From an optimization exercise on the open Yosys and OpenROAD flow, aimed at small area; shortcuts taken in it are not production practice. In this exercise RTL edits were held to simulation tests only and were not proved equivalent to the original. The series may have gaps, and a smaller design here may also do less where the tests do not look.

run_1/met1.png
Drawn at 1 px/um. Supply wires on this layer in grey.
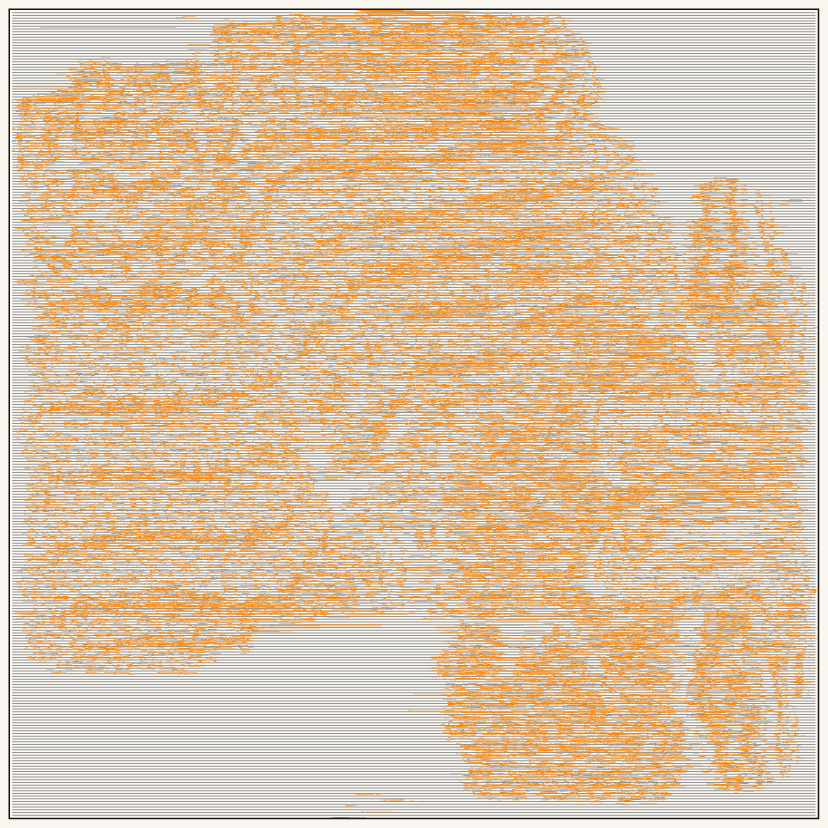
run_1/met2.png
Drawn at 1 px/um.
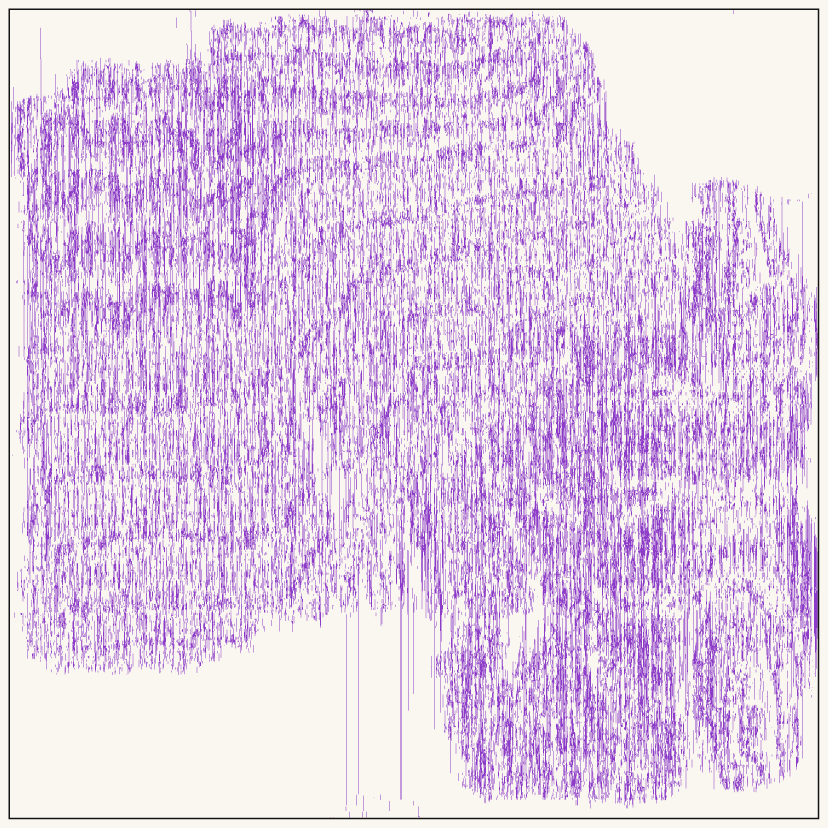
run_1/met3.png
Drawn at 1 px/um.
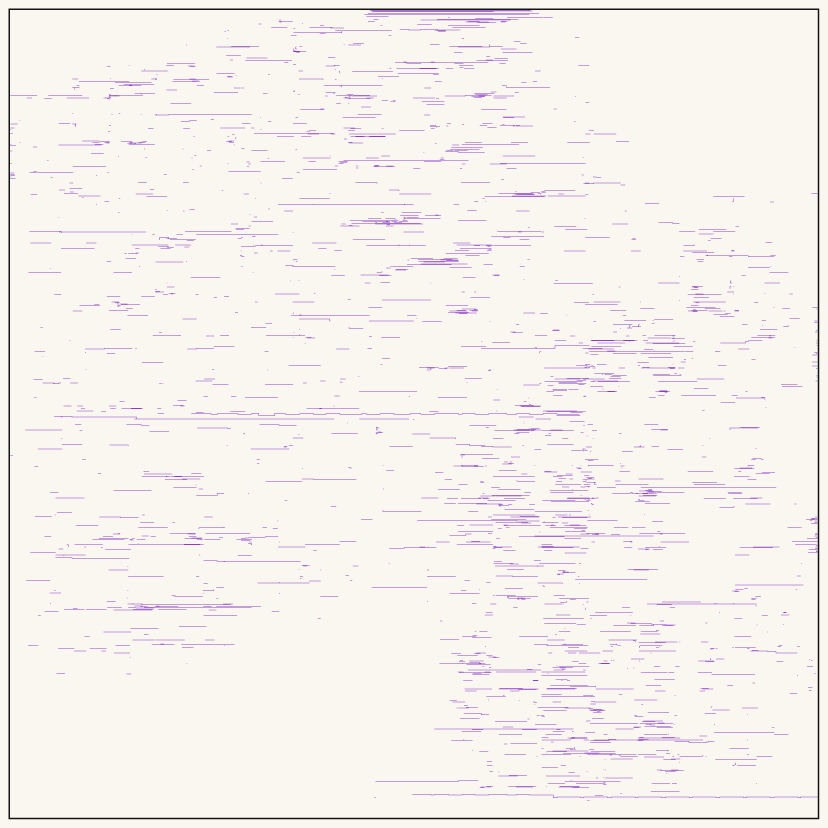
--- flow/constraint.sdc ---
create_clock -name core_clock -period 7.5 [get_ports {i_clock}]
set_input_delay 1.5000 -clock core_clock [delete_from_list [all_inputs] [get_ports {i_clock}]]
set_output_delay 1.5000 -clock core_clock [all_outputs]
set_load 0.01 [all_outputs]
--- flow/design.v ---
`timescale 10ps / 10ps
`default_nettype none
module cic_decim_integrator #(
    parameter integer WIDTH = 16
) (
    input  wire logic [WIDTH-1:0] i_inph_data,
    input  wire logic [WIDTH-1:0] i_quad_data,
    input  wire logic             i_valid,
    output      logic [WIDTH-1:0] o_inph_data,
    output      logic [WIDTH-1:0] o_quad_data,
    output      logic             o_valid,
    input  wire logic             i_clock,
    input  wire logic             i_reset
);
logic [WIDTH-1:0] inph_accum;
logic [WIDTH-1:0] quad_accum;
always @(posedge i_clock) begin
    if (i_reset == 1'b1) begin
        inph_accum <= '0;
        quad_accum <= '0;
    end else if (i_valid == 1'b1) begin
        inph_accum <= inph_accum + i_inph_data;
        quad_accum <= quad_accum + i_quad_data;
    end
    o_valid <= i_valid;
end
assign o_inph_data = inph_accum;
assign o_quad_data = quad_accum;
endmodule
`default_nettype wire
`timescale 10ps / 10ps
`default_nettype none
module cic_decim_comb #(
    parameter integer WIDTH = 16,
    parameter integer DELAY = 2
) (
    input  wire logic [WIDTH-1:0] i_inph_data,
    input  wire logic [WIDTH-1:0] i_quad_data,
    input  wire logic             i_valid,
    output      logic [WIDTH-1:0] o_inph_data,
    output      logic [WIDTH-1:0] o_quad_data,
    output      logic             o_valid,
    input  wire logic             i_clock,
    input  wire logic             i_reset
);
logic [DELAY*WIDTH-1:0] inph_delays;
logic [DELAY*WIDTH-1:0] quad_delays;
generate
if (DELAY == 1) begin
    always @(posedge i_clock) begin
        if (i_reset == 1'b1) begin
            inph_delays <= { (DELAY*WIDTH){1'b0} };
            quad_delays <= { (DELAY*WIDTH){1'b0} };
            o_inph_data <= { (WIDTH){1'b0} };
            o_quad_data <= { (WIDTH){1'b0} };
        end else if (i_valid == 1'b1) begin
            inph_delays <= i_inph_data;
            quad_delays <= i_quad_data;
            o_inph_data <= i_inph_data - inph_delays;
            o_quad_data <= i_quad_data - quad_delays;
        end
        o_valid <= i_valid;
    end
end
if (DELAY > 1) begin
    always @(posedge i_clock) begin
        if (i_reset == 1'b1) begin
            inph_delays <= { (DELAY*WIDTH){1'b0} };
            quad_delays <= { (DELAY*WIDTH){1'b0} };
            o_inph_data <= { (WIDTH){1'b0} };
            o_quad_data <= { (WIDTH){1'b0} };
        end else if (i_valid == 1'b1) begin
            inph_delays[WIDTH-1:0] <= i_inph_data;
            quad_delays[WIDTH-1:0] <= i_quad_data;
            for (integer d = 1; d < DELAY; d++) begin
                inph_delays[(d+1)*WIDTH-1-:WIDTH] <= inph_delays[d*WIDTH-1-:WIDTH];
                quad_delays[(d+1)*WIDTH-1-:WIDTH] <= quad_delays[d*WIDTH-1-:WIDTH];
            end
            o_inph_data <= i_inph_data - inph_delays[DELAY*WIDTH-1-:WIDTH];
            o_quad_data <= i_quad_data - quad_delays[DELAY*WIDTH-1-:WIDTH];
        end
        o_valid <= i_valid;
    end
end
endgenerate
endmodule
`default_nettype wire
`timescale 10ps / 10ps
`default_nettype none
module cic_decim_stages #(
    parameter integer WIDTH = 16,
    parameter integer FACTOR = 313,
    parameter integer DELAY = 2,
    parameter integer STAGES = 5
) (
    input  wire logic [WIDTH-1:0] i_inph_data,
    input  wire logic [WIDTH-1:0] i_quad_data,
    input  wire logic             i_valid,
    output      logic [WIDTH-1:0] o_inph_data,
    output      logic [WIDTH-1:0] o_quad_data,
    output      logic             o_valid,
    input  wire logic             i_clock,
    input  wire logic             i_reset
);
wire [(STAGES+1)*WIDTH-1:0] inph_integ_data;
wire [(STAGES+1)*WIDTH-1:0] quad_integ_data;
wire [STAGES:0]             integ_valids;
logic [WIDTH-1:0] sample_inph;
logic [WIDTH-1:0] sample_quad;
logic             sample_valid;
genvar stage;
generate
assign inph_integ_data[WIDTH-1:0] = i_inph_data;
assign quad_integ_data[WIDTH-1:0] = i_quad_data;
assign integ_valids[0] = i_valid;
for(stage = 0; stage < STAGES; stage++) begin
    cic_decim_integrator #(
        .WIDTH(WIDTH))
    cic_integrator_inst (
        .i_inph_data(inph_integ_data[(stage+1)*WIDTH-1-:WIDTH]),
        .i_quad_data(quad_integ_data[(stage+1)*WIDTH-1-:WIDTH]),
        .i_valid    (integ_valids[stage]                      ),
        .o_inph_data(inph_integ_data[(stage+2)*WIDTH-1-:WIDTH]),
        .o_quad_data(quad_integ_data[(stage+2)*WIDTH-1-:WIDTH]),
        .o_valid    (integ_valids[stage+1]                    ),
        .i_clock    (i_clock                                  ),
        .i_reset    (i_reset                                  ));
end
endgenerate
logic [$clog2(FACTOR)-1:0] upsample_counter;
always_ff @(posedge i_clock) begin
    if(i_reset == 1'b1) begin
        upsample_counter <= '0;
        sample_inph <= '0;
        sample_quad <= '0;
        sample_valid <= 1'b0;
    end else begin
        if (integ_valids[STAGES] == 1'b1) begin
            if (upsample_counter == FACTOR-1) begin
                upsample_counter <= '0;
                sample_inph <= inph_integ_data[(STAGES+1)*WIDTH-1-:WIDTH];
                sample_quad <= quad_integ_data[(STAGES+1)*WIDTH-1-:WIDTH];
                sample_valid <= 1'b1;
            end else begin
                upsample_counter <= upsample_counter + 1;
                sample_valid <= 1'b0;
            end
        end else begin
            sample_valid <= 1'b0;
        end
    end
end
wire [(STAGES+1)*WIDTH-1:0] inph_comb_data;
wire [(STAGES+1)*WIDTH-1:0] quad_comb_data;
wire [STAGES:0]             comb_valids;
generate
assign inph_comb_data[WIDTH-1:0] = sample_inph;
assign quad_comb_data[WIDTH-1:0] = sample_quad;
assign comb_valids[0] = sample_valid;
for(stage = 0; stage < STAGES; stage++) begin
    cic_decim_comb #(
        .WIDTH(WIDTH),
        .DELAY(DELAY))
    cic_comb_inst (
        .i_inph_data(inph_comb_data[(stage+1)*WIDTH-1-:WIDTH]),
        .i_quad_data(quad_comb_data[(stage+1)*WIDTH-1-:WIDTH]),
        .i_valid    (comb_valids[stage]                    ),
        .o_inph_data(inph_comb_data[(stage+2)*WIDTH-1-:WIDTH]),
        .o_quad_data(quad_comb_data[(stage+2)*WIDTH-1-:WIDTH]),
        .o_valid    (comb_valids[stage+1]                    ),
        .i_clock    (i_clock                                 ),
        .i_reset    (i_reset                                 ));
end
endgenerate
assign o_inph_data = inph_comb_data[(STAGES+1)*WIDTH-1-:WIDTH];
assign o_quad_data = quad_comb_data[(STAGES+1)*WIDTH-1-:WIDTH];
assign o_valid = comb_valids[STAGES];
endmodule
`default_nettype wire
`timescale 10ps / 10ps
`default_nettype none
module cic_decim_compfir #(
    parameter integer WIDTH = 16
) (
    input  wire logic [WIDTH-1:0] i_inph,
    input  wire logic [WIDTH-1:0] i_quad,
    input  wire logic             i_valid,
    output      logic             o_ready,
    output      logic [WIDTH-1:0] o_inph,
    output      logic [WIDTH-1:0] o_quad,
    output      logic             o_inph_pos_oflow,
    output      logic             o_inph_neg_oflow,
    output      logic             o_quad_pos_oflow,
    output      logic             o_quad_neg_oflow,
    output      logic             o_valid,
    input  wire logic             i_clock,
    input  wire logic             i_reset
);
localparam integer F_HALF_ORDER = 16;
logic [$clog2(F_HALF_ORDER)-1:0] ready_count;
logic                                    accum_start;
logic                                    accum_finish;
always_ff @(posedge i_clock) begin
    if (i_reset == 1'b1) begin
        ready_count <= { $clog2(F_HALF_ORDER){ 1'b0 } };
        o_ready <= 1'b0;
        accum_start <= 1'b0;
        accum_finish <= 1'b0;
    end else if ((i_valid & o_ready) == 1'b1) begin
        ready_count <= F_HALF_ORDER-1;
        o_ready <= 1'b0;
        accum_start <= 1'b1;
        accum_finish <= 1'b0;
    end else if (ready_count > 0) begin
        ready_count <= ready_count - 1;
        o_ready <= ready_count == { { ($clog2(F_HALF_ORDER)-1){ 1'b0 } }, 1'b1 };
        accum_start <= 1'b0;
        accum_finish <= ready_count == { { ($clog2(F_HALF_ORDER)-1){ 1'b0 } }, 1'b1 };
    end else begin
        accum_finish <= 1'b0;
        o_ready <= ready_count == { { $clog2(F_HALF_ORDER){ 1'b0 } } };
    end
end
logic signed [17:0] inph_coeff_entry_reg0;
logic signed [17:0] quad_coeff_entry_reg0;
logic signed [17:0] coeff_entry_reg0;
logic               accum_start_reg0;
logic               accum_finish_reg0;
always_ff @ (posedge i_clock) begin
    case (ready_count)
    15: begin
        coeff_entry_reg0 <= 18'sb000000000010100011;
    end
    14: begin
        coeff_entry_reg0 <= 18'sb111111110110001011;
    end
    13: begin
        coeff_entry_reg0 <= 18'sb111111111100100001;
    end
    12: begin
        coeff_entry_reg0 <= 18'sb000000100110001111;
    end
    11: begin
        coeff_entry_reg0 <= 18'sb111111010111111100;
    end
    10: begin
        coeff_entry_reg0 <= 18'sb111111001101101010;
    end
    9: begin
        coeff_entry_reg0 <= 18'sb000010011001101100;
    end
    8: begin
        coeff_entry_reg0 <= 18'sb111110111110010111;
    end
    7: begin
        coeff_entry_reg0 <= 18'sb111100010001101010;
    end
    6: begin
        coeff_entry_reg0 <= 18'sb000101110110110110;
    end
    5: begin
        coeff_entry_reg0 <= 18'sb000000110101100011;
    end
    4: begin
        coeff_entry_reg0 <= 18'sb110101000011010110;
    end
    3: begin
        coeff_entry_reg0 <= 18'sb001000100100010111;
    end
    2: begin
        coeff_entry_reg0 <= 18'sb001010011011110000;
    end
    1: begin
        coeff_entry_reg0 <= 18'sb101010100011100100;
    end
    default: begin
        coeff_entry_reg0 <= 18'sb111110000001110101;
    end
    endcase
    accum_start_reg0 <= accum_start;
    accum_finish_reg0 <= accum_finish;
end
assign inph_coeff_entry_reg0 = coeff_entry_reg0;
assign quad_coeff_entry_reg0 = coeff_entry_reg0;
localparam integer F_LENGTH = 2 * F_HALF_ORDER + 1;
logic signed [F_LENGTH*WIDTH-1:0] inph_tdl;
logic signed [F_LENGTH*WIDTH-1:0] quad_tdl;
logic signed [WIDTH-1:0]          lhs_inph_reg0;
logic signed [WIDTH-1:0]          lhs_quad_reg0;
logic signed [WIDTH-1:0]          rhs_inph_reg0;
logic signed [WIDTH-1:0]          rhs_quad_reg0;
logic signed [WIDTH-1:0]          mid_inph_reg0;
logic signed [WIDTH-1:0]          mid_quad_reg0;
always_ff @(posedge i_clock) begin
    if (i_reset == 1'b1) begin
        inph_tdl <= { (F_LENGTH*WIDTH){ 1'b0 } };
        quad_tdl <= { (F_LENGTH*WIDTH){ 1'b0 } };
    end else if ((i_valid & o_ready) == 1'b1) begin
        inph_tdl[WIDTH-1-:WIDTH] <= i_inph;
        quad_tdl[WIDTH-1-:WIDTH] <= i_quad;
        for(integer TDL_IDX = 1; TDL_IDX < F_LENGTH; TDL_IDX++) begin
            inph_tdl[(TDL_IDX+1)*WIDTH-1-:WIDTH] <= inph_tdl[TDL_IDX*WIDTH-1-:WIDTH];
            quad_tdl[(TDL_IDX+1)*WIDTH-1-:WIDTH] <= quad_tdl[TDL_IDX*WIDTH-1-:WIDTH];
        end
        mid_inph_reg0 <= inph_tdl[(F_HALF_ORDER)*WIDTH-1-:WIDTH];
        mid_quad_reg0 <= quad_tdl[(F_HALF_ORDER)*WIDTH-1-:WIDTH];
    end
    case (ready_count)
    15: begin
        lhs_inph_reg0 <= inph_tdl[(0+1)*WIDTH-1-:WIDTH];
        lhs_quad_reg0 <= quad_tdl[(0+1)*WIDTH-1-:WIDTH];
        rhs_inph_reg0 <= inph_tdl[(32+1)*WIDTH-1-:WIDTH];
        rhs_quad_reg0 <= quad_tdl[(32+1)*WIDTH-1-:WIDTH];
    end
    14: begin
        lhs_inph_reg0 <= inph_tdl[(1+1)*WIDTH-1-:WIDTH];
        lhs_quad_reg0 <= quad_tdl[(1+1)*WIDTH-1-:WIDTH];
        rhs_inph_reg0 <= inph_tdl[(31+1)*WIDTH-1-:WIDTH];
        rhs_quad_reg0 <= quad_tdl[(31+1)*WIDTH-1-:WIDTH];
    end
    13: begin
        lhs_inph_reg0 <= inph_tdl[(2+1)*WIDTH-1-:WIDTH];
        lhs_quad_reg0 <= quad_tdl[(2+1)*WIDTH-1-:WIDTH];
        rhs_inph_reg0 <= inph_tdl[(30+1)*WIDTH-1-:WIDTH];
        rhs_quad_reg0 <= quad_tdl[(30+1)*WIDTH-1-:WIDTH];
    end
    12: begin
        lhs_inph_reg0 <= inph_tdl[(3+1)*WIDTH-1-:WIDTH];
        lhs_quad_reg0 <= quad_tdl[(3+1)*WIDTH-1-:WIDTH];
        rhs_inph_reg0 <= inph_tdl[(29+1)*WIDTH-1-:WIDTH];
        rhs_quad_reg0 <= quad_tdl[(29+1)*WIDTH-1-:WIDTH];
    end
    11: begin
        lhs_inph_reg0 <= inph_tdl[(4+1)*WIDTH-1-:WIDTH];
        lhs_quad_reg0 <= quad_tdl[(4+1)*WIDTH-1-:WIDTH];
        rhs_inph_reg0 <= inph_tdl[(28+1)*WIDTH-1-:WIDTH];
        rhs_quad_reg0 <= quad_tdl[(28+1)*WIDTH-1-:WIDTH];
    end
    10: begin
        lhs_inph_reg0 <= inph_tdl[(5+1)*WIDTH-1-:WIDTH];
        lhs_quad_reg0 <= quad_tdl[(5+1)*WIDTH-1-:WIDTH];
        rhs_inph_reg0 <= inph_tdl[(27+1)*WIDTH-1-:WIDTH];
        rhs_quad_reg0 <= quad_tdl[(27+1)*WIDTH-1-:WIDTH];
    end
    9: begin
        lhs_inph_reg0 <= inph_tdl[(6+1)*WIDTH-1-:WIDTH];
        lhs_quad_reg0 <= quad_tdl[(6+1)*WIDTH-1-:WIDTH];
        rhs_inph_reg0 <= inph_tdl[(26+1)*WIDTH-1-:WIDTH];
        rhs_quad_reg0 <= quad_tdl[(26+1)*WIDTH-1-:WIDTH];
    end
    8: begin
        lhs_inph_reg0 <= inph_tdl[(7+1)*WIDTH-1-:WIDTH];
        lhs_quad_reg0 <= quad_tdl[(7+1)*WIDTH-1-:WIDTH];
        rhs_inph_reg0 <= inph_tdl[(25+1)*WIDTH-1-:WIDTH];
        rhs_quad_reg0 <= quad_tdl[(25+1)*WIDTH-1-:WIDTH];
    end
    7: begin
        lhs_inph_reg0 <= inph_tdl[(8+1)*WIDTH-1-:WIDTH];
        lhs_quad_reg0 <= quad_tdl[(8+1)*WIDTH-1-:WIDTH];
        rhs_inph_reg0 <= inph_tdl[(24+1)*WIDTH-1-:WIDTH];
        rhs_quad_reg0 <= quad_tdl[(24+1)*WIDTH-1-:WIDTH];
    end
    6: begin
        lhs_inph_reg0 <= inph_tdl[(9+1)*WIDTH-1-:WIDTH];
        lhs_quad_reg0 <= quad_tdl[(9+1)*WIDTH-1-:WIDTH];
        rhs_inph_reg0 <= inph_tdl[(23+1)*WIDTH-1-:WIDTH];
        rhs_quad_reg0 <= quad_tdl[(23+1)*WIDTH-1-:WIDTH];
    end
    5: begin
        lhs_inph_reg0 <= inph_tdl[(10+1)*WIDTH-1-:WIDTH];
        lhs_quad_reg0 <= quad_tdl[(10+1)*WIDTH-1-:WIDTH];
        rhs_inph_reg0 <= inph_tdl[(22+1)*WIDTH-1-:WIDTH];
        rhs_quad_reg0 <= quad_tdl[(22+1)*WIDTH-1-:WIDTH];
    end
    4: begin
        lhs_inph_reg0 <= inph_tdl[(11+1)*WIDTH-1-:WIDTH];
        lhs_quad_reg0 <= quad_tdl[(11+1)*WIDTH-1-:WIDTH];
        rhs_inph_reg0 <= inph_tdl[(21+1)*WIDTH-1-:WIDTH];
        rhs_quad_reg0 <= quad_tdl[(21+1)*WIDTH-1-:WIDTH];
    end
    3: begin
        lhs_inph_reg0 <= inph_tdl[(12+1)*WIDTH-1-:WIDTH];
        lhs_quad_reg0 <= quad_tdl[(12+1)*WIDTH-1-:WIDTH];
        rhs_inph_reg0 <= inph_tdl[(20+1)*WIDTH-1-:WIDTH];
        rhs_quad_reg0 <= quad_tdl[(20+1)*WIDTH-1-:WIDTH];
    end
    2: begin
        lhs_inph_reg0 <= inph_tdl[(13+1)*WIDTH-1-:WIDTH];
        lhs_quad_reg0 <= quad_tdl[(13+1)*WIDTH-1-:WIDTH];
        rhs_inph_reg0 <= inph_tdl[(19+1)*WIDTH-1-:WIDTH];
        rhs_quad_reg0 <= quad_tdl[(19+1)*WIDTH-1-:WIDTH];
    end
    1: begin
        lhs_inph_reg0 <= inph_tdl[(14+1)*WIDTH-1-:WIDTH];
        lhs_quad_reg0 <= quad_tdl[(14+1)*WIDTH-1-:WIDTH];
        rhs_inph_reg0 <= inph_tdl[(18+1)*WIDTH-1-:WIDTH];
        rhs_quad_reg0 <= quad_tdl[(18+1)*WIDTH-1-:WIDTH];
    end
    0: begin
        lhs_inph_reg0 <= inph_tdl[(15+1)*WIDTH-1-:WIDTH];
        lhs_quad_reg0 <= quad_tdl[(15+1)*WIDTH-1-:WIDTH];
        rhs_inph_reg0 <= inph_tdl[(17+1)*WIDTH-1-:WIDTH];
        rhs_quad_reg0 <= quad_tdl[(17+1)*WIDTH-1-:WIDTH];
    end
    endcase
end
logic signed [WIDTH:0]   inph_preadder_reg1;
logic signed [WIDTH:0]   quad_preadder_reg1;
logic signed [17:0]      inph_coeff_entry_reg1;
logic signed [17:0]      quad_coeff_entry_reg1;
logic signed [WIDTH-1:0] mid_inph_reg1;
logic signed [WIDTH-1:0] mid_quad_reg1;
logic                    accum_start_reg1;
logic                    accum_finish_reg1;
always_ff @(posedge i_clock) begin
    inph_preadder_reg1 <= { lhs_inph_reg0[WIDTH-1], lhs_inph_reg0 } + { rhs_inph_reg0[WIDTH-1], rhs_inph_reg0 };
    quad_preadder_reg1 <= { lhs_quad_reg0[WIDTH-1], lhs_quad_reg0 } + { rhs_quad_reg0[WIDTH-1], rhs_quad_reg0 };
    inph_coeff_entry_reg1 <= inph_coeff_entry_reg0;
    quad_coeff_entry_reg1 <= quad_coeff_entry_reg0;
    accum_start_reg1 <= accum_start_reg0;
    accum_finish_reg1 <= accum_finish_reg0;
    if (accum_finish_reg0 == 1'b1) begin
        mid_inph_reg1 <= mid_inph_reg0;
        mid_quad_reg1 <= mid_quad_reg0;
    end
end
logic signed [WIDTH+18:0] inph_product_reg2;
logic signed [WIDTH+18:0] quad_product_reg2;
logic                     accum_start_reg2;
logic                     accum_finish_reg2;
always_ff @(posedge i_clock) begin
    inph_product_reg2 <= $signed(inph_preadder_reg1) * $signed(inph_coeff_entry_reg1);
    quad_product_reg2 <= $signed(quad_preadder_reg1) * $signed(quad_coeff_entry_reg1);
    accum_start_reg2 <= accum_start_reg1;
    accum_finish_reg2 <= accum_finish_reg1;
end
localparam integer MAX_FILTER_GAIN = 20;
logic signed [WIDTH+18+MAX_FILTER_GAIN:0] inph_accum_reg3;
logic signed [WIDTH+18+MAX_FILTER_GAIN:0] quad_accum_reg3;
logic                                     accum_finish_reg3;
always_ff @(posedge i_clock) begin
    if (accum_start_reg2 == 1'b1) begin
        inph_accum_reg3 <= inph_product_reg2;
        quad_accum_reg3 <= quad_product_reg2;
    end else begin
        inph_accum_reg3 <= inph_product_reg2 + inph_accum_reg3;
        quad_accum_reg3 <= quad_product_reg2 + quad_accum_reg3;
    end
    accum_finish_reg3 <= accum_finish_reg2;
end
logic signed [WIDTH+18+MAX_FILTER_GAIN:0] inph_result_reg4;
logic signed [WIDTH+18+MAX_FILTER_GAIN:0] quad_result_reg4;
logic                                     valid_reg4;
always_ff @(posedge i_clock) begin
    if (accum_finish_reg3 == 1'b1) begin
        inph_result_reg4 <= inph_accum_reg3 + {
            { (MAX_FILTER_GAIN + 3){ mid_inph_reg1[WIDTH-1] } },
            mid_inph_reg1,
            17'b0
        };
        quad_result_reg4 <= quad_accum_reg3 + {
            { (MAX_FILTER_GAIN + 3){ mid_quad_reg1[WIDTH-1] } },
            mid_quad_reg1,
            17'b0
        };
    end
    if (i_reset == 1'b1) begin
        valid_reg4 <= 1'b0;
    end else begin
        valid_reg4 <= accum_finish_reg3;
    end
end
localparam integer LOG2_DC_GAIN = 15;
logic signed [WIDTH+18+MAX_FILTER_GAIN-LOG2_DC_GAIN+1:0] inph_rounded_result_reg5;
logic signed [WIDTH+18+MAX_FILTER_GAIN-LOG2_DC_GAIN+1:0] quad_rounded_result_reg5;
logic                                                    valid_reg5;
always_ff @(posedge i_clock) begin
    if (inph_result_reg4[LOG2_DC_GAIN-1:0] == { 1'b1, { (LOG2_DC_GAIN-1){ 1'b0 } } }) begin
        if (inph_result_reg4[LOG2_DC_GAIN] == 1'b1) begin
            inph_rounded_result_reg5 <= {
                inph_result_reg4[WIDTH+18+MAX_FILTER_GAIN],
                inph_result_reg4[WIDTH+18+MAX_FILTER_GAIN:LOG2_DC_GAIN]
            };
        end else begin
            inph_rounded_result_reg5 <= {
                inph_result_reg4[WIDTH+18+MAX_FILTER_GAIN],
                inph_result_reg4[WIDTH+18+MAX_FILTER_GAIN:LOG2_DC_GAIN]
            } + 1'b1;
        end
    end else begin
        inph_rounded_result_reg5 <= {
            inph_result_reg4[WIDTH+18+MAX_FILTER_GAIN],
            inph_result_reg4[WIDTH+18+MAX_FILTER_GAIN:LOG2_DC_GAIN]
        } + inph_result_reg4[LOG2_DC_GAIN-1];
    end
    if (quad_result_reg4[LOG2_DC_GAIN-1:0] == { 1'b1, { (LOG2_DC_GAIN-1){ 1'b0 } } }) begin
        if (quad_result_reg4[LOG2_DC_GAIN] == 1'b1) begin
            quad_rounded_result_reg5 <= {
                quad_result_reg4[WIDTH+18+MAX_FILTER_GAIN],
                quad_result_reg4[WIDTH+18+MAX_FILTER_GAIN:LOG2_DC_GAIN]
            };
        end else begin
            quad_rounded_result_reg5 <= {
                quad_result_reg4[WIDTH+18+MAX_FILTER_GAIN],
                quad_result_reg4[WIDTH+18+MAX_FILTER_GAIN:LOG2_DC_GAIN]
            } + 1'b1;
        end
    end else begin
        quad_rounded_result_reg5 <= {
            quad_result_reg4[WIDTH+18+MAX_FILTER_GAIN],
            quad_result_reg4[WIDTH+18+MAX_FILTER_GAIN:LOG2_DC_GAIN]
        } + quad_result_reg4[LOG2_DC_GAIN-1];
    end
    if (i_reset == 1'b1) begin
        valid_reg5 <= 1'b0;
    end else begin
        valid_reg5 <= valid_reg4;
    end
end
always_ff @(posedge i_clock) begin
    if (i_reset == 1'b1) begin
        o_inph <= { WIDTH{1'b0} };
        o_quad <= { WIDTH{1'b0} };
        o_inph_pos_oflow <= 1'b0;
        o_inph_neg_oflow <= 1'b0;
        o_quad_pos_oflow <= 1'b0;
        o_quad_neg_oflow <= 1'b0;
        o_valid <= 1'b0;
    end else begin
        if (((&inph_rounded_result_reg5[WIDTH+18+MAX_FILTER_GAIN-16+1:WIDTH-1]) != 1'b1)
                && ((|inph_rounded_result_reg5[WIDTH+18+MAX_FILTER_GAIN-16+1:WIDTH-1]) != 1'b0)) begin
            if (inph_rounded_result_reg5[WIDTH+18+MAX_FILTER_GAIN-16+1] == 1'b0) begin
                o_inph_pos_oflow <= 1'b1;
                o_inph_neg_oflow <= 1'b0;
                o_inph <= { 1'b0, { (WIDTH-1){ 1'b1 } } };
            end else begin
                o_inph_pos_oflow <= 1'b0;
                o_inph_neg_oflow <= 1'b1;
                o_inph <= { 1'b1, { (WIDTH-1){ 1'b0 } } };
            end
        end else begin
            o_inph_pos_oflow <= 1'b0;
            o_inph_neg_oflow <= 1'b0;
            o_inph <= inph_rounded_result_reg5[WIDTH-1:0];
        end
        if (((&quad_rounded_result_reg5[WIDTH+18+MAX_FILTER_GAIN-16+1:WIDTH-1]) != 1'b1)
                && ((|quad_rounded_result_reg5[WIDTH+18+MAX_FILTER_GAIN-16+1:WIDTH-1]) != 1'b0)) begin
            if (quad_rounded_result_reg5[WIDTH+18+MAX_FILTER_GAIN-16+1] == 1'b0) begin
                o_quad_pos_oflow <= 1'b1;
                o_quad_neg_oflow <= 1'b0;
                o_quad <= { 1'b0, { (WIDTH-1){ 1'b1 } } };
            end else begin
                o_quad_pos_oflow <= 1'b0;
                o_quad_neg_oflow <= 1'b1;
                o_quad <= { 1'b1, { (WIDTH-1){ 1'b0 } } };
            end
        end else begin
            o_quad_pos_oflow <= 1'b0;
            o_quad_neg_oflow <= 1'b0;
            o_quad <= quad_rounded_result_reg5[WIDTH-1:0];
        end
        o_valid <= valid_reg5;
    end
end
endmodule
`default_nettype wire
`timescale 10ps / 10ps
`default_nettype none
module cic_decimator #(
    parameter integer WIDTH = 16
) (
    input  wire logic [WIDTH-1:0] i_inph,
    input  wire logic [WIDTH-1:0] i_quad,
    input  wire logic             i_valid,
    output      logic             o_ready,
    output      logic [WIDTH-1:0] o_inph,
    output      logic [WIDTH-1:0] o_quad,
    output      logic             o_valid,
    output      logic             o_inph_pos_oflow,
    output      logic             o_inph_neg_oflow,
    output      logic             o_quad_pos_oflow,
    output      logic             o_quad_neg_oflow,
    output      logic             o_cic_inph_pos_oflow,
    output      logic             o_cic_inph_neg_oflow,
    output      logic             o_cic_quad_pos_oflow,
    output      logic             o_cic_quad_neg_oflow,
    input  wire logic             i_clock,
    input  wire logic             i_reset
);
assign o_ready = 1'b1;
logic [50+WIDTH-1:0] cic_inph;
logic [50+WIDTH-1:0] cic_quad;
logic [50+WIDTH-1:0] comp_inph;
logic [50+WIDTH-1:0] comp_quad;
logic                comp_valid;
assign cic_inph = { { 50{ i_inph[WIDTH-1] } }, i_inph };
assign cic_quad = { { 50{ i_quad[WIDTH-1] } }, i_quad };
cic_decim_stages #(
    .FACTOR(       313),
    .DELAY (         2),
    .STAGES(         5),
    .WIDTH (WIDTH + 50))
cic_decim_stages_inst (
    .i_inph_data(cic_inph  ),
    .i_quad_data(cic_quad  ),
    .i_valid    (i_valid   ),
    .o_inph_data(comp_inph ),
    .o_quad_data(comp_quad ),
    .o_valid    (comp_valid),
    .i_clock    (i_clock   ),
    .i_reset    (i_reset   ));
logic [4+WIDTH-1:0] comp_rounded_inph;
logic [4+WIDTH-1:0] comp_rounded_quad;
logic               comp_rounded_valid;
always_ff @(posedge i_clock) begin
    if (i_reset == 1'b1) begin
        comp_rounded_valid <= 1'b0;
    end else begin
        comp_rounded_valid <= comp_valid;
    end
    comp_rounded_inph <= (comp_inph[WIDTH+50-1-:WIDTH+4+1] + 1'b1) >>> 1;
    comp_rounded_quad <= (comp_quad[WIDTH+50-1-:WIDTH+4+1] + 1'b1) >>> 1;
end
logic [WIDTH-1:0] comp_saturated_inph;
logic [WIDTH-1:0] comp_saturated_quad;
logic             comp_saturated_valid;
logic             comp_saturated_ready;
always_ff @(posedge i_clock) begin
    if (i_reset == 1'b1) begin
        comp_saturated_valid <= 1'b0;
    end else begin
        comp_saturated_valid <= comp_valid;
    end
    if (((&comp_rounded_inph[4+WIDTH-1:WIDTH-1]) != 1'b1)
            && ((|comp_rounded_inph[4+WIDTH-1:WIDTH-1]) != 1'b0)) begin
        if (comp_rounded_inph[4+WIDTH-1] == 1'b0) begin
            o_cic_inph_pos_oflow <= 1'b1;
            o_cic_inph_neg_oflow <= 1'b0;
            comp_saturated_inph <= { 1'b0, { (WIDTH-1){ 1'b1 } } };
        end else begin
            o_cic_inph_pos_oflow <= 1'b0;
            o_cic_inph_neg_oflow <= 1'b1;
            comp_saturated_inph <= { 1'b1, { (WIDTH-1){ 1'b0 } } };
        end
    end else begin
        o_cic_inph_pos_oflow <= 1'b0;
        o_cic_inph_neg_oflow <= 1'b0;
        comp_saturated_inph <= comp_rounded_inph[WIDTH-1:0];
    end
    if (((&comp_rounded_quad[4+WIDTH-1:WIDTH-1]) != 1'b1)
            && ((|comp_rounded_quad[4+WIDTH-1:WIDTH-1]) != 1'b0)) begin
        if (comp_rounded_quad[4+WIDTH-1] == 1'b0) begin
            o_cic_quad_pos_oflow <= 1'b1;
            o_cic_quad_neg_oflow <= 1'b0;
            comp_saturated_quad <= { 1'b0, { (WIDTH-1){ 1'b1 } } };
        end else begin
            o_cic_quad_pos_oflow <= 1'b0;
            o_cic_quad_neg_oflow <= 1'b1;
            comp_saturated_quad <= { 1'b1, { (WIDTH-1){ 1'b0 } } };
        end
    end else begin
        o_cic_quad_pos_oflow <= 1'b0;
        o_cic_quad_neg_oflow <= 1'b0;
        comp_saturated_quad <= comp_rounded_quad[WIDTH-1:0];
    end
end
cic_decim_compfir #(
    .WIDTH(WIDTH))
cic_decim_compfir_inst (
    .i_inph          (comp_saturated_inph ),
    .i_quad          (comp_saturated_quad ),
    .i_valid         (comp_saturated_valid),
    .o_ready         (comp_saturated_ready),
    .o_inph          (o_inph              ),
    .o_quad          (o_quad              ),
    .o_inph_pos_oflow(o_inph_pos_oflow    ),
    .o_inph_neg_oflow(o_inph_neg_oflow    ),
    .o_quad_pos_oflow(o_quad_pos_oflow    ),
    .o_quad_neg_oflow(o_quad_neg_oflow    ),
    .o_valid         (o_valid             ),
    .i_clock         (i_clock             ),
    .i_reset         (i_reset             ));
endmodule
`default_nettype wire
--- flow/run.sh ---
#!/bin/bash
# synth_recipe.tcl (not shown) runs the flow's synth.tcl, then flattens the netlist and writes it again
# the make line also repeats each setting of config.mk as NAME=value (left out here)
make -C /OpenROAD-flow-scripts/flow DESIGN_CONFIG=/design/flow/config.mk WORK_HOME=/design/flow/orfs CLKGATE_MAP_FILE= SYNTH_SCRIPT=/design/flow/synth_recipe.tcl finish
--- flow/config.mk ---
export PLATFORM = sky130hd
export DESIGN_NAME = cic_decimator
export DESIGN_NICKNAME = cic_decimator
export VERILOG_FILES = /design/flow/design.v
export SDC_FILE = /design/flow/constraint.sdc
export NUM_CORES = 8
export LEC_CHECK = 0
export CAP_MARGIN = 20
export CORE_MARGIN = 2
export CORE_UTILIZATION = 40
export SLEW_MARGIN = 20
==> results.json, run 1 <==
{
  "vias_per_cell": 5.33,
  "ys_seq_elements": 4456,
  "top_regs": "cic_decim_stages_inst.genblk2.cic_comb_inst.inph_delays (660), cic_decim_stages_inst.genblk2.cic_comb_inst.quad_delays (660)",
  "crit_path_max_incr_delay_ns": 0.90,
  "cts_tree": "yes",
  "clkSlewWorstSetupHoldPaths_ns": 0.06,
  "finalHoldViolations": 0,
  "cap_violations": 0,
  "ys_seq_area_share_pct": 35.2,
  "netlist_instances": 30516,
  "synthAdderAreaFrac_pct": 13.2,
  "overflow": 0,
  "grt_pass1_wl_um": 1060000,
  "clk-insertion-delay-late_ns": 1.06,
  "period_minus_slack_ns": 7.05,
  "synth.cells.most_frequent": "dfxtp_1 (4282), nand2_1 (3972), nor2_1 (3282), a21oi_1 (2881), mux2i_1 (2044)",
  "timing.final.ws_setup_ns": 0.445,
  "io_buffers": 75,
  "async_reset_ff_share_pct": 0,
  "layout_commonest_cell": "dfxtp_1",
  "layout_common_cells": "dfxtp_1 (4267), nand2_1 (3971), nor2_1 (3272)",
  "r2r_slack_ns": 0.45,
  "post_cts_buffers": 0,
  "path_class": "flop to flop",
  "status": "complete, no violations",
  "place_inst": 37749,
  "dr.first_iter.drc_count": 14184,
  "gp_congestion": 0.869,
  "finalClockSkew_ns": 0.0640,
  "num_io_pins": 77,
  "ctsResizeCount": 0,
  "hold_class": "flop to flop",
  "die_h_um": 808,
  "relSlewSlack_pct": 10.5,
  "yosys.area_share.simple_pct": 16.3,
  "synth_mux_area_share_pct": 8.00,
  "clock_sinks": 4456,
  "start_util_pct": 40.1,
  "hold_start": "cic_decim_compfir_inst.coeff_entry_reg0[3]$_DFF_P_",
  "area_growth_pct": 9.89,
  "die_area_mm2": 0.653,
  "slew_violations": 0,
  "numCtsBuffers": 522,
  "grt_pass1_vias": 196729,
  "drive_gt1_share_pct": 4.45,
  "syn-num-nets": 32899,
  "yosysWarningCount": 5,
  "critPathBufInv": 3,
  "critical_path.cell_chain": "nand2_1, fa_1, fa_1, fa_1, inv_1, fa_1, fa_1, inv_1, fa_1, inv_1, ha_1, a21o_1, a21o_1, a21oi_1, o31ai_1, a21oi_1, o311a_1, a21oi_1, o311ai_0, nand2b_1, a21oi_1, xnor2_1",
  "synthFlopType": "dfxtp_1",
  "r2r_start": "cic_decim_compfir_inst.inph_preadder_reg1[2]$_DFF_P_",
  "worst_pin_slew_ns": 1.34,
  "ant_nets": 0,
  "synth_top_area_share_pct": 33.2,
  "path_delay_family": "adder cells",
  "syn_avg_cell_area_um2": 8.47,
  "synth-compound-area-share_pct": 17.4,
  "synth-xor-area-share_pct": 4.93,
  "required_ns": 8.49,
  "finish.net_count": 32043,
  "hpwl_um": 466000,
  "drc": 0,
  "cpMaxStageDelayCell": "dfxtp_1",
  "synth_area_mm2": 0.258,
  "synth_top_cell_by_area": "dfxtp_1",
  "antenna_found_initial": 28,
  "fmaxAchievable_mhz": 142,
  "ctsHoldBuffers": 0,
  "drt-wirelength-per-cell_um": 16.9,
  "finalCritPeriodShare_pct": 94.1,
  "n_fill_cell": 63574,
  "cp_max_fo": 18,
  "placed_area_mm2": 0.266,
  "crit_start": "cic_decim_compfir_inst.inph_preadder_reg1[2]$_DFF_P_",
  "ff_latch_area_mm2": 0.0910,
  "synth_edf_count": 174,
  "firstDrtPassIters": 9,
  "grt.total_usage_pct": 19.2,
  "cts_root_buffer": "clkbuf_16",
  "final_cells": 38699,
  "finalSetupViolations": 0,
  "dp_slack_ns": 0.407,
  "synthMostInstantiatedCell": "dfxtp_1",
  "endpoint_kind": "flop",
  "cp.arrival_ns": 8.04,
  "synth_top_family_by_area": "compound AO/OA/AOI/OAI gates",
  "synth_area_leaders": "dfxtp_1 (33%), ha_1 (8.2%), mux2i_1 (7.9%)",
  "fp.dieW_um": 808,
  "rows": 295,
  "crit_path_frequent_cell": "fa_1",
  "rsz0062_at_grt": "no",
  "stdcell_area_mm2": 0.284,
  "ctsLongestPathBuffers": 4,
  "ys_types": 130,
  "finish.utilization_pct": 44.1,
  "multi_input_area_mm2": 0.155,
  "startpoint_type": "flop",
  "grt_max_degree": 240,
  "setup_tns_ns": 0,
  "core_region_area_mm2": 0.644,
  "worst_hold_slack_ns": 0.325,
  "h-tree-depth": 6
}
## Picture notes: met1.png
nets with wire on the layer: 30791
share of all routed wire: 47%
wire length on this layer: 305 mm
WL final: 654000 um
via count: 206k

## Picture notes: met2.png
main direction: vertical
longest straight run: 249 um
wire length on this layer: 308 mm
share of all routed wire: 47%
nets with wire on the layer: 25863
GR Util met2: 32.7%

## Picture notes: met3.png
main direction: horizontal
wire length on this layer: 26.8 mm
longest straight run: 200 um
share of all routed wire: 4.1%
nets with wire on the layer: 1070

-- run 1: area by class of cell --
cell class              count  share of cell area (%)
diodes                     12                  0.0106
inverters                1707                    2.26
well taps                8613                    3.79
flip-flops and latches   4456                    32.0
repair buffers            291                   0.997
clock inverters           210                    1.10
clock buffers             728                    5.27
multi-input cells       22682                    54.5
-- run 1: final timing paths --
check	end	cells after the start
min	cic_decim_compfir_inst.inph_coeff_entry_reg1[3]$_DFF_P_	0
min reg2reg	cic_decim_compfir_inst.inph_coeff_entry_reg1[3]$_DFF_P_	0
max	cic_decim_compfir_inst.inph_product_reg2[31]$_DFF_P_	22
max reg2reg	cic_decim_compfir_inst.inph_product_reg2[31]$_DFF_P_	22
-- run 1: metal layers --
layer  track usage (%)  share of wire (%)  vias to the layer above
li1                  -                  -                   103616
met5                 0             0.0095                        -
met3              2.02                4.1                      825
met1              26.2                 47                    98400
met2              32.7                 47                     3507
met4              4.25                2.2                       10
run_1/final_worst_path.png
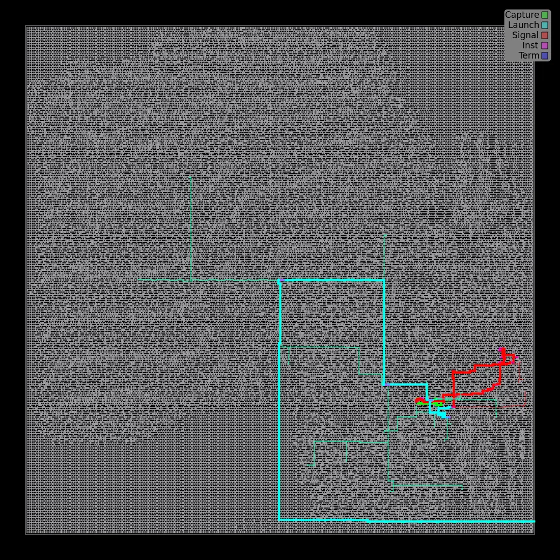

==> run 2: a larger rewrite; changed files in full <==
==> flow/design.v <==
`timescale 10ps / 10ps
`default_nettype none
module cic_decim_integrator #(
    parameter integer W  = 63,
    parameter integer NC = 4,
    parameter integer CW = 16
) (
    input  wire logic [W-1:0]  i_data,
    input  wire logic [NC-1:0] i_gate,
    output      logic [W-1:0]  o_data,
    input  wire logic          i_clock,
    input  wire logic          i_reset
);
logic [W-1:0]  acc;
logic [W-1:0]  opnd;
logic [W-1:0]  sum;
logic [W:0]    cy;
logic [NC-1:0] cout;
logic [NC-2:0] creg;
always_comb begin
    for (integer i = 0; i < W; i++) begin
        opnd[i] = i_data[i] & i_gate[(i / CW < NC) ? i / CW : NC - 1];
    end
    cy[0] = 1'b0;
    for (integer i = 0; i < W; i++) begin
        sum[i] = acc[i] ^ opnd[i] ^ cy[i];
        if (((i + 1) % CW == 0) && ((i + 1) / CW < NC)) begin
            cout[(i + 1) / CW - 1] = (acc[i] & opnd[i]) | (cy[i] & (acc[i] ^ opnd[i]));
            cy[i + 1] = creg[(i + 1) / CW - 1];
        end else begin
            cy[i + 1] = (acc[i] & opnd[i]) | (cy[i] & (acc[i] ^ opnd[i]));
        end
    end
    cout[NC-1] = cy[W];
end
always_ff @(posedge i_clock) begin
    if (i_reset == 1'b1) begin
        acc  <= '0;
        creg <= '0;
    end else begin
        acc  <= sum;
        creg <= cout[NC-2:0];
    end
end
assign o_data = acc;
endmodule
`default_nettype wire
`timescale 10ps / 10ps
`default_nettype none
module cic_decim_comb #(
    parameter integer W  = 63,
    parameter integer NC = 4,
    parameter integer CW = 16
) (
    input  wire logic [W-1:0]  i_data,     
    input  wire logic [NC-1:0] i_load,     
    input  wire logic          i_sload,    
    input  wire logic          i_clear,    
    input  wire logic          i_pass,     
    input  wire logic [5:0]    i_phase,
    output      logic [15:0]   o_data,
    output      logic          o_pos_oflow,
    output      logic          o_neg_oflow,
    input  wire logic          i_clock,
    input  wire logic          i_reset
);
localparam integer NR = 9;
logic [W-1:0]    x_reg;
logic [W-1:0]    q_reg;
logic [NR*W-1:0] ring;
always_ff @(posedge i_clock) begin
    for (integer i = 0; i < W; i++) begin
        if (i_reset == 1'b1)
            x_reg[i] <= 1'b0;
        else if (i_load[(i / CW < NC) ? i / CW : NC - 1] == 1'b1)
            x_reg[i] <= i_data[i];
    end
end
logic [W-1:0] nq;
logic [W:0]   yc;
logic [2:0]   yc_reg;
logic         yc3_reg;
logic [7:0]   ylo_reg;
logic [7:0]   ylo_nxt;
logic [8:0]   yhi;
logic         yc3_nxt;
logic [2:0]   yc_nxt;
assign nq = ~q_reg;
always_comb begin
    yc = '0;
    yc[0] = 1'b1;
    for (integer i = 0; i < 16; i++)
        yc[i+1] = (x_reg[i] & nq[i]) | (yc[i] & (x_reg[i] | nq[i]));
    yc_nxt[0] = yc[16];
    yc[16] = yc_reg[0];
    for (integer i = 16; i < 32; i++)
        yc[i+1] = (x_reg[i] & nq[i]) | (yc[i] & (x_reg[i] | nq[i]));
    yc_nxt[1] = yc[32];
    yc[32] = yc_reg[1];
    for (integer i = 32; i < 46; i++)
        yc[i+1] = (x_reg[i] & nq[i]) | (yc[i] & (x_reg[i] | nq[i]));
    yc_nxt[2] = yc[46];
    yc[46] = yc_reg[2];
    for (integer i = 46; i < 54; i++) begin
        ylo_nxt[i-46] = x_reg[i] ^ nq[i] ^ yc[i];
        yc[i+1] = (x_reg[i] & nq[i]) | (yc[i] & (x_reg[i] | nq[i]));
    end
    yc3_nxt = yc[54];
    yc[54] = yc3_reg;
    for (integer i = 54; i < 63; i++) begin
        yhi[i-54] = x_reg[i] ^ nq[i] ^ yc[i];
        yc[i+1] = (x_reg[i] & nq[i]) | (yc[i] & (x_reg[i] | nq[i]));
    end
end
always_ff @(posedge i_clock) begin
    yc_reg  <= yc_nxt;
    yc3_reg <= yc3_nxt;
    ylo_reg <= ylo_nxt;
end
logic [16:0] rnd;
logic        ovf;
assign rnd = { yhi, ylo_reg };
assign ovf = rnd[16] ^ rnd[15];
always_ff @(posedge i_clock) begin
    if (i_reset == 1'b1) begin
        o_data      <= '0;
        o_pos_oflow <= 1'b0;
        o_neg_oflow <= 1'b0;
    end else if (i_sload == 1'b1) begin
        o_data      <= ovf ? { rnd[16], { 15{ ~rnd[16] } } } : rnd[15:0];
        o_pos_oflow <= ovf & ~rnd[16];
        o_neg_oflow <= ovf & rnd[16];
    end
end
logic first;
logic early;
logic ba, bb, bc, bd, be;
logic u, v1, v, w, t, q;
logic cu_r, c1_r, c2_r, c3_r, c4_r, c5_r;
logic cu, c1, c2, c3, c4, c5;
logic u_r, vd1_r, vd2_r;
logic u2, v4, kbit;
assign first = (i_phase == 6'd0);
assign early = (i_phase[5:1] == 5'd0);
assign ba = ring[0*W];
assign bb = ring[2*W];
assign bc = ring[4*W];
assign bd = ring[6*W];
assign be = ring[8*W];
assign kbit = (i_phase >= 6'd45);
assign cu = first ? 1'b1 : cu_r;
assign u  = bc ^ ~bb ^ cu;
assign u2 = first ? 1'b0 : u_r;
assign c1 = first ? 1'b1 : c1_r;
assign v1 = ba ^ ~bd ^ c1;
assign c2 = first ? 1'b0 : c2_r;
assign v  = v1 ^ u2 ^ c2;
assign v4 = early ? 1'b0 : vd2_r;
assign c3 = first ? 1'b0 : c3_r;
assign w  = v ^ v4 ^ c3;
assign c4 = first ? 1'b0 : c4_r;
assign t  = be ^ w ^ c4;
assign c5 = first ? 1'b0 : c5_r;
assign q  = t ^ kbit ^ c5;
always_ff @(posedge i_clock) begin
    cu_r  <= (bc & ~bb) | (cu & (bc | ~bb));
    c1_r  <= (ba & ~bd) | (c1 & (ba | ~bd));
    c2_r  <= (v1 & u2) | (c2 & (v1 | u2));
    c3_r  <= (v & v4) | (c3 & (v | v4));
    c4_r  <= (be & w) | (c4 & (be | w));
    c5_r  <= (t & kbit) | (c5 & (t | kbit));
    u_r   <= u;
    vd1_r <= v;
    vd2_r <= vd1_r;
end
always_ff @(posedge i_clock) begin
    if (i_reset == 1'b1)
        q_reg <= { { (W-45){ 1'b1 } }, 45'b0 };    
    else if (i_pass == 1'b1)
        q_reg <= { q, q_reg[W-1:1] };
end
logic [NR-1:0] rin;
always_comb begin
    for (integer m = 0; m < NR; m++) begin
        if (i_clear == 1'b1)
            rin[m] = 1'b0;
        else if (i_pass == 1'b1)
            rin[m] = (m == 0) ? x_reg[i_phase] : ring[(m-1)*W];
        else
            rin[m] = ring[m*W];
    end
end
always_ff @(posedge i_clock) begin
    for (integer m = 0; m < NR; m++)
        ring[m*W +: W] <= { rin[m], ring[m*W+1 +: W-1] };
end
endmodule
`default_nettype wire
`timescale 10ps / 10ps
`default_nettype none
module cic_decim_stages #(
    parameter integer FACTOR = 313,
    parameter integer W      = 63,
    parameter integer NC     = 4,
    parameter integer CW     = 16
) (
    input  wire logic [15:0] i_inph,
    input  wire logic [15:0] i_quad,
    input  wire logic        i_valid,
    output      logic [15:0] o_inph,       
    output      logic [15:0] o_quad,
    output      logic        o_inph_pos_oflow,
    output      logic        o_inph_neg_oflow,
    output      logic        o_quad_pos_oflow,
    output      logic        o_quad_neg_oflow,
    output      logic        o_valid,      
    output      logic        o_new,        
    output      logic        o_clear,      
    input  wire logic        i_clock,
    input  wire logic        i_reset
);
logic [NC+3:0]               valids;
logic [$clog2(FACTOR)-1:0]   upsample_counter;
logic                        sample_valid;
logic [5:1]                  comb_valids;
logic                        trig;
assign trig = ~i_reset & valids[5] & (upsample_counter == FACTOR-1);
always_ff @(posedge i_clock) begin
    valids[NC+3:1] <= valids[NC+2:0];
    comb_valids <= { comb_valids[4:1], sample_valid };
end
assign valids[0] = i_valid;
always_ff @(posedge i_clock) begin
    if (i_reset == 1'b1) begin
        upsample_counter <= '0;
        sample_valid <= 1'b0;
        o_valid <= 1'b0;
    end else begin
        if (valids[5] == 1'b1) begin
            if (upsample_counter == FACTOR-1)
                upsample_counter <= '0;
            else
                upsample_counter <= upsample_counter + 1;
        end
        sample_valid <= trig;
        o_valid <= comb_valids[5];
    end
end
logic [7:1] trig_d;
always_ff @(posedge i_clock) begin
    if (i_reset == 1'b1)
        trig_d <= '0;
    else
        trig_d <= { trig_d[6:1], trig };
end
assign o_new = trig_d[7];
logic [5:0] phase;
logic       clear;
logic       pend;
logic       pass;
always_ff @(posedge i_clock) begin
    if (i_reset == 1'b1) begin
        phase <= 6'd0;
        clear <= 1'b1;
        pend <= 1'b0;
        pass <= 1'b0;
    end else begin
        phase <= (phase == 6'd62) ? 6'd0 : phase + 6'd1;
        if (phase == 6'd62)
            clear <= 1'b0;
        if (trig_d[7] == 1'b1)
            pend <= 1'b1;
        else if ((pend & ~clear) && (phase == 6'd62))
            pend <= 1'b0;
        if (phase == 6'd62)
            pass <= pend & ~clear;
    end
end
assign o_clear = clear;
logic [NC-1:1] inph_sign_d;
logic [NC-1:1] quad_sign_d;
always_ff @(posedge i_clock) begin
    inph_sign_d <= { inph_sign_d[NC-2:1], i_inph[15] & i_valid & ~i_reset };
    quad_sign_d <= { quad_sign_d[NC-2:1], i_quad[15] & i_valid & ~i_reset };
end
logic [W-1:0] inph_in;
logic [W-1:0] quad_in;
logic [NC-1:0] gate1;
always_comb begin
    for (integer i = 0; i < W; i++) begin
        if (i < 16) begin
            inph_in[i] = i_inph[i];
            quad_in[i] = i_quad[i];
        end else if (i < CW) begin
            inph_in[i] = i_inph[15];
            quad_in[i] = i_quad[15];
        end else begin
            inph_in[i] = inph_sign_d[(i / CW < NC) ? i / CW : NC - 1];
            quad_in[i] = quad_sign_d[(i / CW < NC) ? i / CW : NC - 1];
        end
    end
    gate1 = { { (NC-1){ 1'b1 } }, i_valid };
end
logic [W-1:0] inph_int [0:5];
logic [W-1:0] quad_int [0:5];
assign inph_int[0] = inph_in;
assign quad_int[0] = quad_in;
genvar st;
generate
for (st = 0; st < 5; st++) begin : g_int
    logic [NC-1:0] gate;
    assign gate = (st == 0) ? gate1 : valids[st+NC-1:st];
    cic_decim_integrator #(.W(W), .NC(NC), .CW(CW)) inph_inst (
        .i_data (inph_int[st]  ),
        .i_gate (gate          ),
        .o_data (inph_int[st+1]),
        .i_clock(i_clock       ),
        .i_reset(i_reset       ));
    cic_decim_integrator #(.W(W), .NC(NC), .CW(CW)) quad_inst (
        .i_data (quad_int[st]  ),
        .i_gate (gate          ),
        .o_data (quad_int[st+1]),
        .i_clock(i_clock       ),
        .i_reset(i_reset       ));
end
endgenerate
logic [NC-1:0] load;
assign load = { trig_d[NC-1:1], trig };
cic_decim_comb #(.W(W), .NC(NC), .CW(CW)) inph_comb (
    .i_data     (inph_int[5]     ),
    .i_load     (load            ),
    .i_sload    (trig_d[7]       ),
    .i_clear    (clear           ),
    .i_pass     (pass            ),
    .i_phase    (phase           ),
    .o_data     (o_inph          ),
    .o_pos_oflow(o_inph_pos_oflow),
    .o_neg_oflow(o_inph_neg_oflow),
    .i_clock    (i_clock         ),
    .i_reset    (i_reset         ));
cic_decim_comb #(.W(W), .NC(NC), .CW(CW)) quad_comb (
    .i_data     (quad_int[5]     ),
    .i_load     (load            ),
    .i_sload    (trig_d[7]       ),
    .i_clear    (clear           ),
    .i_pass     (pass            ),
    .i_phase    (phase           ),
    .o_data     (o_quad          ),
    .o_pos_oflow(o_quad_pos_oflow),
    .o_neg_oflow(o_quad_neg_oflow),
    .i_clock    (i_clock         ),
    .i_reset    (i_reset         ));
endmodule
`default_nettype wire
`timescale 10ps / 10ps
`default_nettype none
module cic_decim_compfir #(
    parameter integer WIDTH = 16
) (
    input  wire logic [WIDTH-1:0] i_inph,      
    input  wire logic [WIDTH-1:0] i_quad,
    input  wire logic             i_valid,     
    input  wire logic             i_new,       
    input  wire logic             i_clear,
    output      logic [WIDTH-1:0] o_inph,
    output      logic [WIDTH-1:0] o_quad,
    output      logic             o_inph_pos_oflow,
    output      logic             o_inph_neg_oflow,
    output      logic             o_quad_pos_oflow,
    output      logic             o_quad_neg_oflow,
    output      logic             o_valid,
    input  wire logic             i_clock,
    input  wire logic             i_reset
);
logic [3:0] ready_count;
logic       ready;
logic       accum_finish;
logic       accum_finish_reg0;
logic       accum_finish_reg1;
logic       accum_finish_reg2;
logic       accum_finish_reg3;
logic       valid_reg4;
logic       valid_reg5;
logic       start;
assign start = (i_valid & ready) & ~i_reset;
always_ff @(posedge i_clock) begin
    if (i_reset == 1'b1) begin
        ready_count <= 4'd0;
        ready <= 1'b0;
        accum_finish <= 1'b0;
    end else if ((i_valid & ready) == 1'b1) begin
        ready_count <= 4'd15;
        ready <= 1'b0;
        accum_finish <= 1'b0;
    end else if (ready_count > 0) begin
        ready_count <= ready_count - 1;
        ready <= ready_count == 4'd1;
        accum_finish <= ready_count == 4'd1;
    end else begin
        accum_finish <= 1'b0;
        ready <= ready_count == 4'd0;
    end
end
always_ff @(posedge i_clock) begin
    accum_finish_reg0 <= accum_finish;
    accum_finish_reg1 <= accum_finish_reg0;
    accum_finish_reg2 <= accum_finish_reg1;
    accum_finish_reg3 <= accum_finish_reg2;
    if (i_reset == 1'b1) begin
        valid_reg4 <= 1'b0;
        valid_reg5 <= 1'b0;
        o_valid <= 1'b0;
    end else begin
        valid_reg4 <= accum_finish_reg3;
        valid_reg5 <= valid_reg4;
        o_valid <= valid_reg5;
    end
end
logic [3:0] phase;
logic       pend;
logic       busy;
logic       ins;
logic [3:0] icnt;
logic [3:0] s;
logic [4:0] k;
logic       last_k;
logic       vd;
logic [4:0] kd;
logic       firstd;
logic       shiftd;
assign last_k = (s == 4'd15) ? (k == 5'd17) : (k == 5'd16);
always_ff @(posedge i_clock) begin
    if (i_reset == 1'b1) begin
        phase <= 4'd0;
        pend <= 1'b0;
        busy <= 1'b0;
        ins <= 1'b0;
        icnt <= 4'd0;
        s <= 4'd0;
        k <= 5'd0;
        vd <= 1'b0;
    end else begin
        phase <= phase + 4'd1;
        if (i_new == 1'b1)
            pend <= 1'b1;
        else if ((pend & ~busy & ~ins) && (phase == 4'd15))
            pend <= 1'b0;
        if ((pend & ~busy & ~ins) && (phase == 4'd15)) begin
            busy <= 1'b1;
            s <= 4'd0;
            k <= 5'd0;
        end else if (busy == 1'b1) begin
            if (last_k) begin
                k <= 5'd0;
                s <= s + 4'd1;
                if (s == 4'd15) begin
                    busy <= 1'b0;
                    ins <= 1'b1;
                    icnt <= 4'd0;
                end
            end else begin
                k <= k + 5'd1;
            end
        end else if (ins == 1'b1) begin
            icnt <= icnt + 4'd1;
            if (icnt == 4'd15)
                ins <= 1'b0;
        end
        vd <= busy;
    end
    kd <= k;
    firstd <= (s == 4'd0) && (k == 5'd0);
    shiftd <= (s != 4'd0) && (k == 5'd0);
end
cic_decim_fir_chan inph_fir (
    .i_data     (i_inph          ),
    .i_clear    (i_clear         ),
    .i_ins      (ins             ),
    .i_phase    (phase           ),
    .i_s        (s               ),
    .i_k        (k               ),
    .i_vd       (vd              ),
    .i_kd       (kd              ),
    .i_firstd   (firstd          ),
    .i_shiftd   (shiftd          ),
    .i_load     (start           ),
    .o_data     (o_inph          ),
    .o_pos_oflow(o_inph_pos_oflow),
    .o_neg_oflow(o_inph_neg_oflow),
    .i_clock    (i_clock         ),
    .i_reset    (i_reset         ));
cic_decim_fir_chan quad_fir (
    .i_data     (i_quad          ),
    .i_clear    (i_clear         ),
    .i_ins      (ins             ),
    .i_phase    (phase           ),
    .i_s        (s               ),
    .i_k        (k               ),
    .i_vd       (vd              ),
    .i_kd       (kd              ),
    .i_firstd   (firstd          ),
    .i_shiftd   (shiftd          ),
    .i_load     (start           ),
    .o_data     (o_quad          ),
    .o_pos_oflow(o_quad_pos_oflow),
    .o_neg_oflow(o_quad_neg_oflow),
    .i_clock    (i_clock         ),
    .i_reset    (i_reset         ));
endmodule
module cic_decim_fir_chan (
    input  wire logic [15:0] i_data,
    input  wire logic        i_clear,
    input  wire logic        i_ins,
    input  wire logic [3:0]  i_phase,
    input  wire logic [3:0]  i_s,
    input  wire logic [4:0]  i_k,
    input  wire logic        i_vd,
    input  wire logic [4:0]  i_kd,
    input  wire logic        i_firstd,
    input  wire logic        i_shiftd,
    input  wire logic        i_load,
    output      logic [15:0] o_data,
    output      logic        o_pos_oflow,
    output      logic        o_neg_oflow,
    input  wire logic        i_clock,
    input  wire logic        i_reset
);
localparam integer NR = 32;
localparam integer AW = 22;
logic [NR*16-1:0] ring;
logic [15:0]      din;
logic [NR-1:0]    rin;
assign din = { ~i_data[15], i_data[14:0] };
always_comb begin
    for (integer m = 0; m < NR; m++) begin
        if (i_clear == 1'b1)
            rin[m] = (i_phase == 4'd15);
        else if (i_ins == 1'b1)
            rin[m] = (m == 0) ? din[i_phase] : ring[(m-1)*16];
        else
            rin[m] = ring[m*16];
    end
end
always_ff @(posedge i_clock) begin
    for (integer m = 0; m < NR; m++)
        ring[m*16 +: 16] <= { rin[m], ring[m*16+1 +: 15] };
end
logic ta, tb;
always_comb begin
    ta = 1'b0;
    tb = 1'b0;
    if (i_k == 5'd0) begin
        ta = din[i_s];
        tb = ring[31*16];
    end else if (i_k == 5'd16) begin
        ta = ring[15*16];
    end else begin
        for (integer j = 1; j < 16; j++) begin
            if (i_k == j) begin
                ta = ring[(j-1)*16 + 16 - j];
                tb = ring[(31-j)*16 + 16 - j];
            end
        end
    end
end
logic a_r, b_r;
always_ff @(posedge i_clock) begin
    a_r <= ta;
    b_r <= tb;
end
logic signed [AW-1:0] g;
always_comb begin
    case (i_kd)
    5'd0:  g = 163;
    5'd1:  g = -629;
    5'd2:  g = -223;
    5'd3:  g = 2447;
    5'd4:  g = -2564;
    5'd5:  g = -3222;
    5'd6:  g = 9836;
    5'd7:  g = -4201;
    5'd8:  g = -15254;
    5'd9:  g = 23990;
    5'd10: g = 3427;
    5'd11: g = -44842;
    5'd12: g = 35095;
    5'd13: g = 42736;
    5'd14: g = -87836;
    5'd15: g = -8075;
    5'd16: g = 131072;
    default: g = -32768;
    endcase
end
logic signed [AW-1:0] inc;
always_comb begin
    if (i_kd == 5'd17)
        inc = g;
    else if ((a_r & b_r) == 1'b1)
        inc = g <<< 1;
    else if ((a_r ^ b_r) == 1'b1)
        inc = g;
    else
        inc = '0;
end
logic signed [AW-1:0] acc;
logic signed [AW-1:0] base;
logic                 tie;
always_comb begin
    if (i_firstd == 1'b1)
        base = 22'sd16383;
    else if (i_shiftd == 1'b1)
        base = acc >>> 1;
    else
        base = acc;
end
always_ff @(posedge i_clock) begin
    if (i_reset == 1'b1) begin
        acc <= '0;
        tie <= 1'b0;
    end else if (i_vd == 1'b1) begin
        acc <= base + inc;
        if (i_firstd == 1'b1)
            tie <= 1'b1;
        else if (i_shiftd == 1'b1)
            tie <= tie & acc[0];
    end
end
logic ovf;
assign ovf = ~((&acc[AW-1:15]) | ~(|acc[AW-1:15]));
always_ff @(posedge i_clock) begin
    if (i_load == 1'b1) begin
        o_data      <= ovf ? { acc[AW-1], { 15{ ~acc[AW-1] } } } : { acc[15:1], acc[0] | tie };
        o_pos_oflow <= ovf & ~acc[AW-1];
        o_neg_oflow <= ovf & acc[AW-1];
    end
end
endmodule
`default_nettype wire
`timescale 10ps / 10ps
`default_nettype none
module cic_decimator #(
    parameter integer WIDTH = 16
) (
    input  wire logic [WIDTH-1:0] i_inph,
    input  wire logic [WIDTH-1:0] i_quad,
    input  wire logic             i_valid,
    output      logic             o_ready,
    output      logic [WIDTH-1:0] o_inph,
    output      logic [WIDTH-1:0] o_quad,
    output      logic             o_valid,
    output      logic             o_inph_pos_oflow,
    output      logic             o_inph_neg_oflow,
    output      logic             o_quad_pos_oflow,
    output      logic             o_quad_neg_oflow,
    output      logic             o_cic_inph_pos_oflow,
    output      logic             o_cic_inph_neg_oflow,
    output      logic             o_cic_quad_pos_oflow,
    output      logic             o_cic_quad_neg_oflow,
    input  wire logic             i_clock,
    input  wire logic             i_reset
);
assign o_ready = 1'b1;
logic [WIDTH-1:0] comp_saturated_inph;
logic [WIDTH-1:0] comp_saturated_quad;
logic             comp_saturated_valid;
logic             comp_new;
logic             ring_clear;
cic_decim_stages #(
    .FACTOR(313))
cic_decim_stages_inst (
    .i_inph          (i_inph              ),
    .i_quad          (i_quad              ),
    .i_valid         (i_valid             ),
    .o_inph          (comp_saturated_inph ),
    .o_quad          (comp_saturated_quad ),
    .o_inph_pos_oflow(o_cic_inph_pos_oflow),
    .o_inph_neg_oflow(o_cic_inph_neg_oflow),
    .o_quad_pos_oflow(o_cic_quad_pos_oflow),
    .o_quad_neg_oflow(o_cic_quad_neg_oflow),
    .o_valid         (comp_saturated_valid),
    .o_new           (comp_new            ),
    .o_clear         (ring_clear          ),
    .i_clock         (i_clock             ),
    .i_reset         (i_reset             ));
cic_decim_compfir #(
    .WIDTH(WIDTH))
cic_decim_compfir_inst (
    .i_inph          (comp_saturated_inph ),
    .i_quad          (comp_saturated_quad ),
    .i_valid         (comp_saturated_valid),
    .i_new           (comp_new            ),
    .i_clear         (ring_clear          ),
    .o_inph          (o_inph              ),
    .o_quad          (o_quad              ),
    .o_inph_pos_oflow(o_inph_pos_oflow    ),
    .o_inph_neg_oflow(o_inph_neg_oflow    ),
    .o_quad_pos_oflow(o_quad_pos_oflow    ),
    .o_quad_neg_oflow(o_quad_neg_oflow    ),
    .o_valid         (o_valid             ),
    .i_clock         (i_clock             ),
    .i_reset         (i_reset             ));
endmodule
`default_nettype wire
run_2/final_worst_path.png
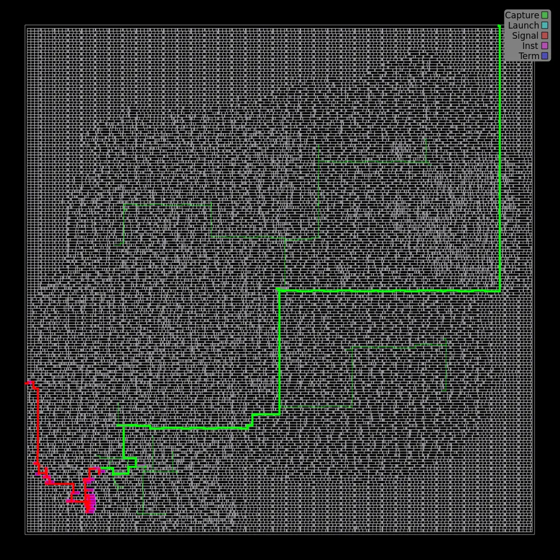
Final min period: 7.24 ns
Post-Route Utilization: 46.2%
Final Worst Setup Slack: 0.262 ns

run_2/met1.png
Drawn at 1 px/um. Supply wires on this layer in grey.
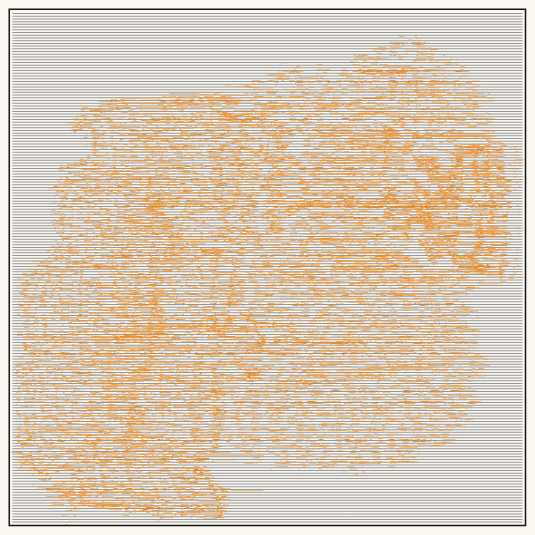
wire length on this layer: 78.1 mm
main direction: horizontal
nets with wire on the layer: 8552
share of all routed wire: 49%
longest straight run: 173 um
via count: 51.1k
met1 GRT Util: 16.8%
WL final: 160000 um

==> run 2 against run 1 <==
Compared with the run above: core utilization increased by 2.1 points; first-iteration DRC count decreased by 86%; worst hold slack got worse by 0.056 ns; sequential cell count decreased by 1118; wire length decreased by 76%; largest cell class is now registers; still clean on timing, DRC and antenna; setup slack got worse by 0.18 ns; register-to-register slack got worse by 0.16 ns; critical path type is now primary input to flop; synthesized cell count decreased by 74%; final cell count decreased by 70%.
==> results.json, run 2 <==
{
  "critical_path.cell_chain": "clkdlybuf4s50_1, and2_1, ha_1, inv_1, fa_1, inv_1, fa_2, fa_2, fa_2, fa_2, fa_2, fa_2, fa_2, fa_2, fa_2, fa_2, fa_2, fa_1, inv_1, fa_2, fa_1, nor2_1",
  "path_class": "primary input to flop",
  "io_buffers": 75,
  "antenna_found_initial": 3,
  "synth_area_leaders": "dfxtp_1 (63%), fa_1 (13%), nor2b_1 (3.5%)",
  "worstHoldEndpoint": "cic_decim_compfir_inst.quad_fir.ring[196]$_DFF_P_",
  "required_ns": 8.33,
  "crit_path_frequent_cell": "fa_2",
  "async_reset_ff_share_pct": 0,
  "fmaxAchievable_mhz": 138,
  "ys_seq_area_share_pct": 64.4,
  "r2r_start": "cic_decim_stages_inst.inph_sign_d[2]$_DFF_P_",
  "cp_max_fo": 4,
  "synth_top_cell_by_area": "dfxtp_1",
  "stdcell_area_mm2": 0.120,
  "path_delay_family": "adder cells",
  "grt_pass1_vias": 52994,
  "dp_slack_ns": -0.693,
  "rr_worst_depth": 20,
  "crit_path_max_incr_delay_ns": 0.51,
  "core_region_area_mm2": 0.259,
  "layout_commonest_cell": "dfxtp_1",
  "cts_root_buffer": "clkbuf_16",
  "post_cts_buffers": 0,
  "cp-endpoint": "cic_decim_stages_inst.g_int[0].quad_inst.acc[15]$_SDFF_PP0_",
  "hold_path_depth": 0,
  "cap_violations": 0,
  "grt_pass1_wl_um": 271000,
  "synth_edf_count": 36,
  "finish.net_count": 8891,
  "worst_pin_slew_ns": 1.03,
  "endpoint_kind": "flop",
  "hpwl_um": 104000,
  "fp.dieW_um": 515,
  "layout_common_cells": "dfxtp_1 (3284), fa_1 (597), nor2b_1 (588)",
  "ys_types": 79,
  "setup_tns_ns": 0,
  "path_depth": 22,
  "synthMostInstantiatedCell": "dfxtp_1",
  "yosys.area_share.simple_pct": 10.5,
  "n_fill_cell": 22584,
  "syn-num-nets": 8732,
  "start_util_pct": 40.2,
  "synthAdderAreaFrac_pct": 13.7,
  "yosysWarningCount": 11,
  "vias_per_cell": 4.35,
  "clock_sinks": 3338,
  "hold_class": "flop to flop",
  "cts_tree": "yes",
  "rows": 187,
  "ys_seq_elements": 3338,
  "firstDrtPassIters": 5,
  "finalClockSkew_ns": 0.0612,
  "drt-wirelength-per-cell_um": 13.6,
  "critPathBufInv": 4,
  "startpoint_type": "primary input",
  "synth_top_family_by_area": "adder cells",
  "ant_nets": 0,
  "numCtsBuffers": 332,
  "finalSetupViolations": 0,
  "ctsHoldBuffers": 0,
  "synth_area_mm2": 0.104,
  "r2r_slack_ns": 0.29,
  "overflow": 0,
  "die_area_mm2": 0.265,
  "cpMaxStageDelayCell": "clkdlybuf4s50_1",
  "status": "complete, no violations",
  "rsz0062_at_grt": "no",
  "clk-insertion-delay-late_ns": 0.91,
  "finalHoldViolations": 0,
  "top_regs": "cic_decim_stages_inst.inph_comb.ring (567), cic_decim_stages_inst.quad_comb.ring (567)",
  "placed_area_mm2": 0.109,
  "clkSlewWorstSetupHoldPaths_ns": 0.07,
  "die_h_um": 515
}
run_2/met3.png
Drawn at 1 px/um.
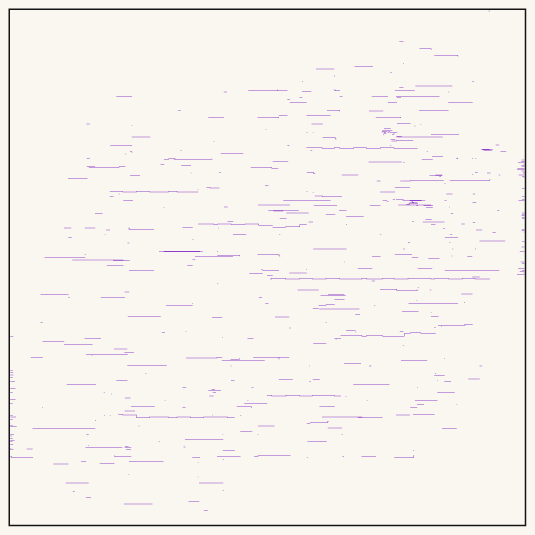
GR Util met3: 2.14%

==> run 2: cell types whose count changed in the layout (fill, tap and decap cells not counted), sizes merged, moves of 957 or more <==
cell / change
mux2i: -1680
nand2: -3672
o21ai: -957
dfxtp: -980
a21o: -1047
a21oi: -2721
inv: -1319
ha: -1623
nor2: -2719
==> run 2: layer usage <==
metal  global-route usage [%]  vias to the layer above  share of wire [%]  wire length [um]
met1                     16.8                    24499                 49             78100
met5                        0                        -                  0                 0
met2                     19.8                      632                 45             71500
met3                     2.14                      356                3.3              5230
met4                     4.48                        0                3.0              4790
li1                         -                    25652                  -                 -
==> run 2: area by class of cell <==
class	count	area, um2	area share, %
timing repair buffer	137	1290	1.07
clock inverter	108	1320	1.10
antenna	1	2.50	0.00209
clock buffer	459	9520	7.95
tap	3402	4260	3.55
sequential	3338	67200	56.1
inverter	411	1540	1.29
multi-input combinational	3901	34600	28.9
==> run 2: logic make-up after synthesis <==
| group | Yosys count |
|---|---|
| other | 1 |
| muxes | 424 |
| DFF | 3338 |
| adders and majority gates | 751 |
| and+or+nand+nor | 2109 |
| xor gates and xnor gates | 78 |
| buffers and inverters | 723 |
| AOI/OAI and AO/OA | 538 |
run_2/met4.png
Drawn at 1 px/um. Supply wires on this layer in grey.
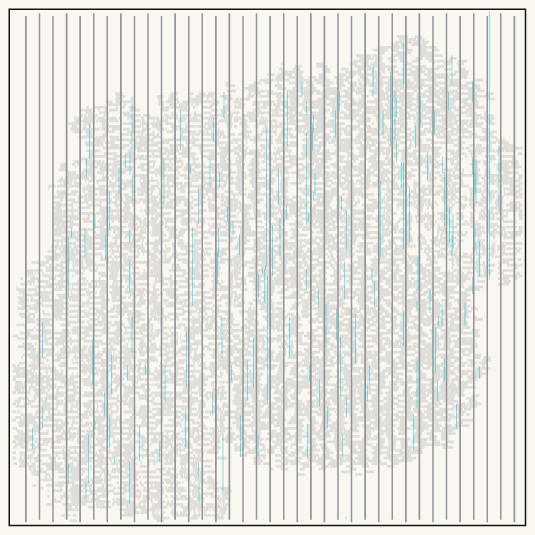

## Run 3: what changed since run 2
--- a/flow/design.v
+++ b/flow/design.v
@@ -65,71 +65,58 @@
     input  wire logic          i_reset
 );
 localparam integer NR = 9;
-logic [W-1:0]    x_reg;
-logic [W-1:0]    q_reg;
+logic [W-1:0]    xq;
 logic [NR*W-1:0] ring;
-always_ff @(posedge i_clock) begin
-    for (integer i = 0; i < W; i++) begin
-        if (i_reset == 1'b1)
-            x_reg[i] <= 1'b0;
-        else if (i_load[(i / CW < NC) ? i / CW : NC - 1] == 1'b1)
-            x_reg[i] <= i_data[i];
-    end
-end
 logic [W-1:0] nq;
 logic [W:0]   yc;
 logic [2:0]   yc_reg;
-logic         yc3_reg;
-logic [7:0]   ylo_reg;
-logic [7:0]   ylo_nxt;
-logic [8:0]   yhi;
-logic         yc3_nxt;
+logic [16:0]  ysum;
+logic [16:0]  ysum_nxt;
 logic [2:0]   yc_nxt;
-assign nq = ~q_reg;
+assign nq = ~xq;
 always_comb begin
     yc = '0;
     yc[0] = 1'b1;
     for (integer i = 0; i < 16; i++)
-        yc[i+1] = (x_reg[i] & nq[i]) | (yc[i] & (x_reg[i] | nq[i]));
+        yc[i+1] = (i_data[i] & nq[i]) | (yc[i] & (i_data[i] | nq[i]));
     yc_nxt[0] = yc[16];
     yc[16] = yc_reg[0];
     for (integer i = 16; i < 32; i++)
-        yc[i+1] = (x_reg[i] & nq[i]) | (yc[i] & (x_reg[i] | nq[i]));
+        yc[i+1] = (i_data[i] & nq[i]) | (yc[i] & (i_data[i] | nq[i]));
     yc_nxt[1] = yc[32];
     yc[32] = yc_reg[1];
-    for (integer i = 32; i < 46; i++)
-        yc[i+1] = (x_reg[i] & nq[i]) | (yc[i] & (x_reg[i] | nq[i]));
-    yc_nxt[2] = yc[46];
-    yc[46] = yc_reg[2];
-    for (integer i = 46; i < 54; i++) begin
-        ylo_nxt[i-46] = x_reg[i] ^ nq[i] ^ yc[i];
-        yc[i+1] = (x_reg[i] & nq[i]) | (yc[i] & (x_reg[i] | nq[i]));
-    end
-    yc3_nxt = yc[54];
-    yc[54] = yc3_reg;
-    for (integer i = 54; i < 63; i++) begin
-        yhi[i-54] = x_reg[i] ^ nq[i] ^ yc[i];
-        yc[i+1] = (x_reg[i] & nq[i]) | (yc[i] & (x_reg[i] | nq[i]));
-    end
+    for (integer i = 32; i < 48; i++)
+        yc[i+1] = (i_data[i] & nq[i]) | (yc[i] & (i_data[i] | nq[i]));
+    yc_nxt[2] = yc[48];
+    yc[48] = yc_reg[2];
+    for (integer i = 48; i < 63; i++)
+        yc[i+1] = (i_data[i] & nq[i]) | (yc[i] & (i_data[i] | nq[i]));
+    for (integer i = 46; i < 63; i++)
+        ysum_nxt[i-46] = i_data[i] ^ nq[i] ^ yc[i];
 end
 always_ff @(posedge i_clock) begin
-    yc_reg  <= yc_nxt;
-    yc3_reg <= yc3_nxt;
-    ylo_reg <= ylo_nxt;
+    if (i_load[0] == 1'b1)
+        yc_reg[0] <= yc_nxt[0];
+    if (i_load[1] == 1'b1)
+        yc_reg[1] <= yc_nxt[1];
+    if (i_load[2] == 1'b1) begin
+        yc_reg[2] <= yc_nxt[2];
+        ysum[1:0] <= ysum_nxt[1:0];
+    end
+    if (i_load[3] == 1'b1)
+        ysum[16:2] <= ysum_nxt[16:2];
 end
-logic [16:0] rnd;
 logic        ovf;
-assign rnd = { yhi, ylo_reg };
-assign ovf = rnd[16] ^ rnd[15];
+assign ovf = ysum[16] ^ ysum[15];
 always_ff @(posedge i_clock) begin
     if (i_reset == 1'b1) begin
         o_data      <= '0;
         o_pos_oflow <= 1'b0;
         o_neg_oflow <= 1'b0;
     end else if (i_sload == 1'b1) begin
-        o_data      <= ovf ? { rnd[16], { 15{ ~rnd[16] } } } : rnd[15:0];
-        o_pos_oflow <= ovf & ~rnd[16];
-        o_neg_oflow <= ovf & rnd[16];
+        o_data      <= ovf ? { ysum[16], { 15{ ~ysum[16] } } } : ysum[15:0];
+        o_pos_oflow <= ovf & ~ysum[16];
+        o_neg_oflow <= ovf & ysum[16];
     end
 end
 logic first;
@@ -174,10 +161,14 @@
     vd2_r <= vd1_r;
 end
 always_ff @(posedge i_clock) begin
-    if (i_reset == 1'b1)
-        q_reg <= { { (W-45){ 1'b1 } }, 45'b0 };    
-    else if (i_pass == 1'b1)
-        q_reg <= { q, q_reg[W-1:1] };
+    for (integer i = 0; i < W; i++) begin
+        if (i_reset == 1'b1)
+            xq[i] <= (i >= 45);                      
+        else if (i_pass == 1'b1)
+            xq[i] <= (i == W-1) ? q : xq[i+1];
+        else if (i_load[(i / CW < NC) ? i / CW : NC - 1] == 1'b1)
+            xq[i] <= i_data[i];
+    end
 end
 logic [NR-1:0] rin;
 always_comb begin
@@ -185,7 +176,7 @@
         if (i_clear == 1'b1)
             rin[m] = 1'b0;
         else if (i_pass == 1'b1)
-            rin[m] = (m == 0) ? x_reg[i_phase] : ring[(m-1)*W];
+            rin[m] = (m == 0) ? xq[0] : ring[(m-1)*W];
         else
             rin[m] = ring[m*W];
     end
run_3/met4.png
Drawn at 1 px/um. Supply wires on this layer in grey.
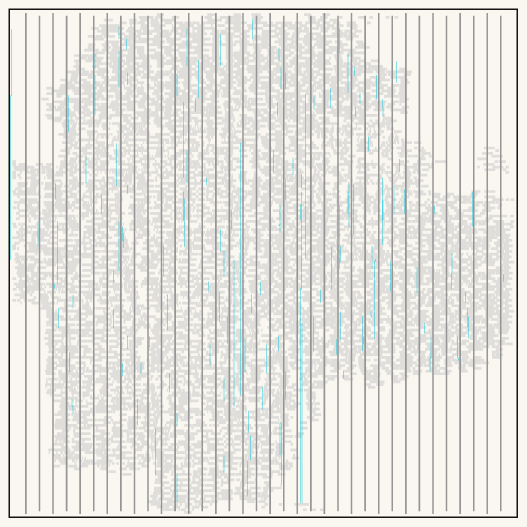
longest straight run: 252 um
nets with wire on the layer: 65

run_3/met2.png
Drawn at 1 px/um.
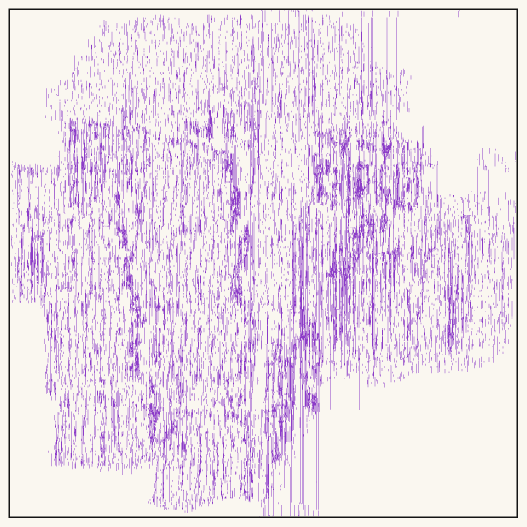
via count: 49.5k
GR Util met2: 19.4%

==> run 3 against run 2 <==
Compared with the run above: setup slack worse by 0.042 ns; clock skew up 0.033 ns; critical path depth up 1; worst hold slack better by 0.011 ns; synthesized cell count down 3.1%; final cell count down 2.5%; global-route usage about the same; first-iteration DRC count up 3.6%; sequential cell count down 110; sequential share of layout area up 0.064 points; still clean; register-to-register slack worse by 0.02 ns.
==> results.json, run 3 <==
{
  "status": "complete, no violations",
  "period_minus_slack_ns": 7.28,
  "placed_area_mm2": 0.105,
  "cp-endpoint": "cic_decim_stages_inst.g_int[0].quad_inst.acc[15]$_SDFF_PP0_",
  "num_io_pins": 77,
  "multi_input_area_share_pct": 28.4,
  "clk-insertion-delay-late_ns": 0.94,
  "relSlewSlack_pct": 23.3,
  "syn_avg_cell_area_um2": 13.1,
  "antenna_found_initial": 1,
  "crit_path_max_incr_delay_ns": 0.44,
  "critPathBufInv": 5,
  "n_fill_cell": 21828,
  "area_growth_pct": 15.3,
  "r2r_end": "cic_decim_stages_inst.g_int[0].inph_inst.acc[31]$_SDFF_PP0_",
  "clock_sinks": 3228,
  "async_reset_ff_share_pct": 0,
  "synthMostInstantiatedCell": "dfxtp_1",
  "netlist_instances": 7718,
  "h-tree-depth": 5,
  "r2r_start": "cic_decim_stages_inst.inph_sign_d[1]$_DFF_P_",
  "yosysWarningCount": 11,
  "grt.total_usage_pct": 12.4,
  "post_cts_buffers": 0,
  "ctsHoldBuffers": 0,
  "place_inst": 10885,
  "inv_count": 417,
  "critical_path.cell_chain": "clkdlybuf4s50_1, buf_12, and2_1, ha_1, inv_1, fa_1, inv_1, fa_1, fa_2, fa_2, fa_2, fa_2, fa_2, fa_2, fa_2, fa_2, fa_2, fa_2, fa_1, inv_1, fa_1, fa_1, nor2_1",
  "layout_commonest_cell": "dfxtp_1",
  "cp.arrival_ns": 8.13,
  "endpoint_kind": "flop",
  "rsz0062_at_grt": "no",
  "finalClockSkew_ns": 0.0940,
  "synth_area_mm2": 0.101,
  "finalCritPeriodShare_pct": 97.1,
  "cts_tree": "yes",
  "largestClassByArea": "registers",
  "vias_per_cell": 4.32,
  "numCtsBuffers": 326,
  "crit_path_frequent_cell": "fa_2",
  "ff_latch_area_mm2": 0.0654,
  "ys_types": 75,
  "ys_seq_area_share_pct": 64.7,
  "ctsLongestPathBuffers": 4,
  "gp_congestion": 0.778,
  "die_area_mm2": 0.257,
  "crit_start": "i_valid",
  "layout_common_cells": "dfxtp_1 (3134), nor2b_1 (613), fa_1 (604)",
  "firstDrtPassIters": 5,
  "die_h_um": 507,
  "cap_violations": 0,
  "drive_gt1_share_pct": 8.36,
  "core_region_area_mm2": 0.251,
  "finish.utilization_pct": 46.4,
  "fmaxAchievable_mhz": 137,
  "grt_max_degree": 227,
  "finish.net_count": 8637,
  "setup_tns_ns": 0,
  "start_util_pct": 40.2,
  "ant_nets": 0,
  "synth_top_area_share_pct": 62.5,
  "clkSlewWorstSetupHoldPaths_ns": 0.06
}
run_3/met1.png
Drawn at 1 px/um. Supply wires on this layer in grey.
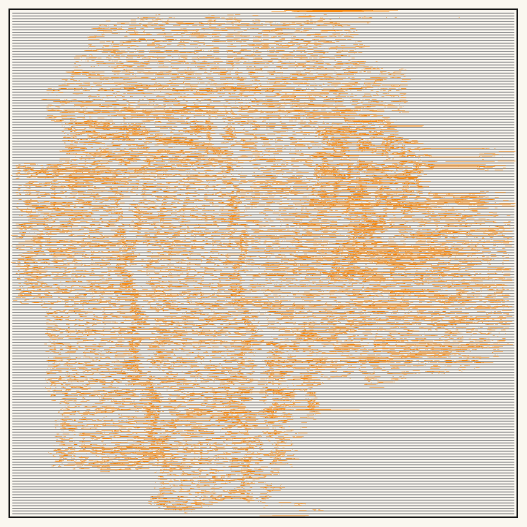
nets with wire on the layer: 8313
wire length on this layer: 75.0 mm

[run 3: per-layer routing]
layer / wire, um / share of wire [%] / GRT usage, % / vias up
li1: - / - / - / 24819
met1: 75000 / 49 / 17.0 / 23705
met2: 69000 / 45 / 19.4 / 649
met3: 6450 / 4.2 / 2.69 / 301
met4: 4230 / 2.7 / 4.16 / 0
met5: 0 / 0 / 0 / -
[run 3: through the flow]
step           hold slack (ns)
2_1_floorplan            0.310
3_3_place_gp             0.310
3_5_place_dp             0.312
4_1_cts                  0.281
5_1_grt                  0.292
6_report                 0.279
[run 3: kinds of logic (layout without fill, tap and decap cells)]
family	Yosys count	count (layout)	share of synthesized area, %
AO/OA/AOI/OAI	664	664	4.26
XOR/XNOR	83	83	0.720
adder cells (fa/ha/maj)	763	763	14.3
buffers and inverters	719	1115	2.68
flip-flops	3228	3228	64.7
multiplexers	258	258	2.81
other	1	3	0.00371
AND/OR/NAND/NOR	2002	2002	10.5
run_3/final_worst_path.png
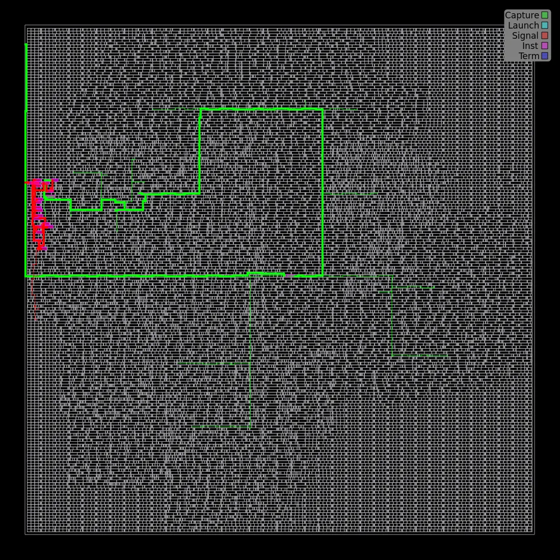

## Run 4: what changed since run 3
--- a/flow/design.v
+++ b/flow/design.v
@@ -70,9 +70,12 @@
 logic [W-1:0] nq;
 logic [W:0]   yc;
 logic [2:0]   yc_reg;
-logic [16:0]  ysum;
-logic [16:0]  ysum_nxt;
 logic [2:0]   yc_nxt;
+logic [1:0]   ymid;
+logic [16:0]  rnd;
+logic         ovf;
+logic         pos_d;
+logic         neg_d;
 assign nq = ~xq;
 always_comb begin
     yc = '0;
@@ -91,9 +94,11 @@
     yc[48] = yc_reg[2];
     for (integer i = 48; i < 63; i++)
         yc[i+1] = (i_data[i] & nq[i]) | (yc[i] & (i_data[i] | nq[i]));
-    for (integer i = 46; i < 63; i++)
-        ysum_nxt[i-46] = i_data[i] ^ nq[i] ^ yc[i];
+    for (integer i = 48; i < 63; i++)
+        rnd[i-46] = i_data[i] ^ nq[i] ^ yc[i];
+    rnd[1:0] = ymid;
 end
+assign ovf = rnd[16] ^ rnd[15];
 always_ff @(posedge i_clock) begin
     if (i_load[0] == 1'b1)
         yc_reg[0] <= yc_nxt[0];
@@ -101,22 +106,25 @@
         yc_reg[1] <= yc_nxt[1];
     if (i_load[2] == 1'b1) begin
         yc_reg[2] <= yc_nxt[2];
-        ysum[1:0] <= ysum_nxt[1:0];
+        ymid <= { i_data[47] ^ nq[47] ^ yc[47], i_data[46] ^ nq[46] ^ yc[46] };
+    end
+    if (i_load[3] == 1'b1) begin
+        pos_d <= ovf & ~rnd[16];
+        neg_d <= ovf & rnd[16];
     end
-    if (i_load[3] == 1'b1)
-        ysum[16:2] <= ysum_nxt[16:2];
 end
-logic        ovf;
-assign ovf = ysum[16] ^ ysum[15];
 always_ff @(posedge i_clock) begin
     if (i_reset == 1'b1) begin
         o_data      <= '0;
         o_pos_oflow <= 1'b0;
         o_neg_oflow <= 1'b0;
-    end else if (i_sload == 1'b1) begin
-        o_data      <= ovf ? { ysum[16], { 15{ ~ysum[16] } } } : ysum[15:0];
-        o_pos_oflow <= ovf & ~ysum[16];
-        o_neg_oflow <= ovf & ysum[16];
+    end else begin
+        if (i_load[3] == 1'b1)
+            o_data <= ovf ? { rnd[16], { 15{ ~rnd[16] } } } : rnd[15:0];
+        if (i_sload == 1'b1) begin
+            o_pos_oflow <= pos_d;
+            o_neg_oflow <= neg_d;
+        end
     end
 end
 logic first;
--- a/flow/config.mk
+++ b/flow/config.mk
@@ -7,5 +7,8 @@
 export LEC_CHECK = 0
 export CAP_MARGIN = 20
 export CORE_MARGIN = 2
-export CORE_UTILIZATION = 40
+export CORE_UTILIZATION = 65
+export CTS_BUF_LIST = sky130_fd_sc_hd__clkbuf_8
+export CTS_CLUSTER_DIAMETER = 50
+export CTS_CLUSTER_SIZE = 20
 export SLEW_MARGIN = 20
run_4/final_worst_path.png
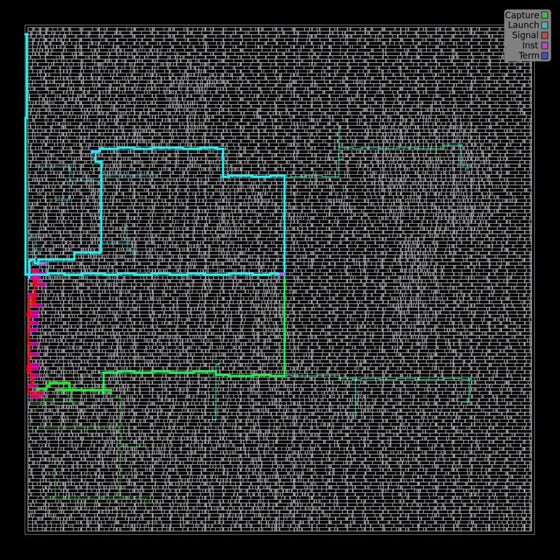
fin cells: 9905
Fin Setup TNS: 0 ns
Final min period: 7.24 ns
Final Worst Setup Slack: 0.256 ns

run_4/met4.png
Drawn at 1.5 px/um. Supply wires on this layer in grey.
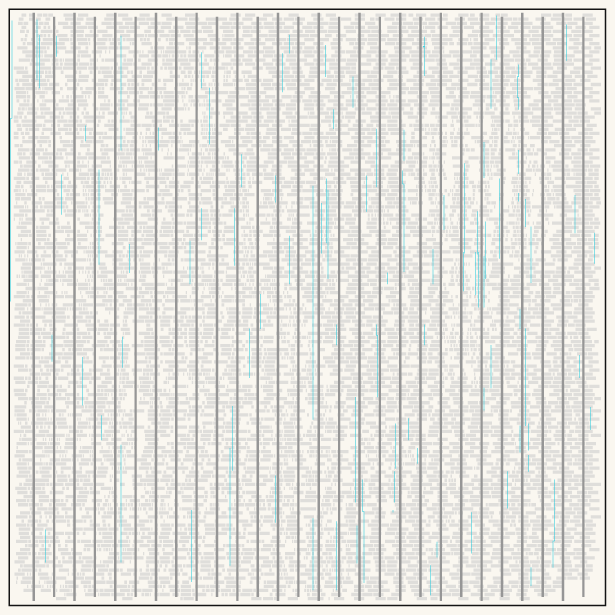
nets with wire on the layer: 36
main direction: vertical
share of all routed wire: 2.1%
wire length on this layer: 3090 um
longest straight run: 156 um
via count: 48.4k
WL final: 147000 um

==> run 4 against run 3 <==
Compared with the run above: first-iteration DRC count up 0.43%; register-to-register slack barely moved; area after synthesis is 0.89% lower; critical path type is now flop to flop; critical endpoint is now cic_decim_stages_inst.g_int[0].inph_inst.acc[31]$_SDFF_PP0_.
==> results.json, run 4 <==
{
  "r2r_start": "cic_decim_stages_inst.inph_sign_d[1]$_DFF_P_",
  "use_met2_pct": 30.9,
  "tap_cells": 2044,
  "ctsResizeCount": 14,
  "worst_pin_slew_ns": 1.21,
  "synth.cells.most_frequent": "dfxtp_1 (3152), fa_1 (656), nor2_1 (595), nor2b_1 (561), and2_1 (448)",
  "dp_slack_ns": -0.650,
  "cp_max_fo": 2,
  "vias_per_cell": 4.89,
  "firstDrtPassIters": 5,
  "ys_seq_area_share_pct": 64.5,
  "slew_violations": 0,
  "rows": 144,
  "cap_violations": 0,
  "netlist_instances": 7688,
  "cts_tree": "yes",
  "stdcell_area_mm2": 0.107,
  "post_cts_buffers": 4,
  "route.met3.wl_um": 4460,
  "synth_top_family_by_area": "adder cells",
  "syn-num-nets": 8458,
  "h-tree-depth": 4,
  "fmaxAchievable_mhz": 138,
  "status": "complete, no violations",
  "nNonClkBuffers": 141,
  "hold_class": "flop to flop",
  "synth-compound-area-share_pct": 3.97,
  "synth_mux_area_share_pct": 3.40,
  "synthAdderAreaFrac_pct": 14.4,
  "cts_root_buffer": "clkbuf_8",
  "ys_seq_elements": 3202,
  "multi_input_area_mm2": 0.0330,
  "clk-insertion-delay-late_ns": 0.94,
  "use_met3_pct": 2.96,
  "grt_max_degree": 217,
  "syn_avg_cell_area_um2": 13.0,
  "critical_path.cell_chain": "fa_2, fa_2, fa_2, fa_2, fa_2, fa_1, fa_1, fa_1, fa_1, fa_1, fa_2, fa_2, fa_1, inv_1, fa_1, inv_1, fa_1, inv_1, fa_1, nor2_1",
  "worst_hold_slack_ns": 0.307,
  "crit_path_frequent_cell": "fa_1",
  "placed_area_mm2": 0.103,
  "seq_cells": 3202,
  "io_buffers": 75,
  "clkSlewWorstSetupHoldPaths_ns": 0.11,
  "drt-wirelength-per-cell_um": 14.8,
  "multi_input_area_share_pct": 30.7,
  "largestClassByArea": "registers",
  "nMultiInputCombCells": 3782,
  "start_util_pct": 65.2,
  "n_fill_cell": 10985,
  "layout_common_cells": "dfxtp_1 (3134), nor2_1 (590), fa_1 (577)",
  "synthFlopType": "dfxtp_1",
  "ctsHoldBuffers": 0,
  "synthMostInstantiatedCell": "dfxtp_1",
  "r2r_end": "cic_decim_stages_inst.g_int[0].inph_inst.acc[31]$_SDFF_PP0_",
  "rsz0062_at_grt": "no",
  "place_inst": 9567,
  "yosysWarningCount": 11,
  "crit_path_max_incr_delay_ns": 0.47,
  "gp_congestion": 0.807,
  "startpoint_type": "flop",
  "ctsLongestPathBuffers": 3,
  "num_io_pins": 77,
  "finalCritPeriodShare_pct": 96.6
}
run_4/met1.png
Drawn at 1.5 px/um. Supply wires on this layer in grey.
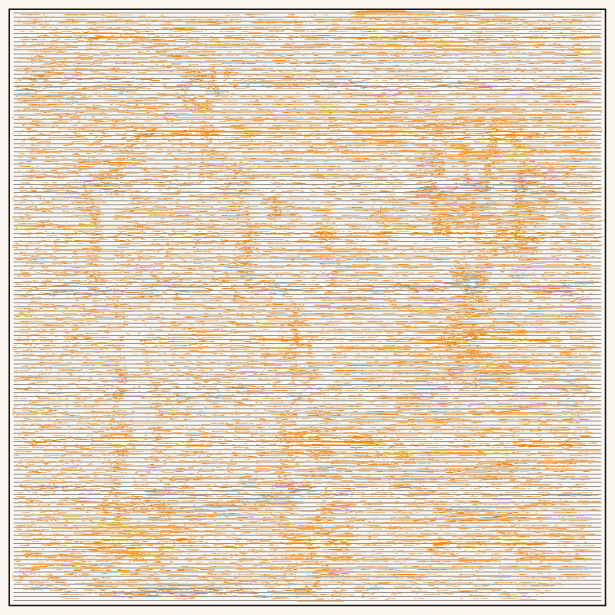
share of all routed wire: 49%
main direction: horizontal
wire length on this layer: 72.2 mm
nets with wire on the layer: 8162
longest straight run: 81.9 um

-- run 4: how the worst max path moves through the flow --
stage | from | to | slack [ns] | cells after the start
2_1_floorplan | i_valid | cic_decim_stages_inst.g_int[0].inph_inst.acc[15]$_SDFF_PP0_ | 0.03 | 22
3_3_place_gp | i_valid | cic_decim_stages_inst.g_int[0].quad_inst.acc[15]$_SDFF_PP0_ | -0.67 | 22
3_5_place_dp | i_valid | cic_decim_stages_inst.g_int[0].quad_inst.acc[15]$_SDFF_PP0_ | -0.65 | 22
4_1_cts | cic_decim_stages_inst.g_int[4].quad_inst.acc[48]$_SDFF_PP0_ | cic_decim_stages_inst.quad_comb.o_data[5]$_SDFFE_PP0P_ | 0.02 | 23
5_1_grt | cic_decim_stages_inst.quad_sign_d[2]$_DFF_P_ | cic_decim_stages_inst.g_int[0].quad_inst.acc[47]$_SDFF_PP0_ | 0.01 | 20
6_report | cic_decim_stages_inst.inph_sign_d[1]$_DFF_P_ | cic_decim_stages_inst.g_int[0].inph_inst.acc[31]$_SDFF_PP0_ | 0.26 | 20
run_4/met2.png
Drawn at 1 px/um.
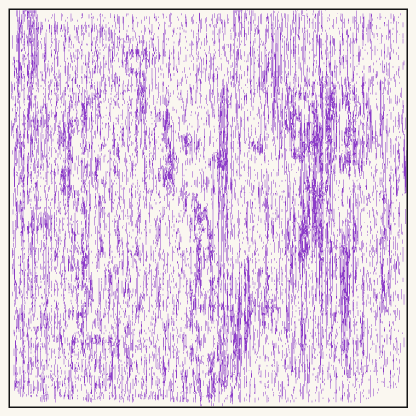

## Run 5: what changed since run 4
--- a/flow/design.v
+++ b/flow/design.v
@@ -114,17 +114,14 @@
     end
 end
 always_ff @(posedge i_clock) begin
+    if (i_load[3] == 1'b1)
+        o_data <= ovf ? { rnd[16], { 15{ ~rnd[16] } } } : rnd[15:0];
     if (i_reset == 1'b1) begin
-        o_data      <= '0;
         o_pos_oflow <= 1'b0;
         o_neg_oflow <= 1'b0;
-    end else begin
-        if (i_load[3] == 1'b1)
-            o_data <= ovf ? { rnd[16], { 15{ ~rnd[16] } } } : rnd[15:0];
-        if (i_sload == 1'b1) begin
-            o_pos_oflow <= pos_d;
-            o_neg_oflow <= neg_d;
-        end
+    end else if (i_sload == 1'b1) begin
+        o_pos_oflow <= pos_d;
+        o_neg_oflow <= neg_d;
     end
 end
 logic first;
@@ -170,9 +167,7 @@
 end
 always_ff @(posedge i_clock) begin
     for (integer i = 0; i < W; i++) begin
-        if (i_reset == 1'b1)
-            xq[i] <= (i >= 45);                      
-        else if (i_pass == 1'b1)
+        if (i_pass == 1'b1)
             xq[i] <= (i == W-1) ? q : xq[i+1];
         else if (i_load[(i / CW < NC) ? i / CW : NC - 1] == 1'b1)
             xq[i] <= i_data[i];
@@ -254,19 +249,22 @@
 end
 assign o_new = trig_d[7];
 logic [5:0] phase;
+logic [1:0] init;
 logic       clear;
 logic       pend;
 logic       pass;
+logic       cpass;
+assign clear = (init != 2'd0);
 always_ff @(posedge i_clock) begin
     if (i_reset == 1'b1) begin
         phase <= 6'd0;
-        clear <= 1'b1;
+        init <= 2'd2;
         pend <= 1'b0;
         pass <= 1'b0;
     end else begin
         phase <= (phase == 6'd62) ? 6'd0 : phase + 6'd1;
-        if (phase == 6'd62)
-            clear <= 1'b0;
+        if ((phase == 6'd62) && clear)
+            init <= init - 2'd1;
         if (trig_d[7] == 1'b1)
             pend <= 1'b1;
         else if ((pend & ~clear) && (phase == 6'd62))
@@ -275,6 +273,7 @@
             pass <= pend & ~clear;
     end
 end
+assign cpass = pass | (init == 2'd1);
 assign o_clear = clear;
 logic [NC-1:1] inph_sign_d;
 logic [NC-1:1] quad_sign_d;
@@ -330,7 +329,7 @@
     .i_load     (load            ),
     .i_sload    (trig_d[7]       ),
     .i_clear    (clear           ),
-    .i_pass     (pass            ),
+    .i_pass     (cpass           ),
     .i_phase    (phase           ),
     .o_data     (o_inph          ),
     .o_pos_oflow(o_inph_pos_oflow),
@@ -342,7 +341,7 @@
     .i_load     (load            ),
     .i_sload    (trig_d[7]       ),
     .i_clear    (clear           ),
-    .i_pass     (pass            ),
+    .i_pass     (cpass           ),
     .i_phase    (phase           ),
     .o_data     (o_quad          ),
     .o_pos_oflow(o_quad_pos_oflow),
@@ -419,7 +418,6 @@
 logic       pend;
 logic       busy;
 logic       ins;
-logic [3:0] icnt;
 logic [3:0] s;
 logic [4:0] k;
 logic       last_k;
@@ -434,7 +432,6 @@
         pend <= 1'b0;
         busy <= 1'b0;
         ins <= 1'b0;
-        icnt <= 4'd0;
         s <= 4'd0;
         k <= 5'd0;
         vd <= 1'b0;
@@ -455,15 +452,12 @@
                 if (s == 4'd15) begin
                     busy <= 1'b0;
                     ins <= 1'b1;
-                    icnt <= 4'd0;
                 end
             end else begin
                 k <= k + 5'd1;
             end
-        end else if (ins == 1'b1) begin
-            icnt <= icnt + 4'd1;
-            if (icnt == 4'd15)
-                ins <= 1'b0;
+        end else if ((ins == 1'b1) && (phase == 4'd0)) begin
+            ins <= 1'b0;
         end
         vd <= busy;
     end
@@ -549,7 +543,7 @@
     ta = 1'b0;
     tb = 1'b0;
     if (i_k == 5'd0) begin
-        ta = din[i_s];
+        ta = din[i_phase];       
         tb = ring[31*16];
     end else if (i_k == 5'd16) begin
         ta = ring[15*16];
run_5/met2.png
Drawn at 1 px/um.
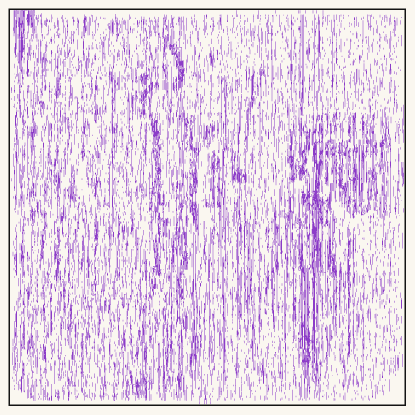
GR Util met2: 29.2%
WL final: 142000 um
via count: 46.4k

run_5/met4.png
Drawn at 1.5 px/um. Supply wires on this layer in grey.
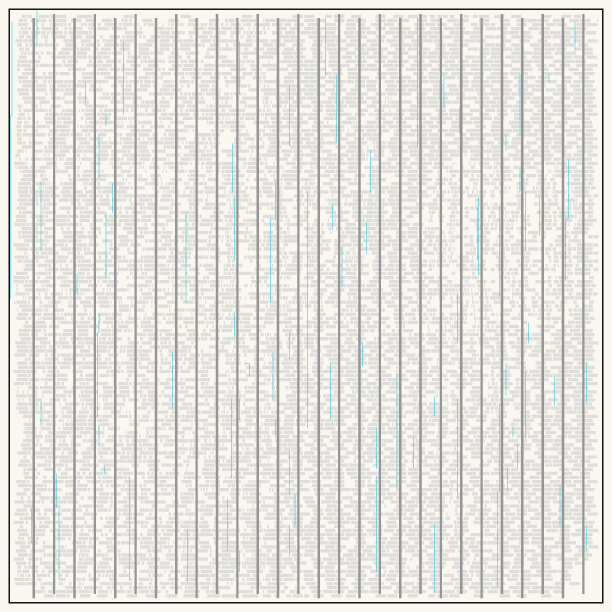

==> run 5 against run 4 <==
Compared with the run above: critical path depth stayed put; global-route usage decreased by 0.51 points; register-to-register slack got worse by 0.04 ns; non-clock buffer count down 2; worst hold slack worse by 0.0062 ns; count of clock-buffer cells in the layout is 4 higher; final area shrank 0.64%; die area fell by 0.94%; critical endpoint is now cic_decim_stages_inst.inph_comb.o_data[1]$_DFFE_PP_; highest routed layer unchanged.
==> results.json, run 5 <==
{
  "clkCellAreaFrac_pct": 4.07,
  "worstHoldEndpoint": "cic_decim_stages_inst.quad_comb.ring[408]$_DFF_P_",
  "n_fill_cell": 10722,
  "worst_pin_slew_ns": 0.997,
  "finalSetupViolations": 0,
  "endpoint_kind": "flop",
  "hold_path_depth": 0,
  "syn_avg_cell_area_um2": 13.5,
  "stdcell_area_mm2": 0.107,
  "finalClockSkew_ns": 0.0583,
  "seq_share_pct": 62.0,
  "synth.cells.most_frequent": "dfxtp_1 (2991), fa_1 (656), nor2b_1 (585), and2_1 (448), nand2_1 (420)",
  "drive_gt1_share_pct": 6.74,
  "placed_area_mm2": 0.102,
  "hold_class": "flop to flop",
  "rows": 143,
  "clk-insertion-delay-late_ns": 0.95,
  "status": "complete, no violations",
  "multi_input_area_mm2": 0.0309,
  "synthFlopType": "dfxtp_1",
  "grtUsageMet1_pct": 28.1,
  "startpoint_type": "flop",
  "gp_congestion": 0.792,
  "finalCritPeriodShare_pct": 97.1,
  "ys_seq_area_share_pct": 66.7,
  "hold_start": "cic_decim_stages_inst.quad_comb.ring[409]$_DFF_P_",
  "nClkBuffers": 223,
  "cts_tree": "yes",
  "nNonClkBuffers": 139,
  "r2r_start": "cic_decim_stages_inst.inph_comb.xq[48]$_DFFE_PP_",
  "path_delay_family": "adder cells",
  "num_io_pins": 77,
  "cpMaxStageDelayCell": "edfxtp_1",
  "busiest_layer": "met2",
  "h-tree-depth": 4,
  "netlist_instances": 7360,
  "io_buffers": 75,
  "r2r_end": "cic_decim_stages_inst.inph_comb.o_data[1]$_DFFE_PP_",
  "timing.final.ws_setup_ns": 0.216,
  "cp.arrival_ns": 7.97,
  "tap_cells": 2030,
  "antenna_cells": 3,
  "fp.dieW_um": 395,
  "cap_violations": 0,
  "drc": 0,
  "rr_worst_depth": 20,
  "largestClassByArea": "registers",
  "ff_latch_area_mm2": 0.0661,
  "route.met3.wl_um": 4380,
  "dp_slack_ns": -0.643,
  "start_util_pct": 65.4,
  "multi_input_area_share_pct": 29.0,
  "overflow": 0,
  "cts_root_buffer": "clkbuf_8",
  "cp_max_fo": 15,
  "die_h_um": 395,
  "crit_path_frequent_cell": "fa_2",
  "required_ns": 8.19,
  "ant_nets": 0,
  "buf_share_pct": 1.24,
  "path_depth": 20,
  "hpwl_um": 96400,
  "synth_area_mm2": 0.0992,
  "slew_violations": 0,
  "vias_per_cell": 4.83,
  "critPathBufInv": 1,
  "inv_count": 385,
  "relSlewSlack_pct": 33.1,
  "dr.first_iter.drc_count": 1926,
  "cp-endpoint": "cic_decim_stages_inst.inph_comb.o_data[1]$_DFFE_PP_",
  "top_layer": "met4",
  "nMultiInputCombCells": 3517,
  "synth_top_cell_by_area": "dfxtp_1",
  "area_growth_pct": 7.61,
  "finalHoldViolations": 0
}
run_5/met3.png
Drawn at 1.5 px/um.
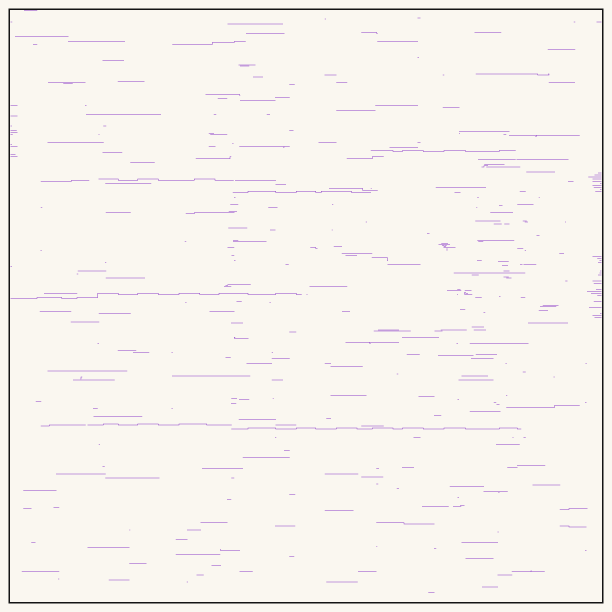
wire length on this layer: 4380 um
longest straight run: 52.9 um
share of all routed wire: 3.1%
nets with wire on the layer: 150
main direction: horizontal

run 5: cell count changes after synthesis, sizes merged, moves of 24 or more:
cell	delta
a211o	+28
nor2	-245
o21ai	+87
nor2b	+24
clkbuf	-32
edfxtp	+158
a21oi	-129
dfxtp	-161
nand2	+186
mux2i	-165
run 5: cell families after synthesis:
| group | Yosys count | synth area share [%] |
|---|---|---|
| xor+xnor | 77 | 0.680 |
| mux | 141 | 1.55 |
| buf+inv | 644 | 2.44 |
| simple gates | 1966 | 10.5 |
| other cells | 1 | 0.00378 |
| compound gates | 567 | 3.63 |
| flops | 3199 | 66.7 |
| fa+ha+maj | 765 | 14.6 |
run 5: metrics by stage:
step | instances | TNS [ns] | hold WS, ns | utilization (%)
2_1_floorplan | 7360 | 0 | 0.310 | -
3_3_place_gp | 9266 | -3.25 | 0.310 | 67.3
3_5_place_dp | 9266 | -4.56 | 0.312 | 67.3
4_1_cts | 9597 | 0 | 0.306 | 70.3
5_1_grt | 9600 | 0 | 0.316 | 70.3
6_report | 9602 | 0 | 0.301 | 70.3
run 5: repair_timing:
action                                  CTS  global route
endpoints found under the setup margin   34            35
buffers inserted                          2             1
hold buffers                              0             0
gates resized for setup                  14            22
pin swaps                                 4             3
run_5/met1.png
Drawn at 1.5 px/um. Supply wires on this layer in grey.
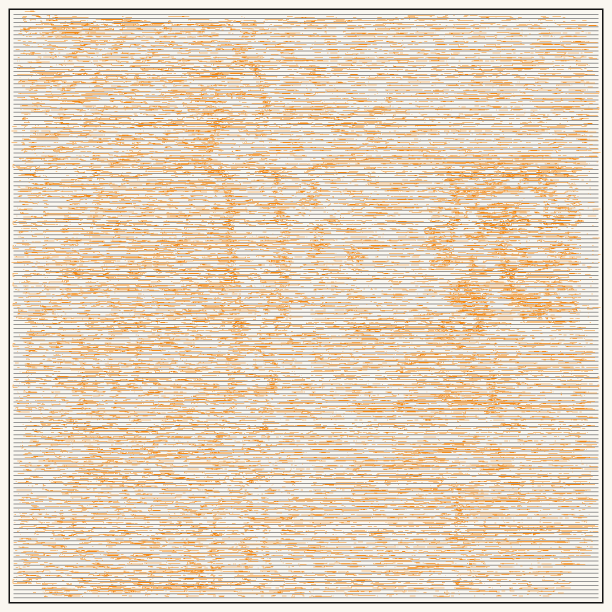

## Run 6: what changed since run 5
==> flow/flow/run.sh (new file) <==
#!/bin/bash
# The standard layout (standard.sh: ORFS synthesis to final layout, the
# standard synthesis unchanged) with two differences:
#  - the port buffers are the smallest buffer cell (buf_1) instead of the
#    clkdlybuf4s50_1 that buffer_ports picks by default;
#  - clock tree synthesis inserts no dummy loads.
# The clock tree settings are otherwise those of config.mk.
set -euo pipefail
export BUFFER_PORTS_ARGS="-buffer_cell sky130_fd_sc_hd__buf_1"
export CTS_ARGS="-sink_clustering_enable -repair_clock_nets -sink_clustering_size 20 -sink_clustering_max_diameter 50 -buf_list sky130_fd_sc_hd__clkbuf_8 -dont_use_dummy_load"
bash standard.sh > standard.log 2>&1
==> flow/standard.sh (new file) <==
#!/bin/bash
# synth_recipe.tcl (not shown) runs the flow's synth.tcl, then flattens the netlist and writes it again
# the make line also repeats each setting of config.mk as NAME=value (left out here)
make -C /OpenROAD-flow-scripts/flow DESIGN_CONFIG=/design/flow/config.mk WORK_HOME=/design/flow/orfs CLKGATE_MAP_FILE= SYNTH_SCRIPT=/design/flow/synth_recipe.tcl "${@:-finish}"
removed: flow/run.sh
run_6/met1.png
Drawn at 1.5 px/um. Supply wires on this layer in grey.
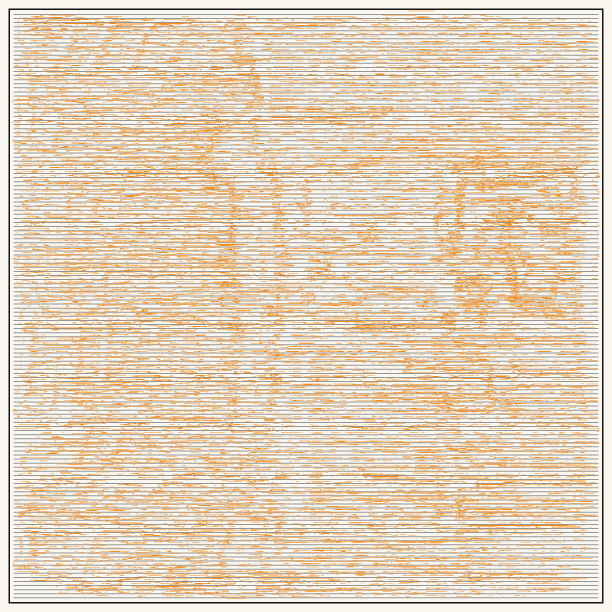
share of all routed wire: 51%
longest straight run: 101 um
WL final: 139000 um
via count: 46.1k
met1 GRT Util: 28.4%

run_6/final_worst_path.png
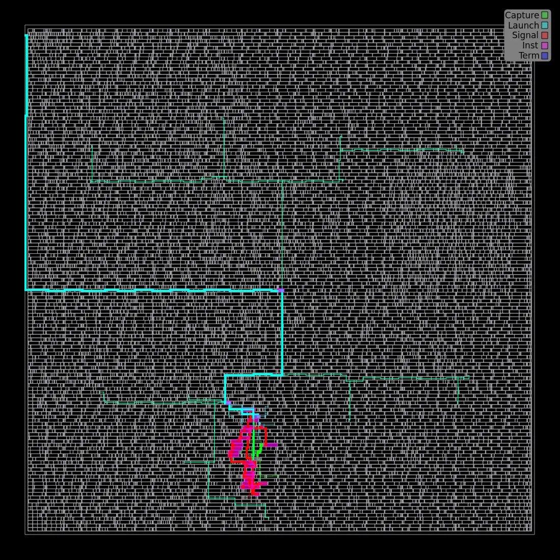
Final min period: 7.28 ns
Post-Route Utilization: 69.1%

==> run 6 against run 5 <==
Compared with the run above: count of clock-buffer cells in the layout fell by 11; clock skew rose by 0.034 ns; via count down 0.62%; die area stayed put; area after synthesis is the same; sequential cell count unchanged; critical endpoint is now cic_decim_stages_inst.inph_comb.o_data[0]$_DFFE_PP_; largest cell class unchanged.
==> results.json, run 6 <==
{
  "finalClockSkew_ns": 0.0923,
  "cts_tree": "yes",
  "endpoint_kind": "flop",
  "core_region_area_mm2": 0.152,
  "relSlewSlack_pct": 27.1,
  "path_class": "flop to flop",
  "drc": 0,
  "finalSetupViolations": 0,
  "top_regs": "cic_decim_stages_inst.inph_comb.ring (567), cic_decim_stages_inst.quad_comb.ring (567)",
  "die_area_mm2": 0.156,
  "syn-num-nets": 8132,
  "fmaxAchievable_mhz": 137,
  "finish.net_count": 8219,
  "cts_root_buffer": "clkbuf_8",
  "start_util_pct": 65.4,
  "ys_seq_elements": 3199,
  "post_cts_buffers": 3,
  "critPathBufInv": 1,
  "firstDrtPassIters": 5,
  "synth-compound-area-share_pct": 3.63,
  "rows": 143,
  "vias_per_cell": 4.86,
  "dr.first_iter.drc_count": 2025,
  "synth_top_area_share_pct": 60.4,
  "num_io_pins": 77,
  "synth_edf_count": 208,
  "slew_violations": 0,
  "r2r_start": "cic_decim_stages_inst.inph_comb.xq[48]$_DFFE_PP_",
  "crit_start": "cic_decim_stages_inst.inph_comb.xq[48]$_DFFE_PP_",
  "r2r_slack_ns": 0.22,
  "ys_seq_area_share_pct": 66.7,
  "ant_nets": 0,
  "layout_commonest_cell": "dfxtp_1",
  "timing.final.ws_setup_ns": 0.220,
  "worst_pin_slew_ns": 1.09,
  "path_delay_family": "adder cells",
  "ctsHoldBuffers": 0,
  "finalHoldViolations": 0,
  "area_growth_pct": 5.67,
  "synth-xor-area-share_pct": 0.680,
  "grt_pass1_wl_um": 237000,
  "placed_area_mm2": 0.102,
  "io_buffers": 75,
  "cp_max_fo": 15,
  "h-tree-depth": 4,
  "hpwl_um": 94700,
  "gp_congestion": 0.818,
  "yosys.area_share.simple_pct": 10.5,
  "clock_sinks": 3199,
  "rr_worst_depth": 20,
  "die_h_um": 395,
  "ctsResizeCount": 11,
  "antenna_found_initial": 1,
  "synth_mux_area_share_pct": 1.55,
  "worstHoldEndpoint": "cic_decim_stages_inst.inph_comb.ring[496]$_DFF_P_",
  "stdcell_area_mm2": 0.105,
  "status": "complete, no violations",
  "overflow": 0,
  "synthFlopType": "dfxtp_1",
  "ctsLongestPathBuffers": 3,
  "cpMaxStageDelayCell": "edfxtp_1",
  "drive_gt1_share_pct": 5.44,
  "cp.arrival_ns": 7.88,
  "netlist_instances": 7360,
  "async_reset_ff_share_pct": 0,
  "grt.total_usage_pct": 18.6,
  "synth_area_leaders": "dfxtp_1 (60%), fa_1 (13%), edfxtp_1 (6.3%)"
}
run_6/met4.png
Drawn at 1.5 px/um. Supply wires on this layer in grey.
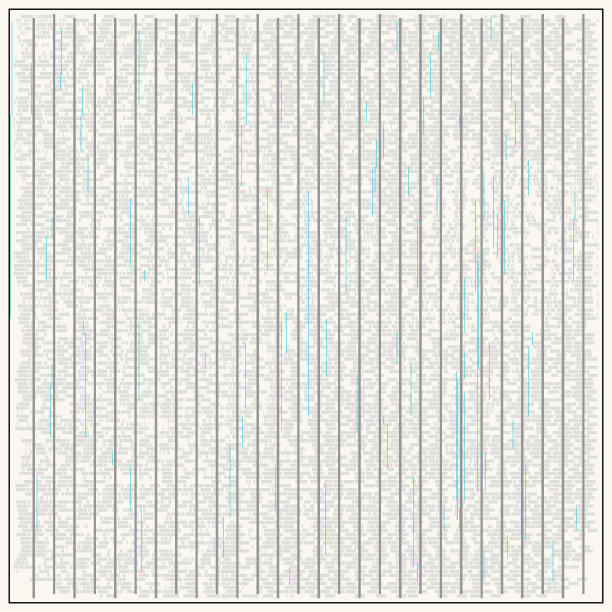
longest straight run: 159 um
wire length on this layer: 3400 um
nets with wire on the layer: 33

run 6: per-layer routing:
metal,track usage [%],wire length [um]
met1,28.4,71100
met2,27.9,60100
met3,2.82,4550
met4,5.12,3400
met5,0,0
run 6: layout make-up:
cell class                 instances  area [um2]  share of cell area [%]
sequential                      3199       66100                    63.1
tap                             2030        2540                    2.42
inverter                         385        1450                    1.38
clock buffer                     212        2920                    2.78
antenna                            3        7.51                 0.00716
multi-input combinational       3517       30900                    29.5
timing repair buffer             132         826                   0.788
run 6: logic make-up after synthesis:
group / Yosys count
compound gates: 567
other cells: 1
flops: 3199
xor+xnor: 77
mux: 141
fa+ha+maj: 765
buf+inv: 644
simple gates: 1966
run 6: per-stage QoR:
stage               std cells  setup TNS (ns)  util, %
floorplan                7360               0        -
global placement         9259           -1.06     67.0
detailed placement       9259           -2.19     67.0
CTS                      9474               0     69.0
global route             9476         -0.0121     69.1
finish                   9478               0     69.1
run_6/met3.png
Drawn at 1.5 px/um.
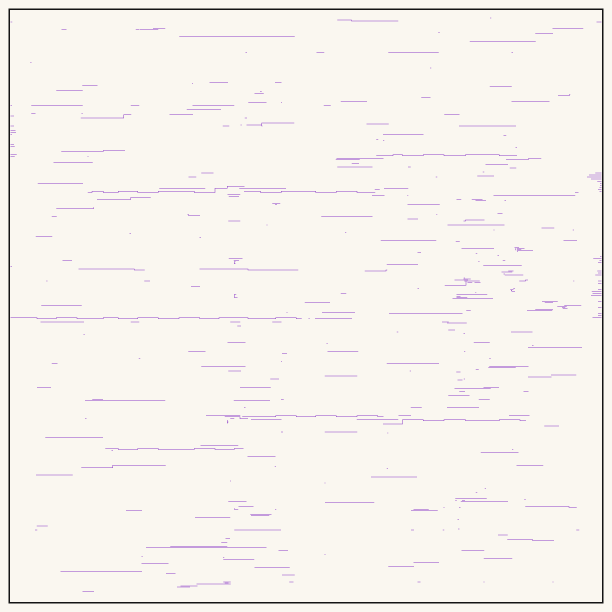

## Run 7: what changed since run 6
--- a/flow/design.v
+++ b/flow/design.v
@@ -240,14 +240,6 @@
         o_valid <= comb_valids[5];
     end
 end
-logic [7:1] trig_d;
-always_ff @(posedge i_clock) begin
-    if (i_reset == 1'b1)
-        trig_d <= '0;
-    else
-        trig_d <= { trig_d[6:1], trig };
-end
-assign o_new = trig_d[7];
 logic [5:0] phase;
 logic [1:0] init;
 logic       clear;
@@ -255,6 +247,9 @@
 logic       pass;
 logic       cpass;
 assign clear = (init != 2'd0);
+logic sample_new;
+assign sample_new = o_valid & ~clear;
+assign o_new = sample_new;
 always_ff @(posedge i_clock) begin
     if (i_reset == 1'b1) begin
         phase <= 6'd0;
@@ -265,7 +260,7 @@
         phase <= (phase == 6'd62) ? 6'd0 : phase + 6'd1;
         if ((phase == 6'd62) && clear)
             init <= init - 2'd1;
-        if (trig_d[7] == 1'b1)
+        if (sample_new == 1'b1)
             pend <= 1'b1;
         else if ((pend & ~clear) && (phase == 6'd62))
             pend <= 1'b0;
@@ -323,11 +318,11 @@
 end
 endgenerate
 logic [NC-1:0] load;
-assign load = { trig_d[NC-1:1], trig };
+assign load = { comb_valids[NC-2:1], sample_valid, trig };
 cic_decim_comb #(.W(W), .NC(NC), .CW(CW)) inph_comb (
     .i_data     (inph_int[5]     ),
     .i_load     (load            ),
-    .i_sload    (trig_d[7]       ),
+    .i_sload    (sample_new      ),
     .i_clear    (clear           ),
     .i_pass     (cpass           ),
     .i_phase    (phase           ),
@@ -339,7 +334,7 @@
 cic_decim_comb #(.W(W), .NC(NC), .CW(CW)) quad_comb (
     .i_data     (quad_int[5]     ),
     .i_load     (load            ),
-    .i_sload    (trig_d[7]       ),
+    .i_sload    (sample_new      ),
     .i_clear    (clear           ),
     .i_pass     (cpass           ),
     .i_phase    (phase           ),
@@ -434,7 +429,6 @@
         ins <= 1'b0;
         s <= 4'd0;
         k <= 5'd0;
-        vd <= 1'b0;
     end else begin
         phase <= phase + 4'd1;
         if (i_new == 1'b1)
@@ -459,12 +453,12 @@
         end else if ((ins == 1'b1) && (phase == 4'd0)) begin
             ins <= 1'b0;
         end
-        vd <= busy;
     end
-    kd <= k;
-    firstd <= (s == 4'd0) && (k == 5'd0);
-    shiftd <= (s != 4'd0) && (k == 5'd0);
 end
+assign vd = busy;
+assign kd = k;
+assign firstd = (s == 4'd0) && (k == 5'd0);
+assign shiftd = (s != 4'd0) && (k == 5'd0);
 cic_decim_fir_chan inph_fir (
     .i_data     (i_inph          ),
     .i_clear    (i_clear         ),
@@ -519,7 +513,7 @@
     input  wire logic        i_reset
 );
 localparam integer NR = 32;
-localparam integer AW = 22;
+localparam integer AW = 21;
 logic [NR*16-1:0] ring;
 logic [15:0]      din;
 logic [NR-1:0]    rin;
@@ -557,10 +551,8 @@
     end
 end
 logic a_r, b_r;
-always_ff @(posedge i_clock) begin
-    a_r <= ta;
-    b_r <= tb;
-end
+assign a_r = ta;
+assign b_r = tb;
 logic signed [AW-1:0] g;
 always_comb begin
     case (i_kd)
@@ -600,7 +592,7 @@
 logic                 tie;
 always_comb begin
     if (i_firstd == 1'b1)
-        base = 22'sd16383;
+        base = 21'sd16383;
     else if (i_shiftd == 1'b1)
         base = acc >>> 1;
     else
run_7/met3.png
Drawn at 1.5 px/um.
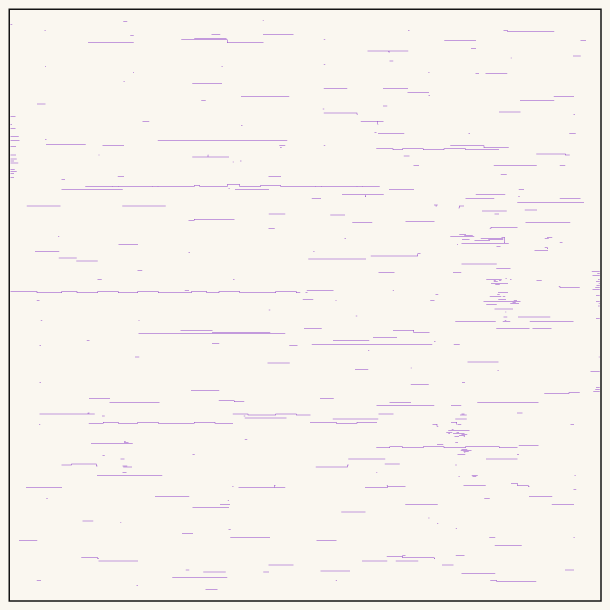
wire length on this layer: 4290 um
share of all routed wire: 3.1%
main direction: horizontal
longest straight run: 97.5 um
nets with wire on the layer: 145

run_7/met2.png
Drawn at 1 px/um.
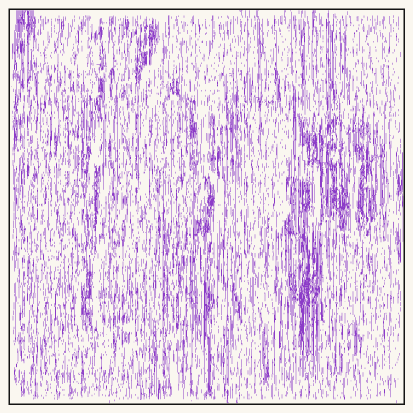
share of all routed wire: 45%
wire length on this layer: 63.3 mm
main direction: vertical
nets with wire on the layer: 6798

==> run 7 against run 6 <==
Compared with the run above: non-clock buffer count rose by 21; final area fell by 0.44%; core utilization is 0.42 points higher; still clean; global-route usage rose by 0.21 points; via count rose by 1.1%; critical path depth down 1.
==> results.json, run 7 <==
{
  "slew_violations": 0,
  "top_regs": "cic_decim_stages_inst.inph_comb.ring (567), cic_decim_stages_inst.quad_comb.ring (567)",
  "r2r_end": "cic_decim_stages_inst.quad_comb.o_data[9]$_DFFE_PP_",
  "finish.net_count": 8245,
  "grt.total_usage_pct": 18.8,
  "path_class": "flop to flop",
  "cap_violations": 0,
  "r2r_start": "cic_decim_stages_inst.quad_comb.xq[48]$_DFFE_PP_",
  "fp.dieW_um": 393,
  "finalCritPeriodShare_pct": 96.9,
  "wl_um": 141000,
  "fmaxAchievable_mhz": 138,
  "ys_types": 83,
  "synth_area_mm2": 0.0986,
  "die_h_um": 393,
  "num_vias": 46570,
  "drt-wirelength-per-cell_um": 14.8,
  "die_area_mm2": 0.155,
  "dr.first_iter.drc_count": 1833,
  "synth-xor-area-share_pct": 0.649,
  "h-tree-depth": 4,
  "ctsLongestPathBuffers": 3,
  "worst_hold_slack_ns": 0.261,
  "ctsHoldBuffers": 0,
  "async_reset_ff_share_pct": 0,
  "clock_sinks": 3179,
  "relSlewSlack_pct": 30.3,
  "synth_area_leaders": "dfxtp_1 (60%), fa_1 (13%), edfxtp_1 (6.3%)",
  "rr_worst_depth": 19,
  "dp_slack_ns": -0.251,
  "endpoint_kind": "flop",
  "cpMaxStageDelayCell": "fa_1",
  "io_buffers": 75,
  "hold_start": "cic_decim_stages_inst.quad_comb.ring[500]$_DFF_P_",
  "drive_gt1_share_pct": 5.42,
  "finalHoldViolations": 0,
  "synthFlopType": "dfxtp_1",
  "placed_area_mm2": 0.101,
  "critPathBufInv": 1,
  "place_inst": 9268,
  "yosysWarningCount": 11,
  "layout_commonest_cell": "dfxtp_1",
  "status": "complete, no violations",
  "crit_start": "cic_decim_stages_inst.quad_comb.xq[48]$_DFFE_PP_",
  "synth_mux_area_share_pct": 1.12,
  "layout_common_cells": "dfxtp_1 (2962), fa_1 (595), nor2b_1 (554)",
  "rsz0062_at_grt": "no",
  "worst_pin_slew_ns": 1.04,
  "drc": 0,
  "yosys.area_share.simple_pct": 10.4,
  "synthMostInstantiatedCell": "dfxtp_1",
  "ys_seq_elements": 3179,
  "antenna_found_initial": 2,
  "cp_max_fo": 15,
  "firstDrtPassIters": 7,
  "setup_tns_ns": 0,
  "clkSlewWorstSetupHoldPaths_ns": 0.11,
  "synth_edf_count": 208,
  "path_depth": 19,
  "hold_class": "flop to flop",
  "clk-insertion-delay-late_ns": 0.93,
  "cp.arrival_ns": 7.86,
  "synth_top_cell_by_area": "dfxtp_1",
  "required_ns": 8.09
}
run_7/final_worst_path.png
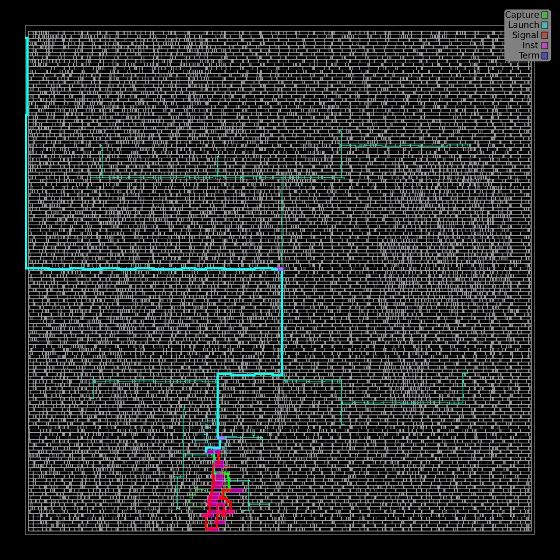
Post-Route Utilization: 69.5%
Final min period: 7.27 ns
fin cells: 9487
Final Worst Setup Slack: 0.230 ns

## run 7: cell types whose count changed after synthesis, sizes merged, moves of 10 or more
cell	previous run	this run
nor2b	585	554
nor3	21	39
o22a	0	28
inv	385	419
a21oi	117	131
mux2i	127	88
dfxtp	2991	2971
a211o	30	6
a22o	37	47
## run 7: area by class of cell
type	count	area, um2
Sequential cell	3179	65700
Fill cell	10727	45800
Multi-Input combinational cell	3501	30500
Clock buffer	216	2970
Tap cell	2016	2520
Inverter	420	1580
Timing Repair Buffer	153	962
Antenna cell	2	5.00
## run 7: layer usage
layer  track usage, %  vias up  part of all wire [%]
met5                0        -                     0
met4             5.11        0                   2.4
met3             2.91      260                   3.1
met2             29.6      518                    45
met1             27.4    22547                    50
li1                 -    23245                     -
## run 7: what timing repair did
action	4_1_cts	5_1_grt
buffers inserted	1	0
pin swaps	0	1
gates resized for setup	13	22
setup endpoints to repair	35	35

==> port drivers added, routing unchanged <==
In the flow no input, the clock included, has a driving cell. The finished layouts below were timed again as built, in two steps.
Step 1, drivers: a clkbuf_16 drives i_clock and a buf_2 each remaining input, both assumed.
Step 2 also shifts input and output timing later by t, the mid clock arrival at the registers, as if the neighbouring blocks saw the same clock.
a / b / c = ideal / step 1 / step 2; a / b = the first two.
run | t, ns | slack for setup (ns) | hold WS [ns] | latest minus earliest clock arrival (ns) | pins driven straight from the clock port
run 1 | 1.168 | 0.445 / 0.445 / 0.445 | 0.325 / 0.325 / 0.325 | 0.072 / 0.071 | 1
run 2 | 1.004 | 0.262 / 0.291 / -0.657 | 0.269 / 0.269 / 0.269 | 0.108 / 0.108 | 1
run 3 | 0.983 | 0.220 / 0.271 / -0.696 | 0.279 / 0.279 / 0.279 | 0.102 / 0.102 | 1
run 4 | 0.984 | 0.256 / 0.256 / -0.579 | 0.307 / 0.307 / 0.307 | 0.073 / 0.073 | 1
run 5 | 0.991 | 0.216 / 0.216 / -0.626 | 0.301 / 0.301 / 0.301 | 0.058 / 0.059 | 1
run 6 | 0.947 | 0.220 / 0.220 / -0.278 | 0.253 / 0.253 / 0.253 | 0.120 / 0.120 | 1
run 7 | 0.948 | 0.230 / 0.230 / -0.254 | 0.261 / 0.261 / 0.261 | 0.119 / 0.119 | 1
Met with ideal ports but missed after step 2: setup timing in 6 of these runs. The setup slack of run 2, which loses most, moves by +0.029 ns with the drivers and by -0.919 ns with both steps.
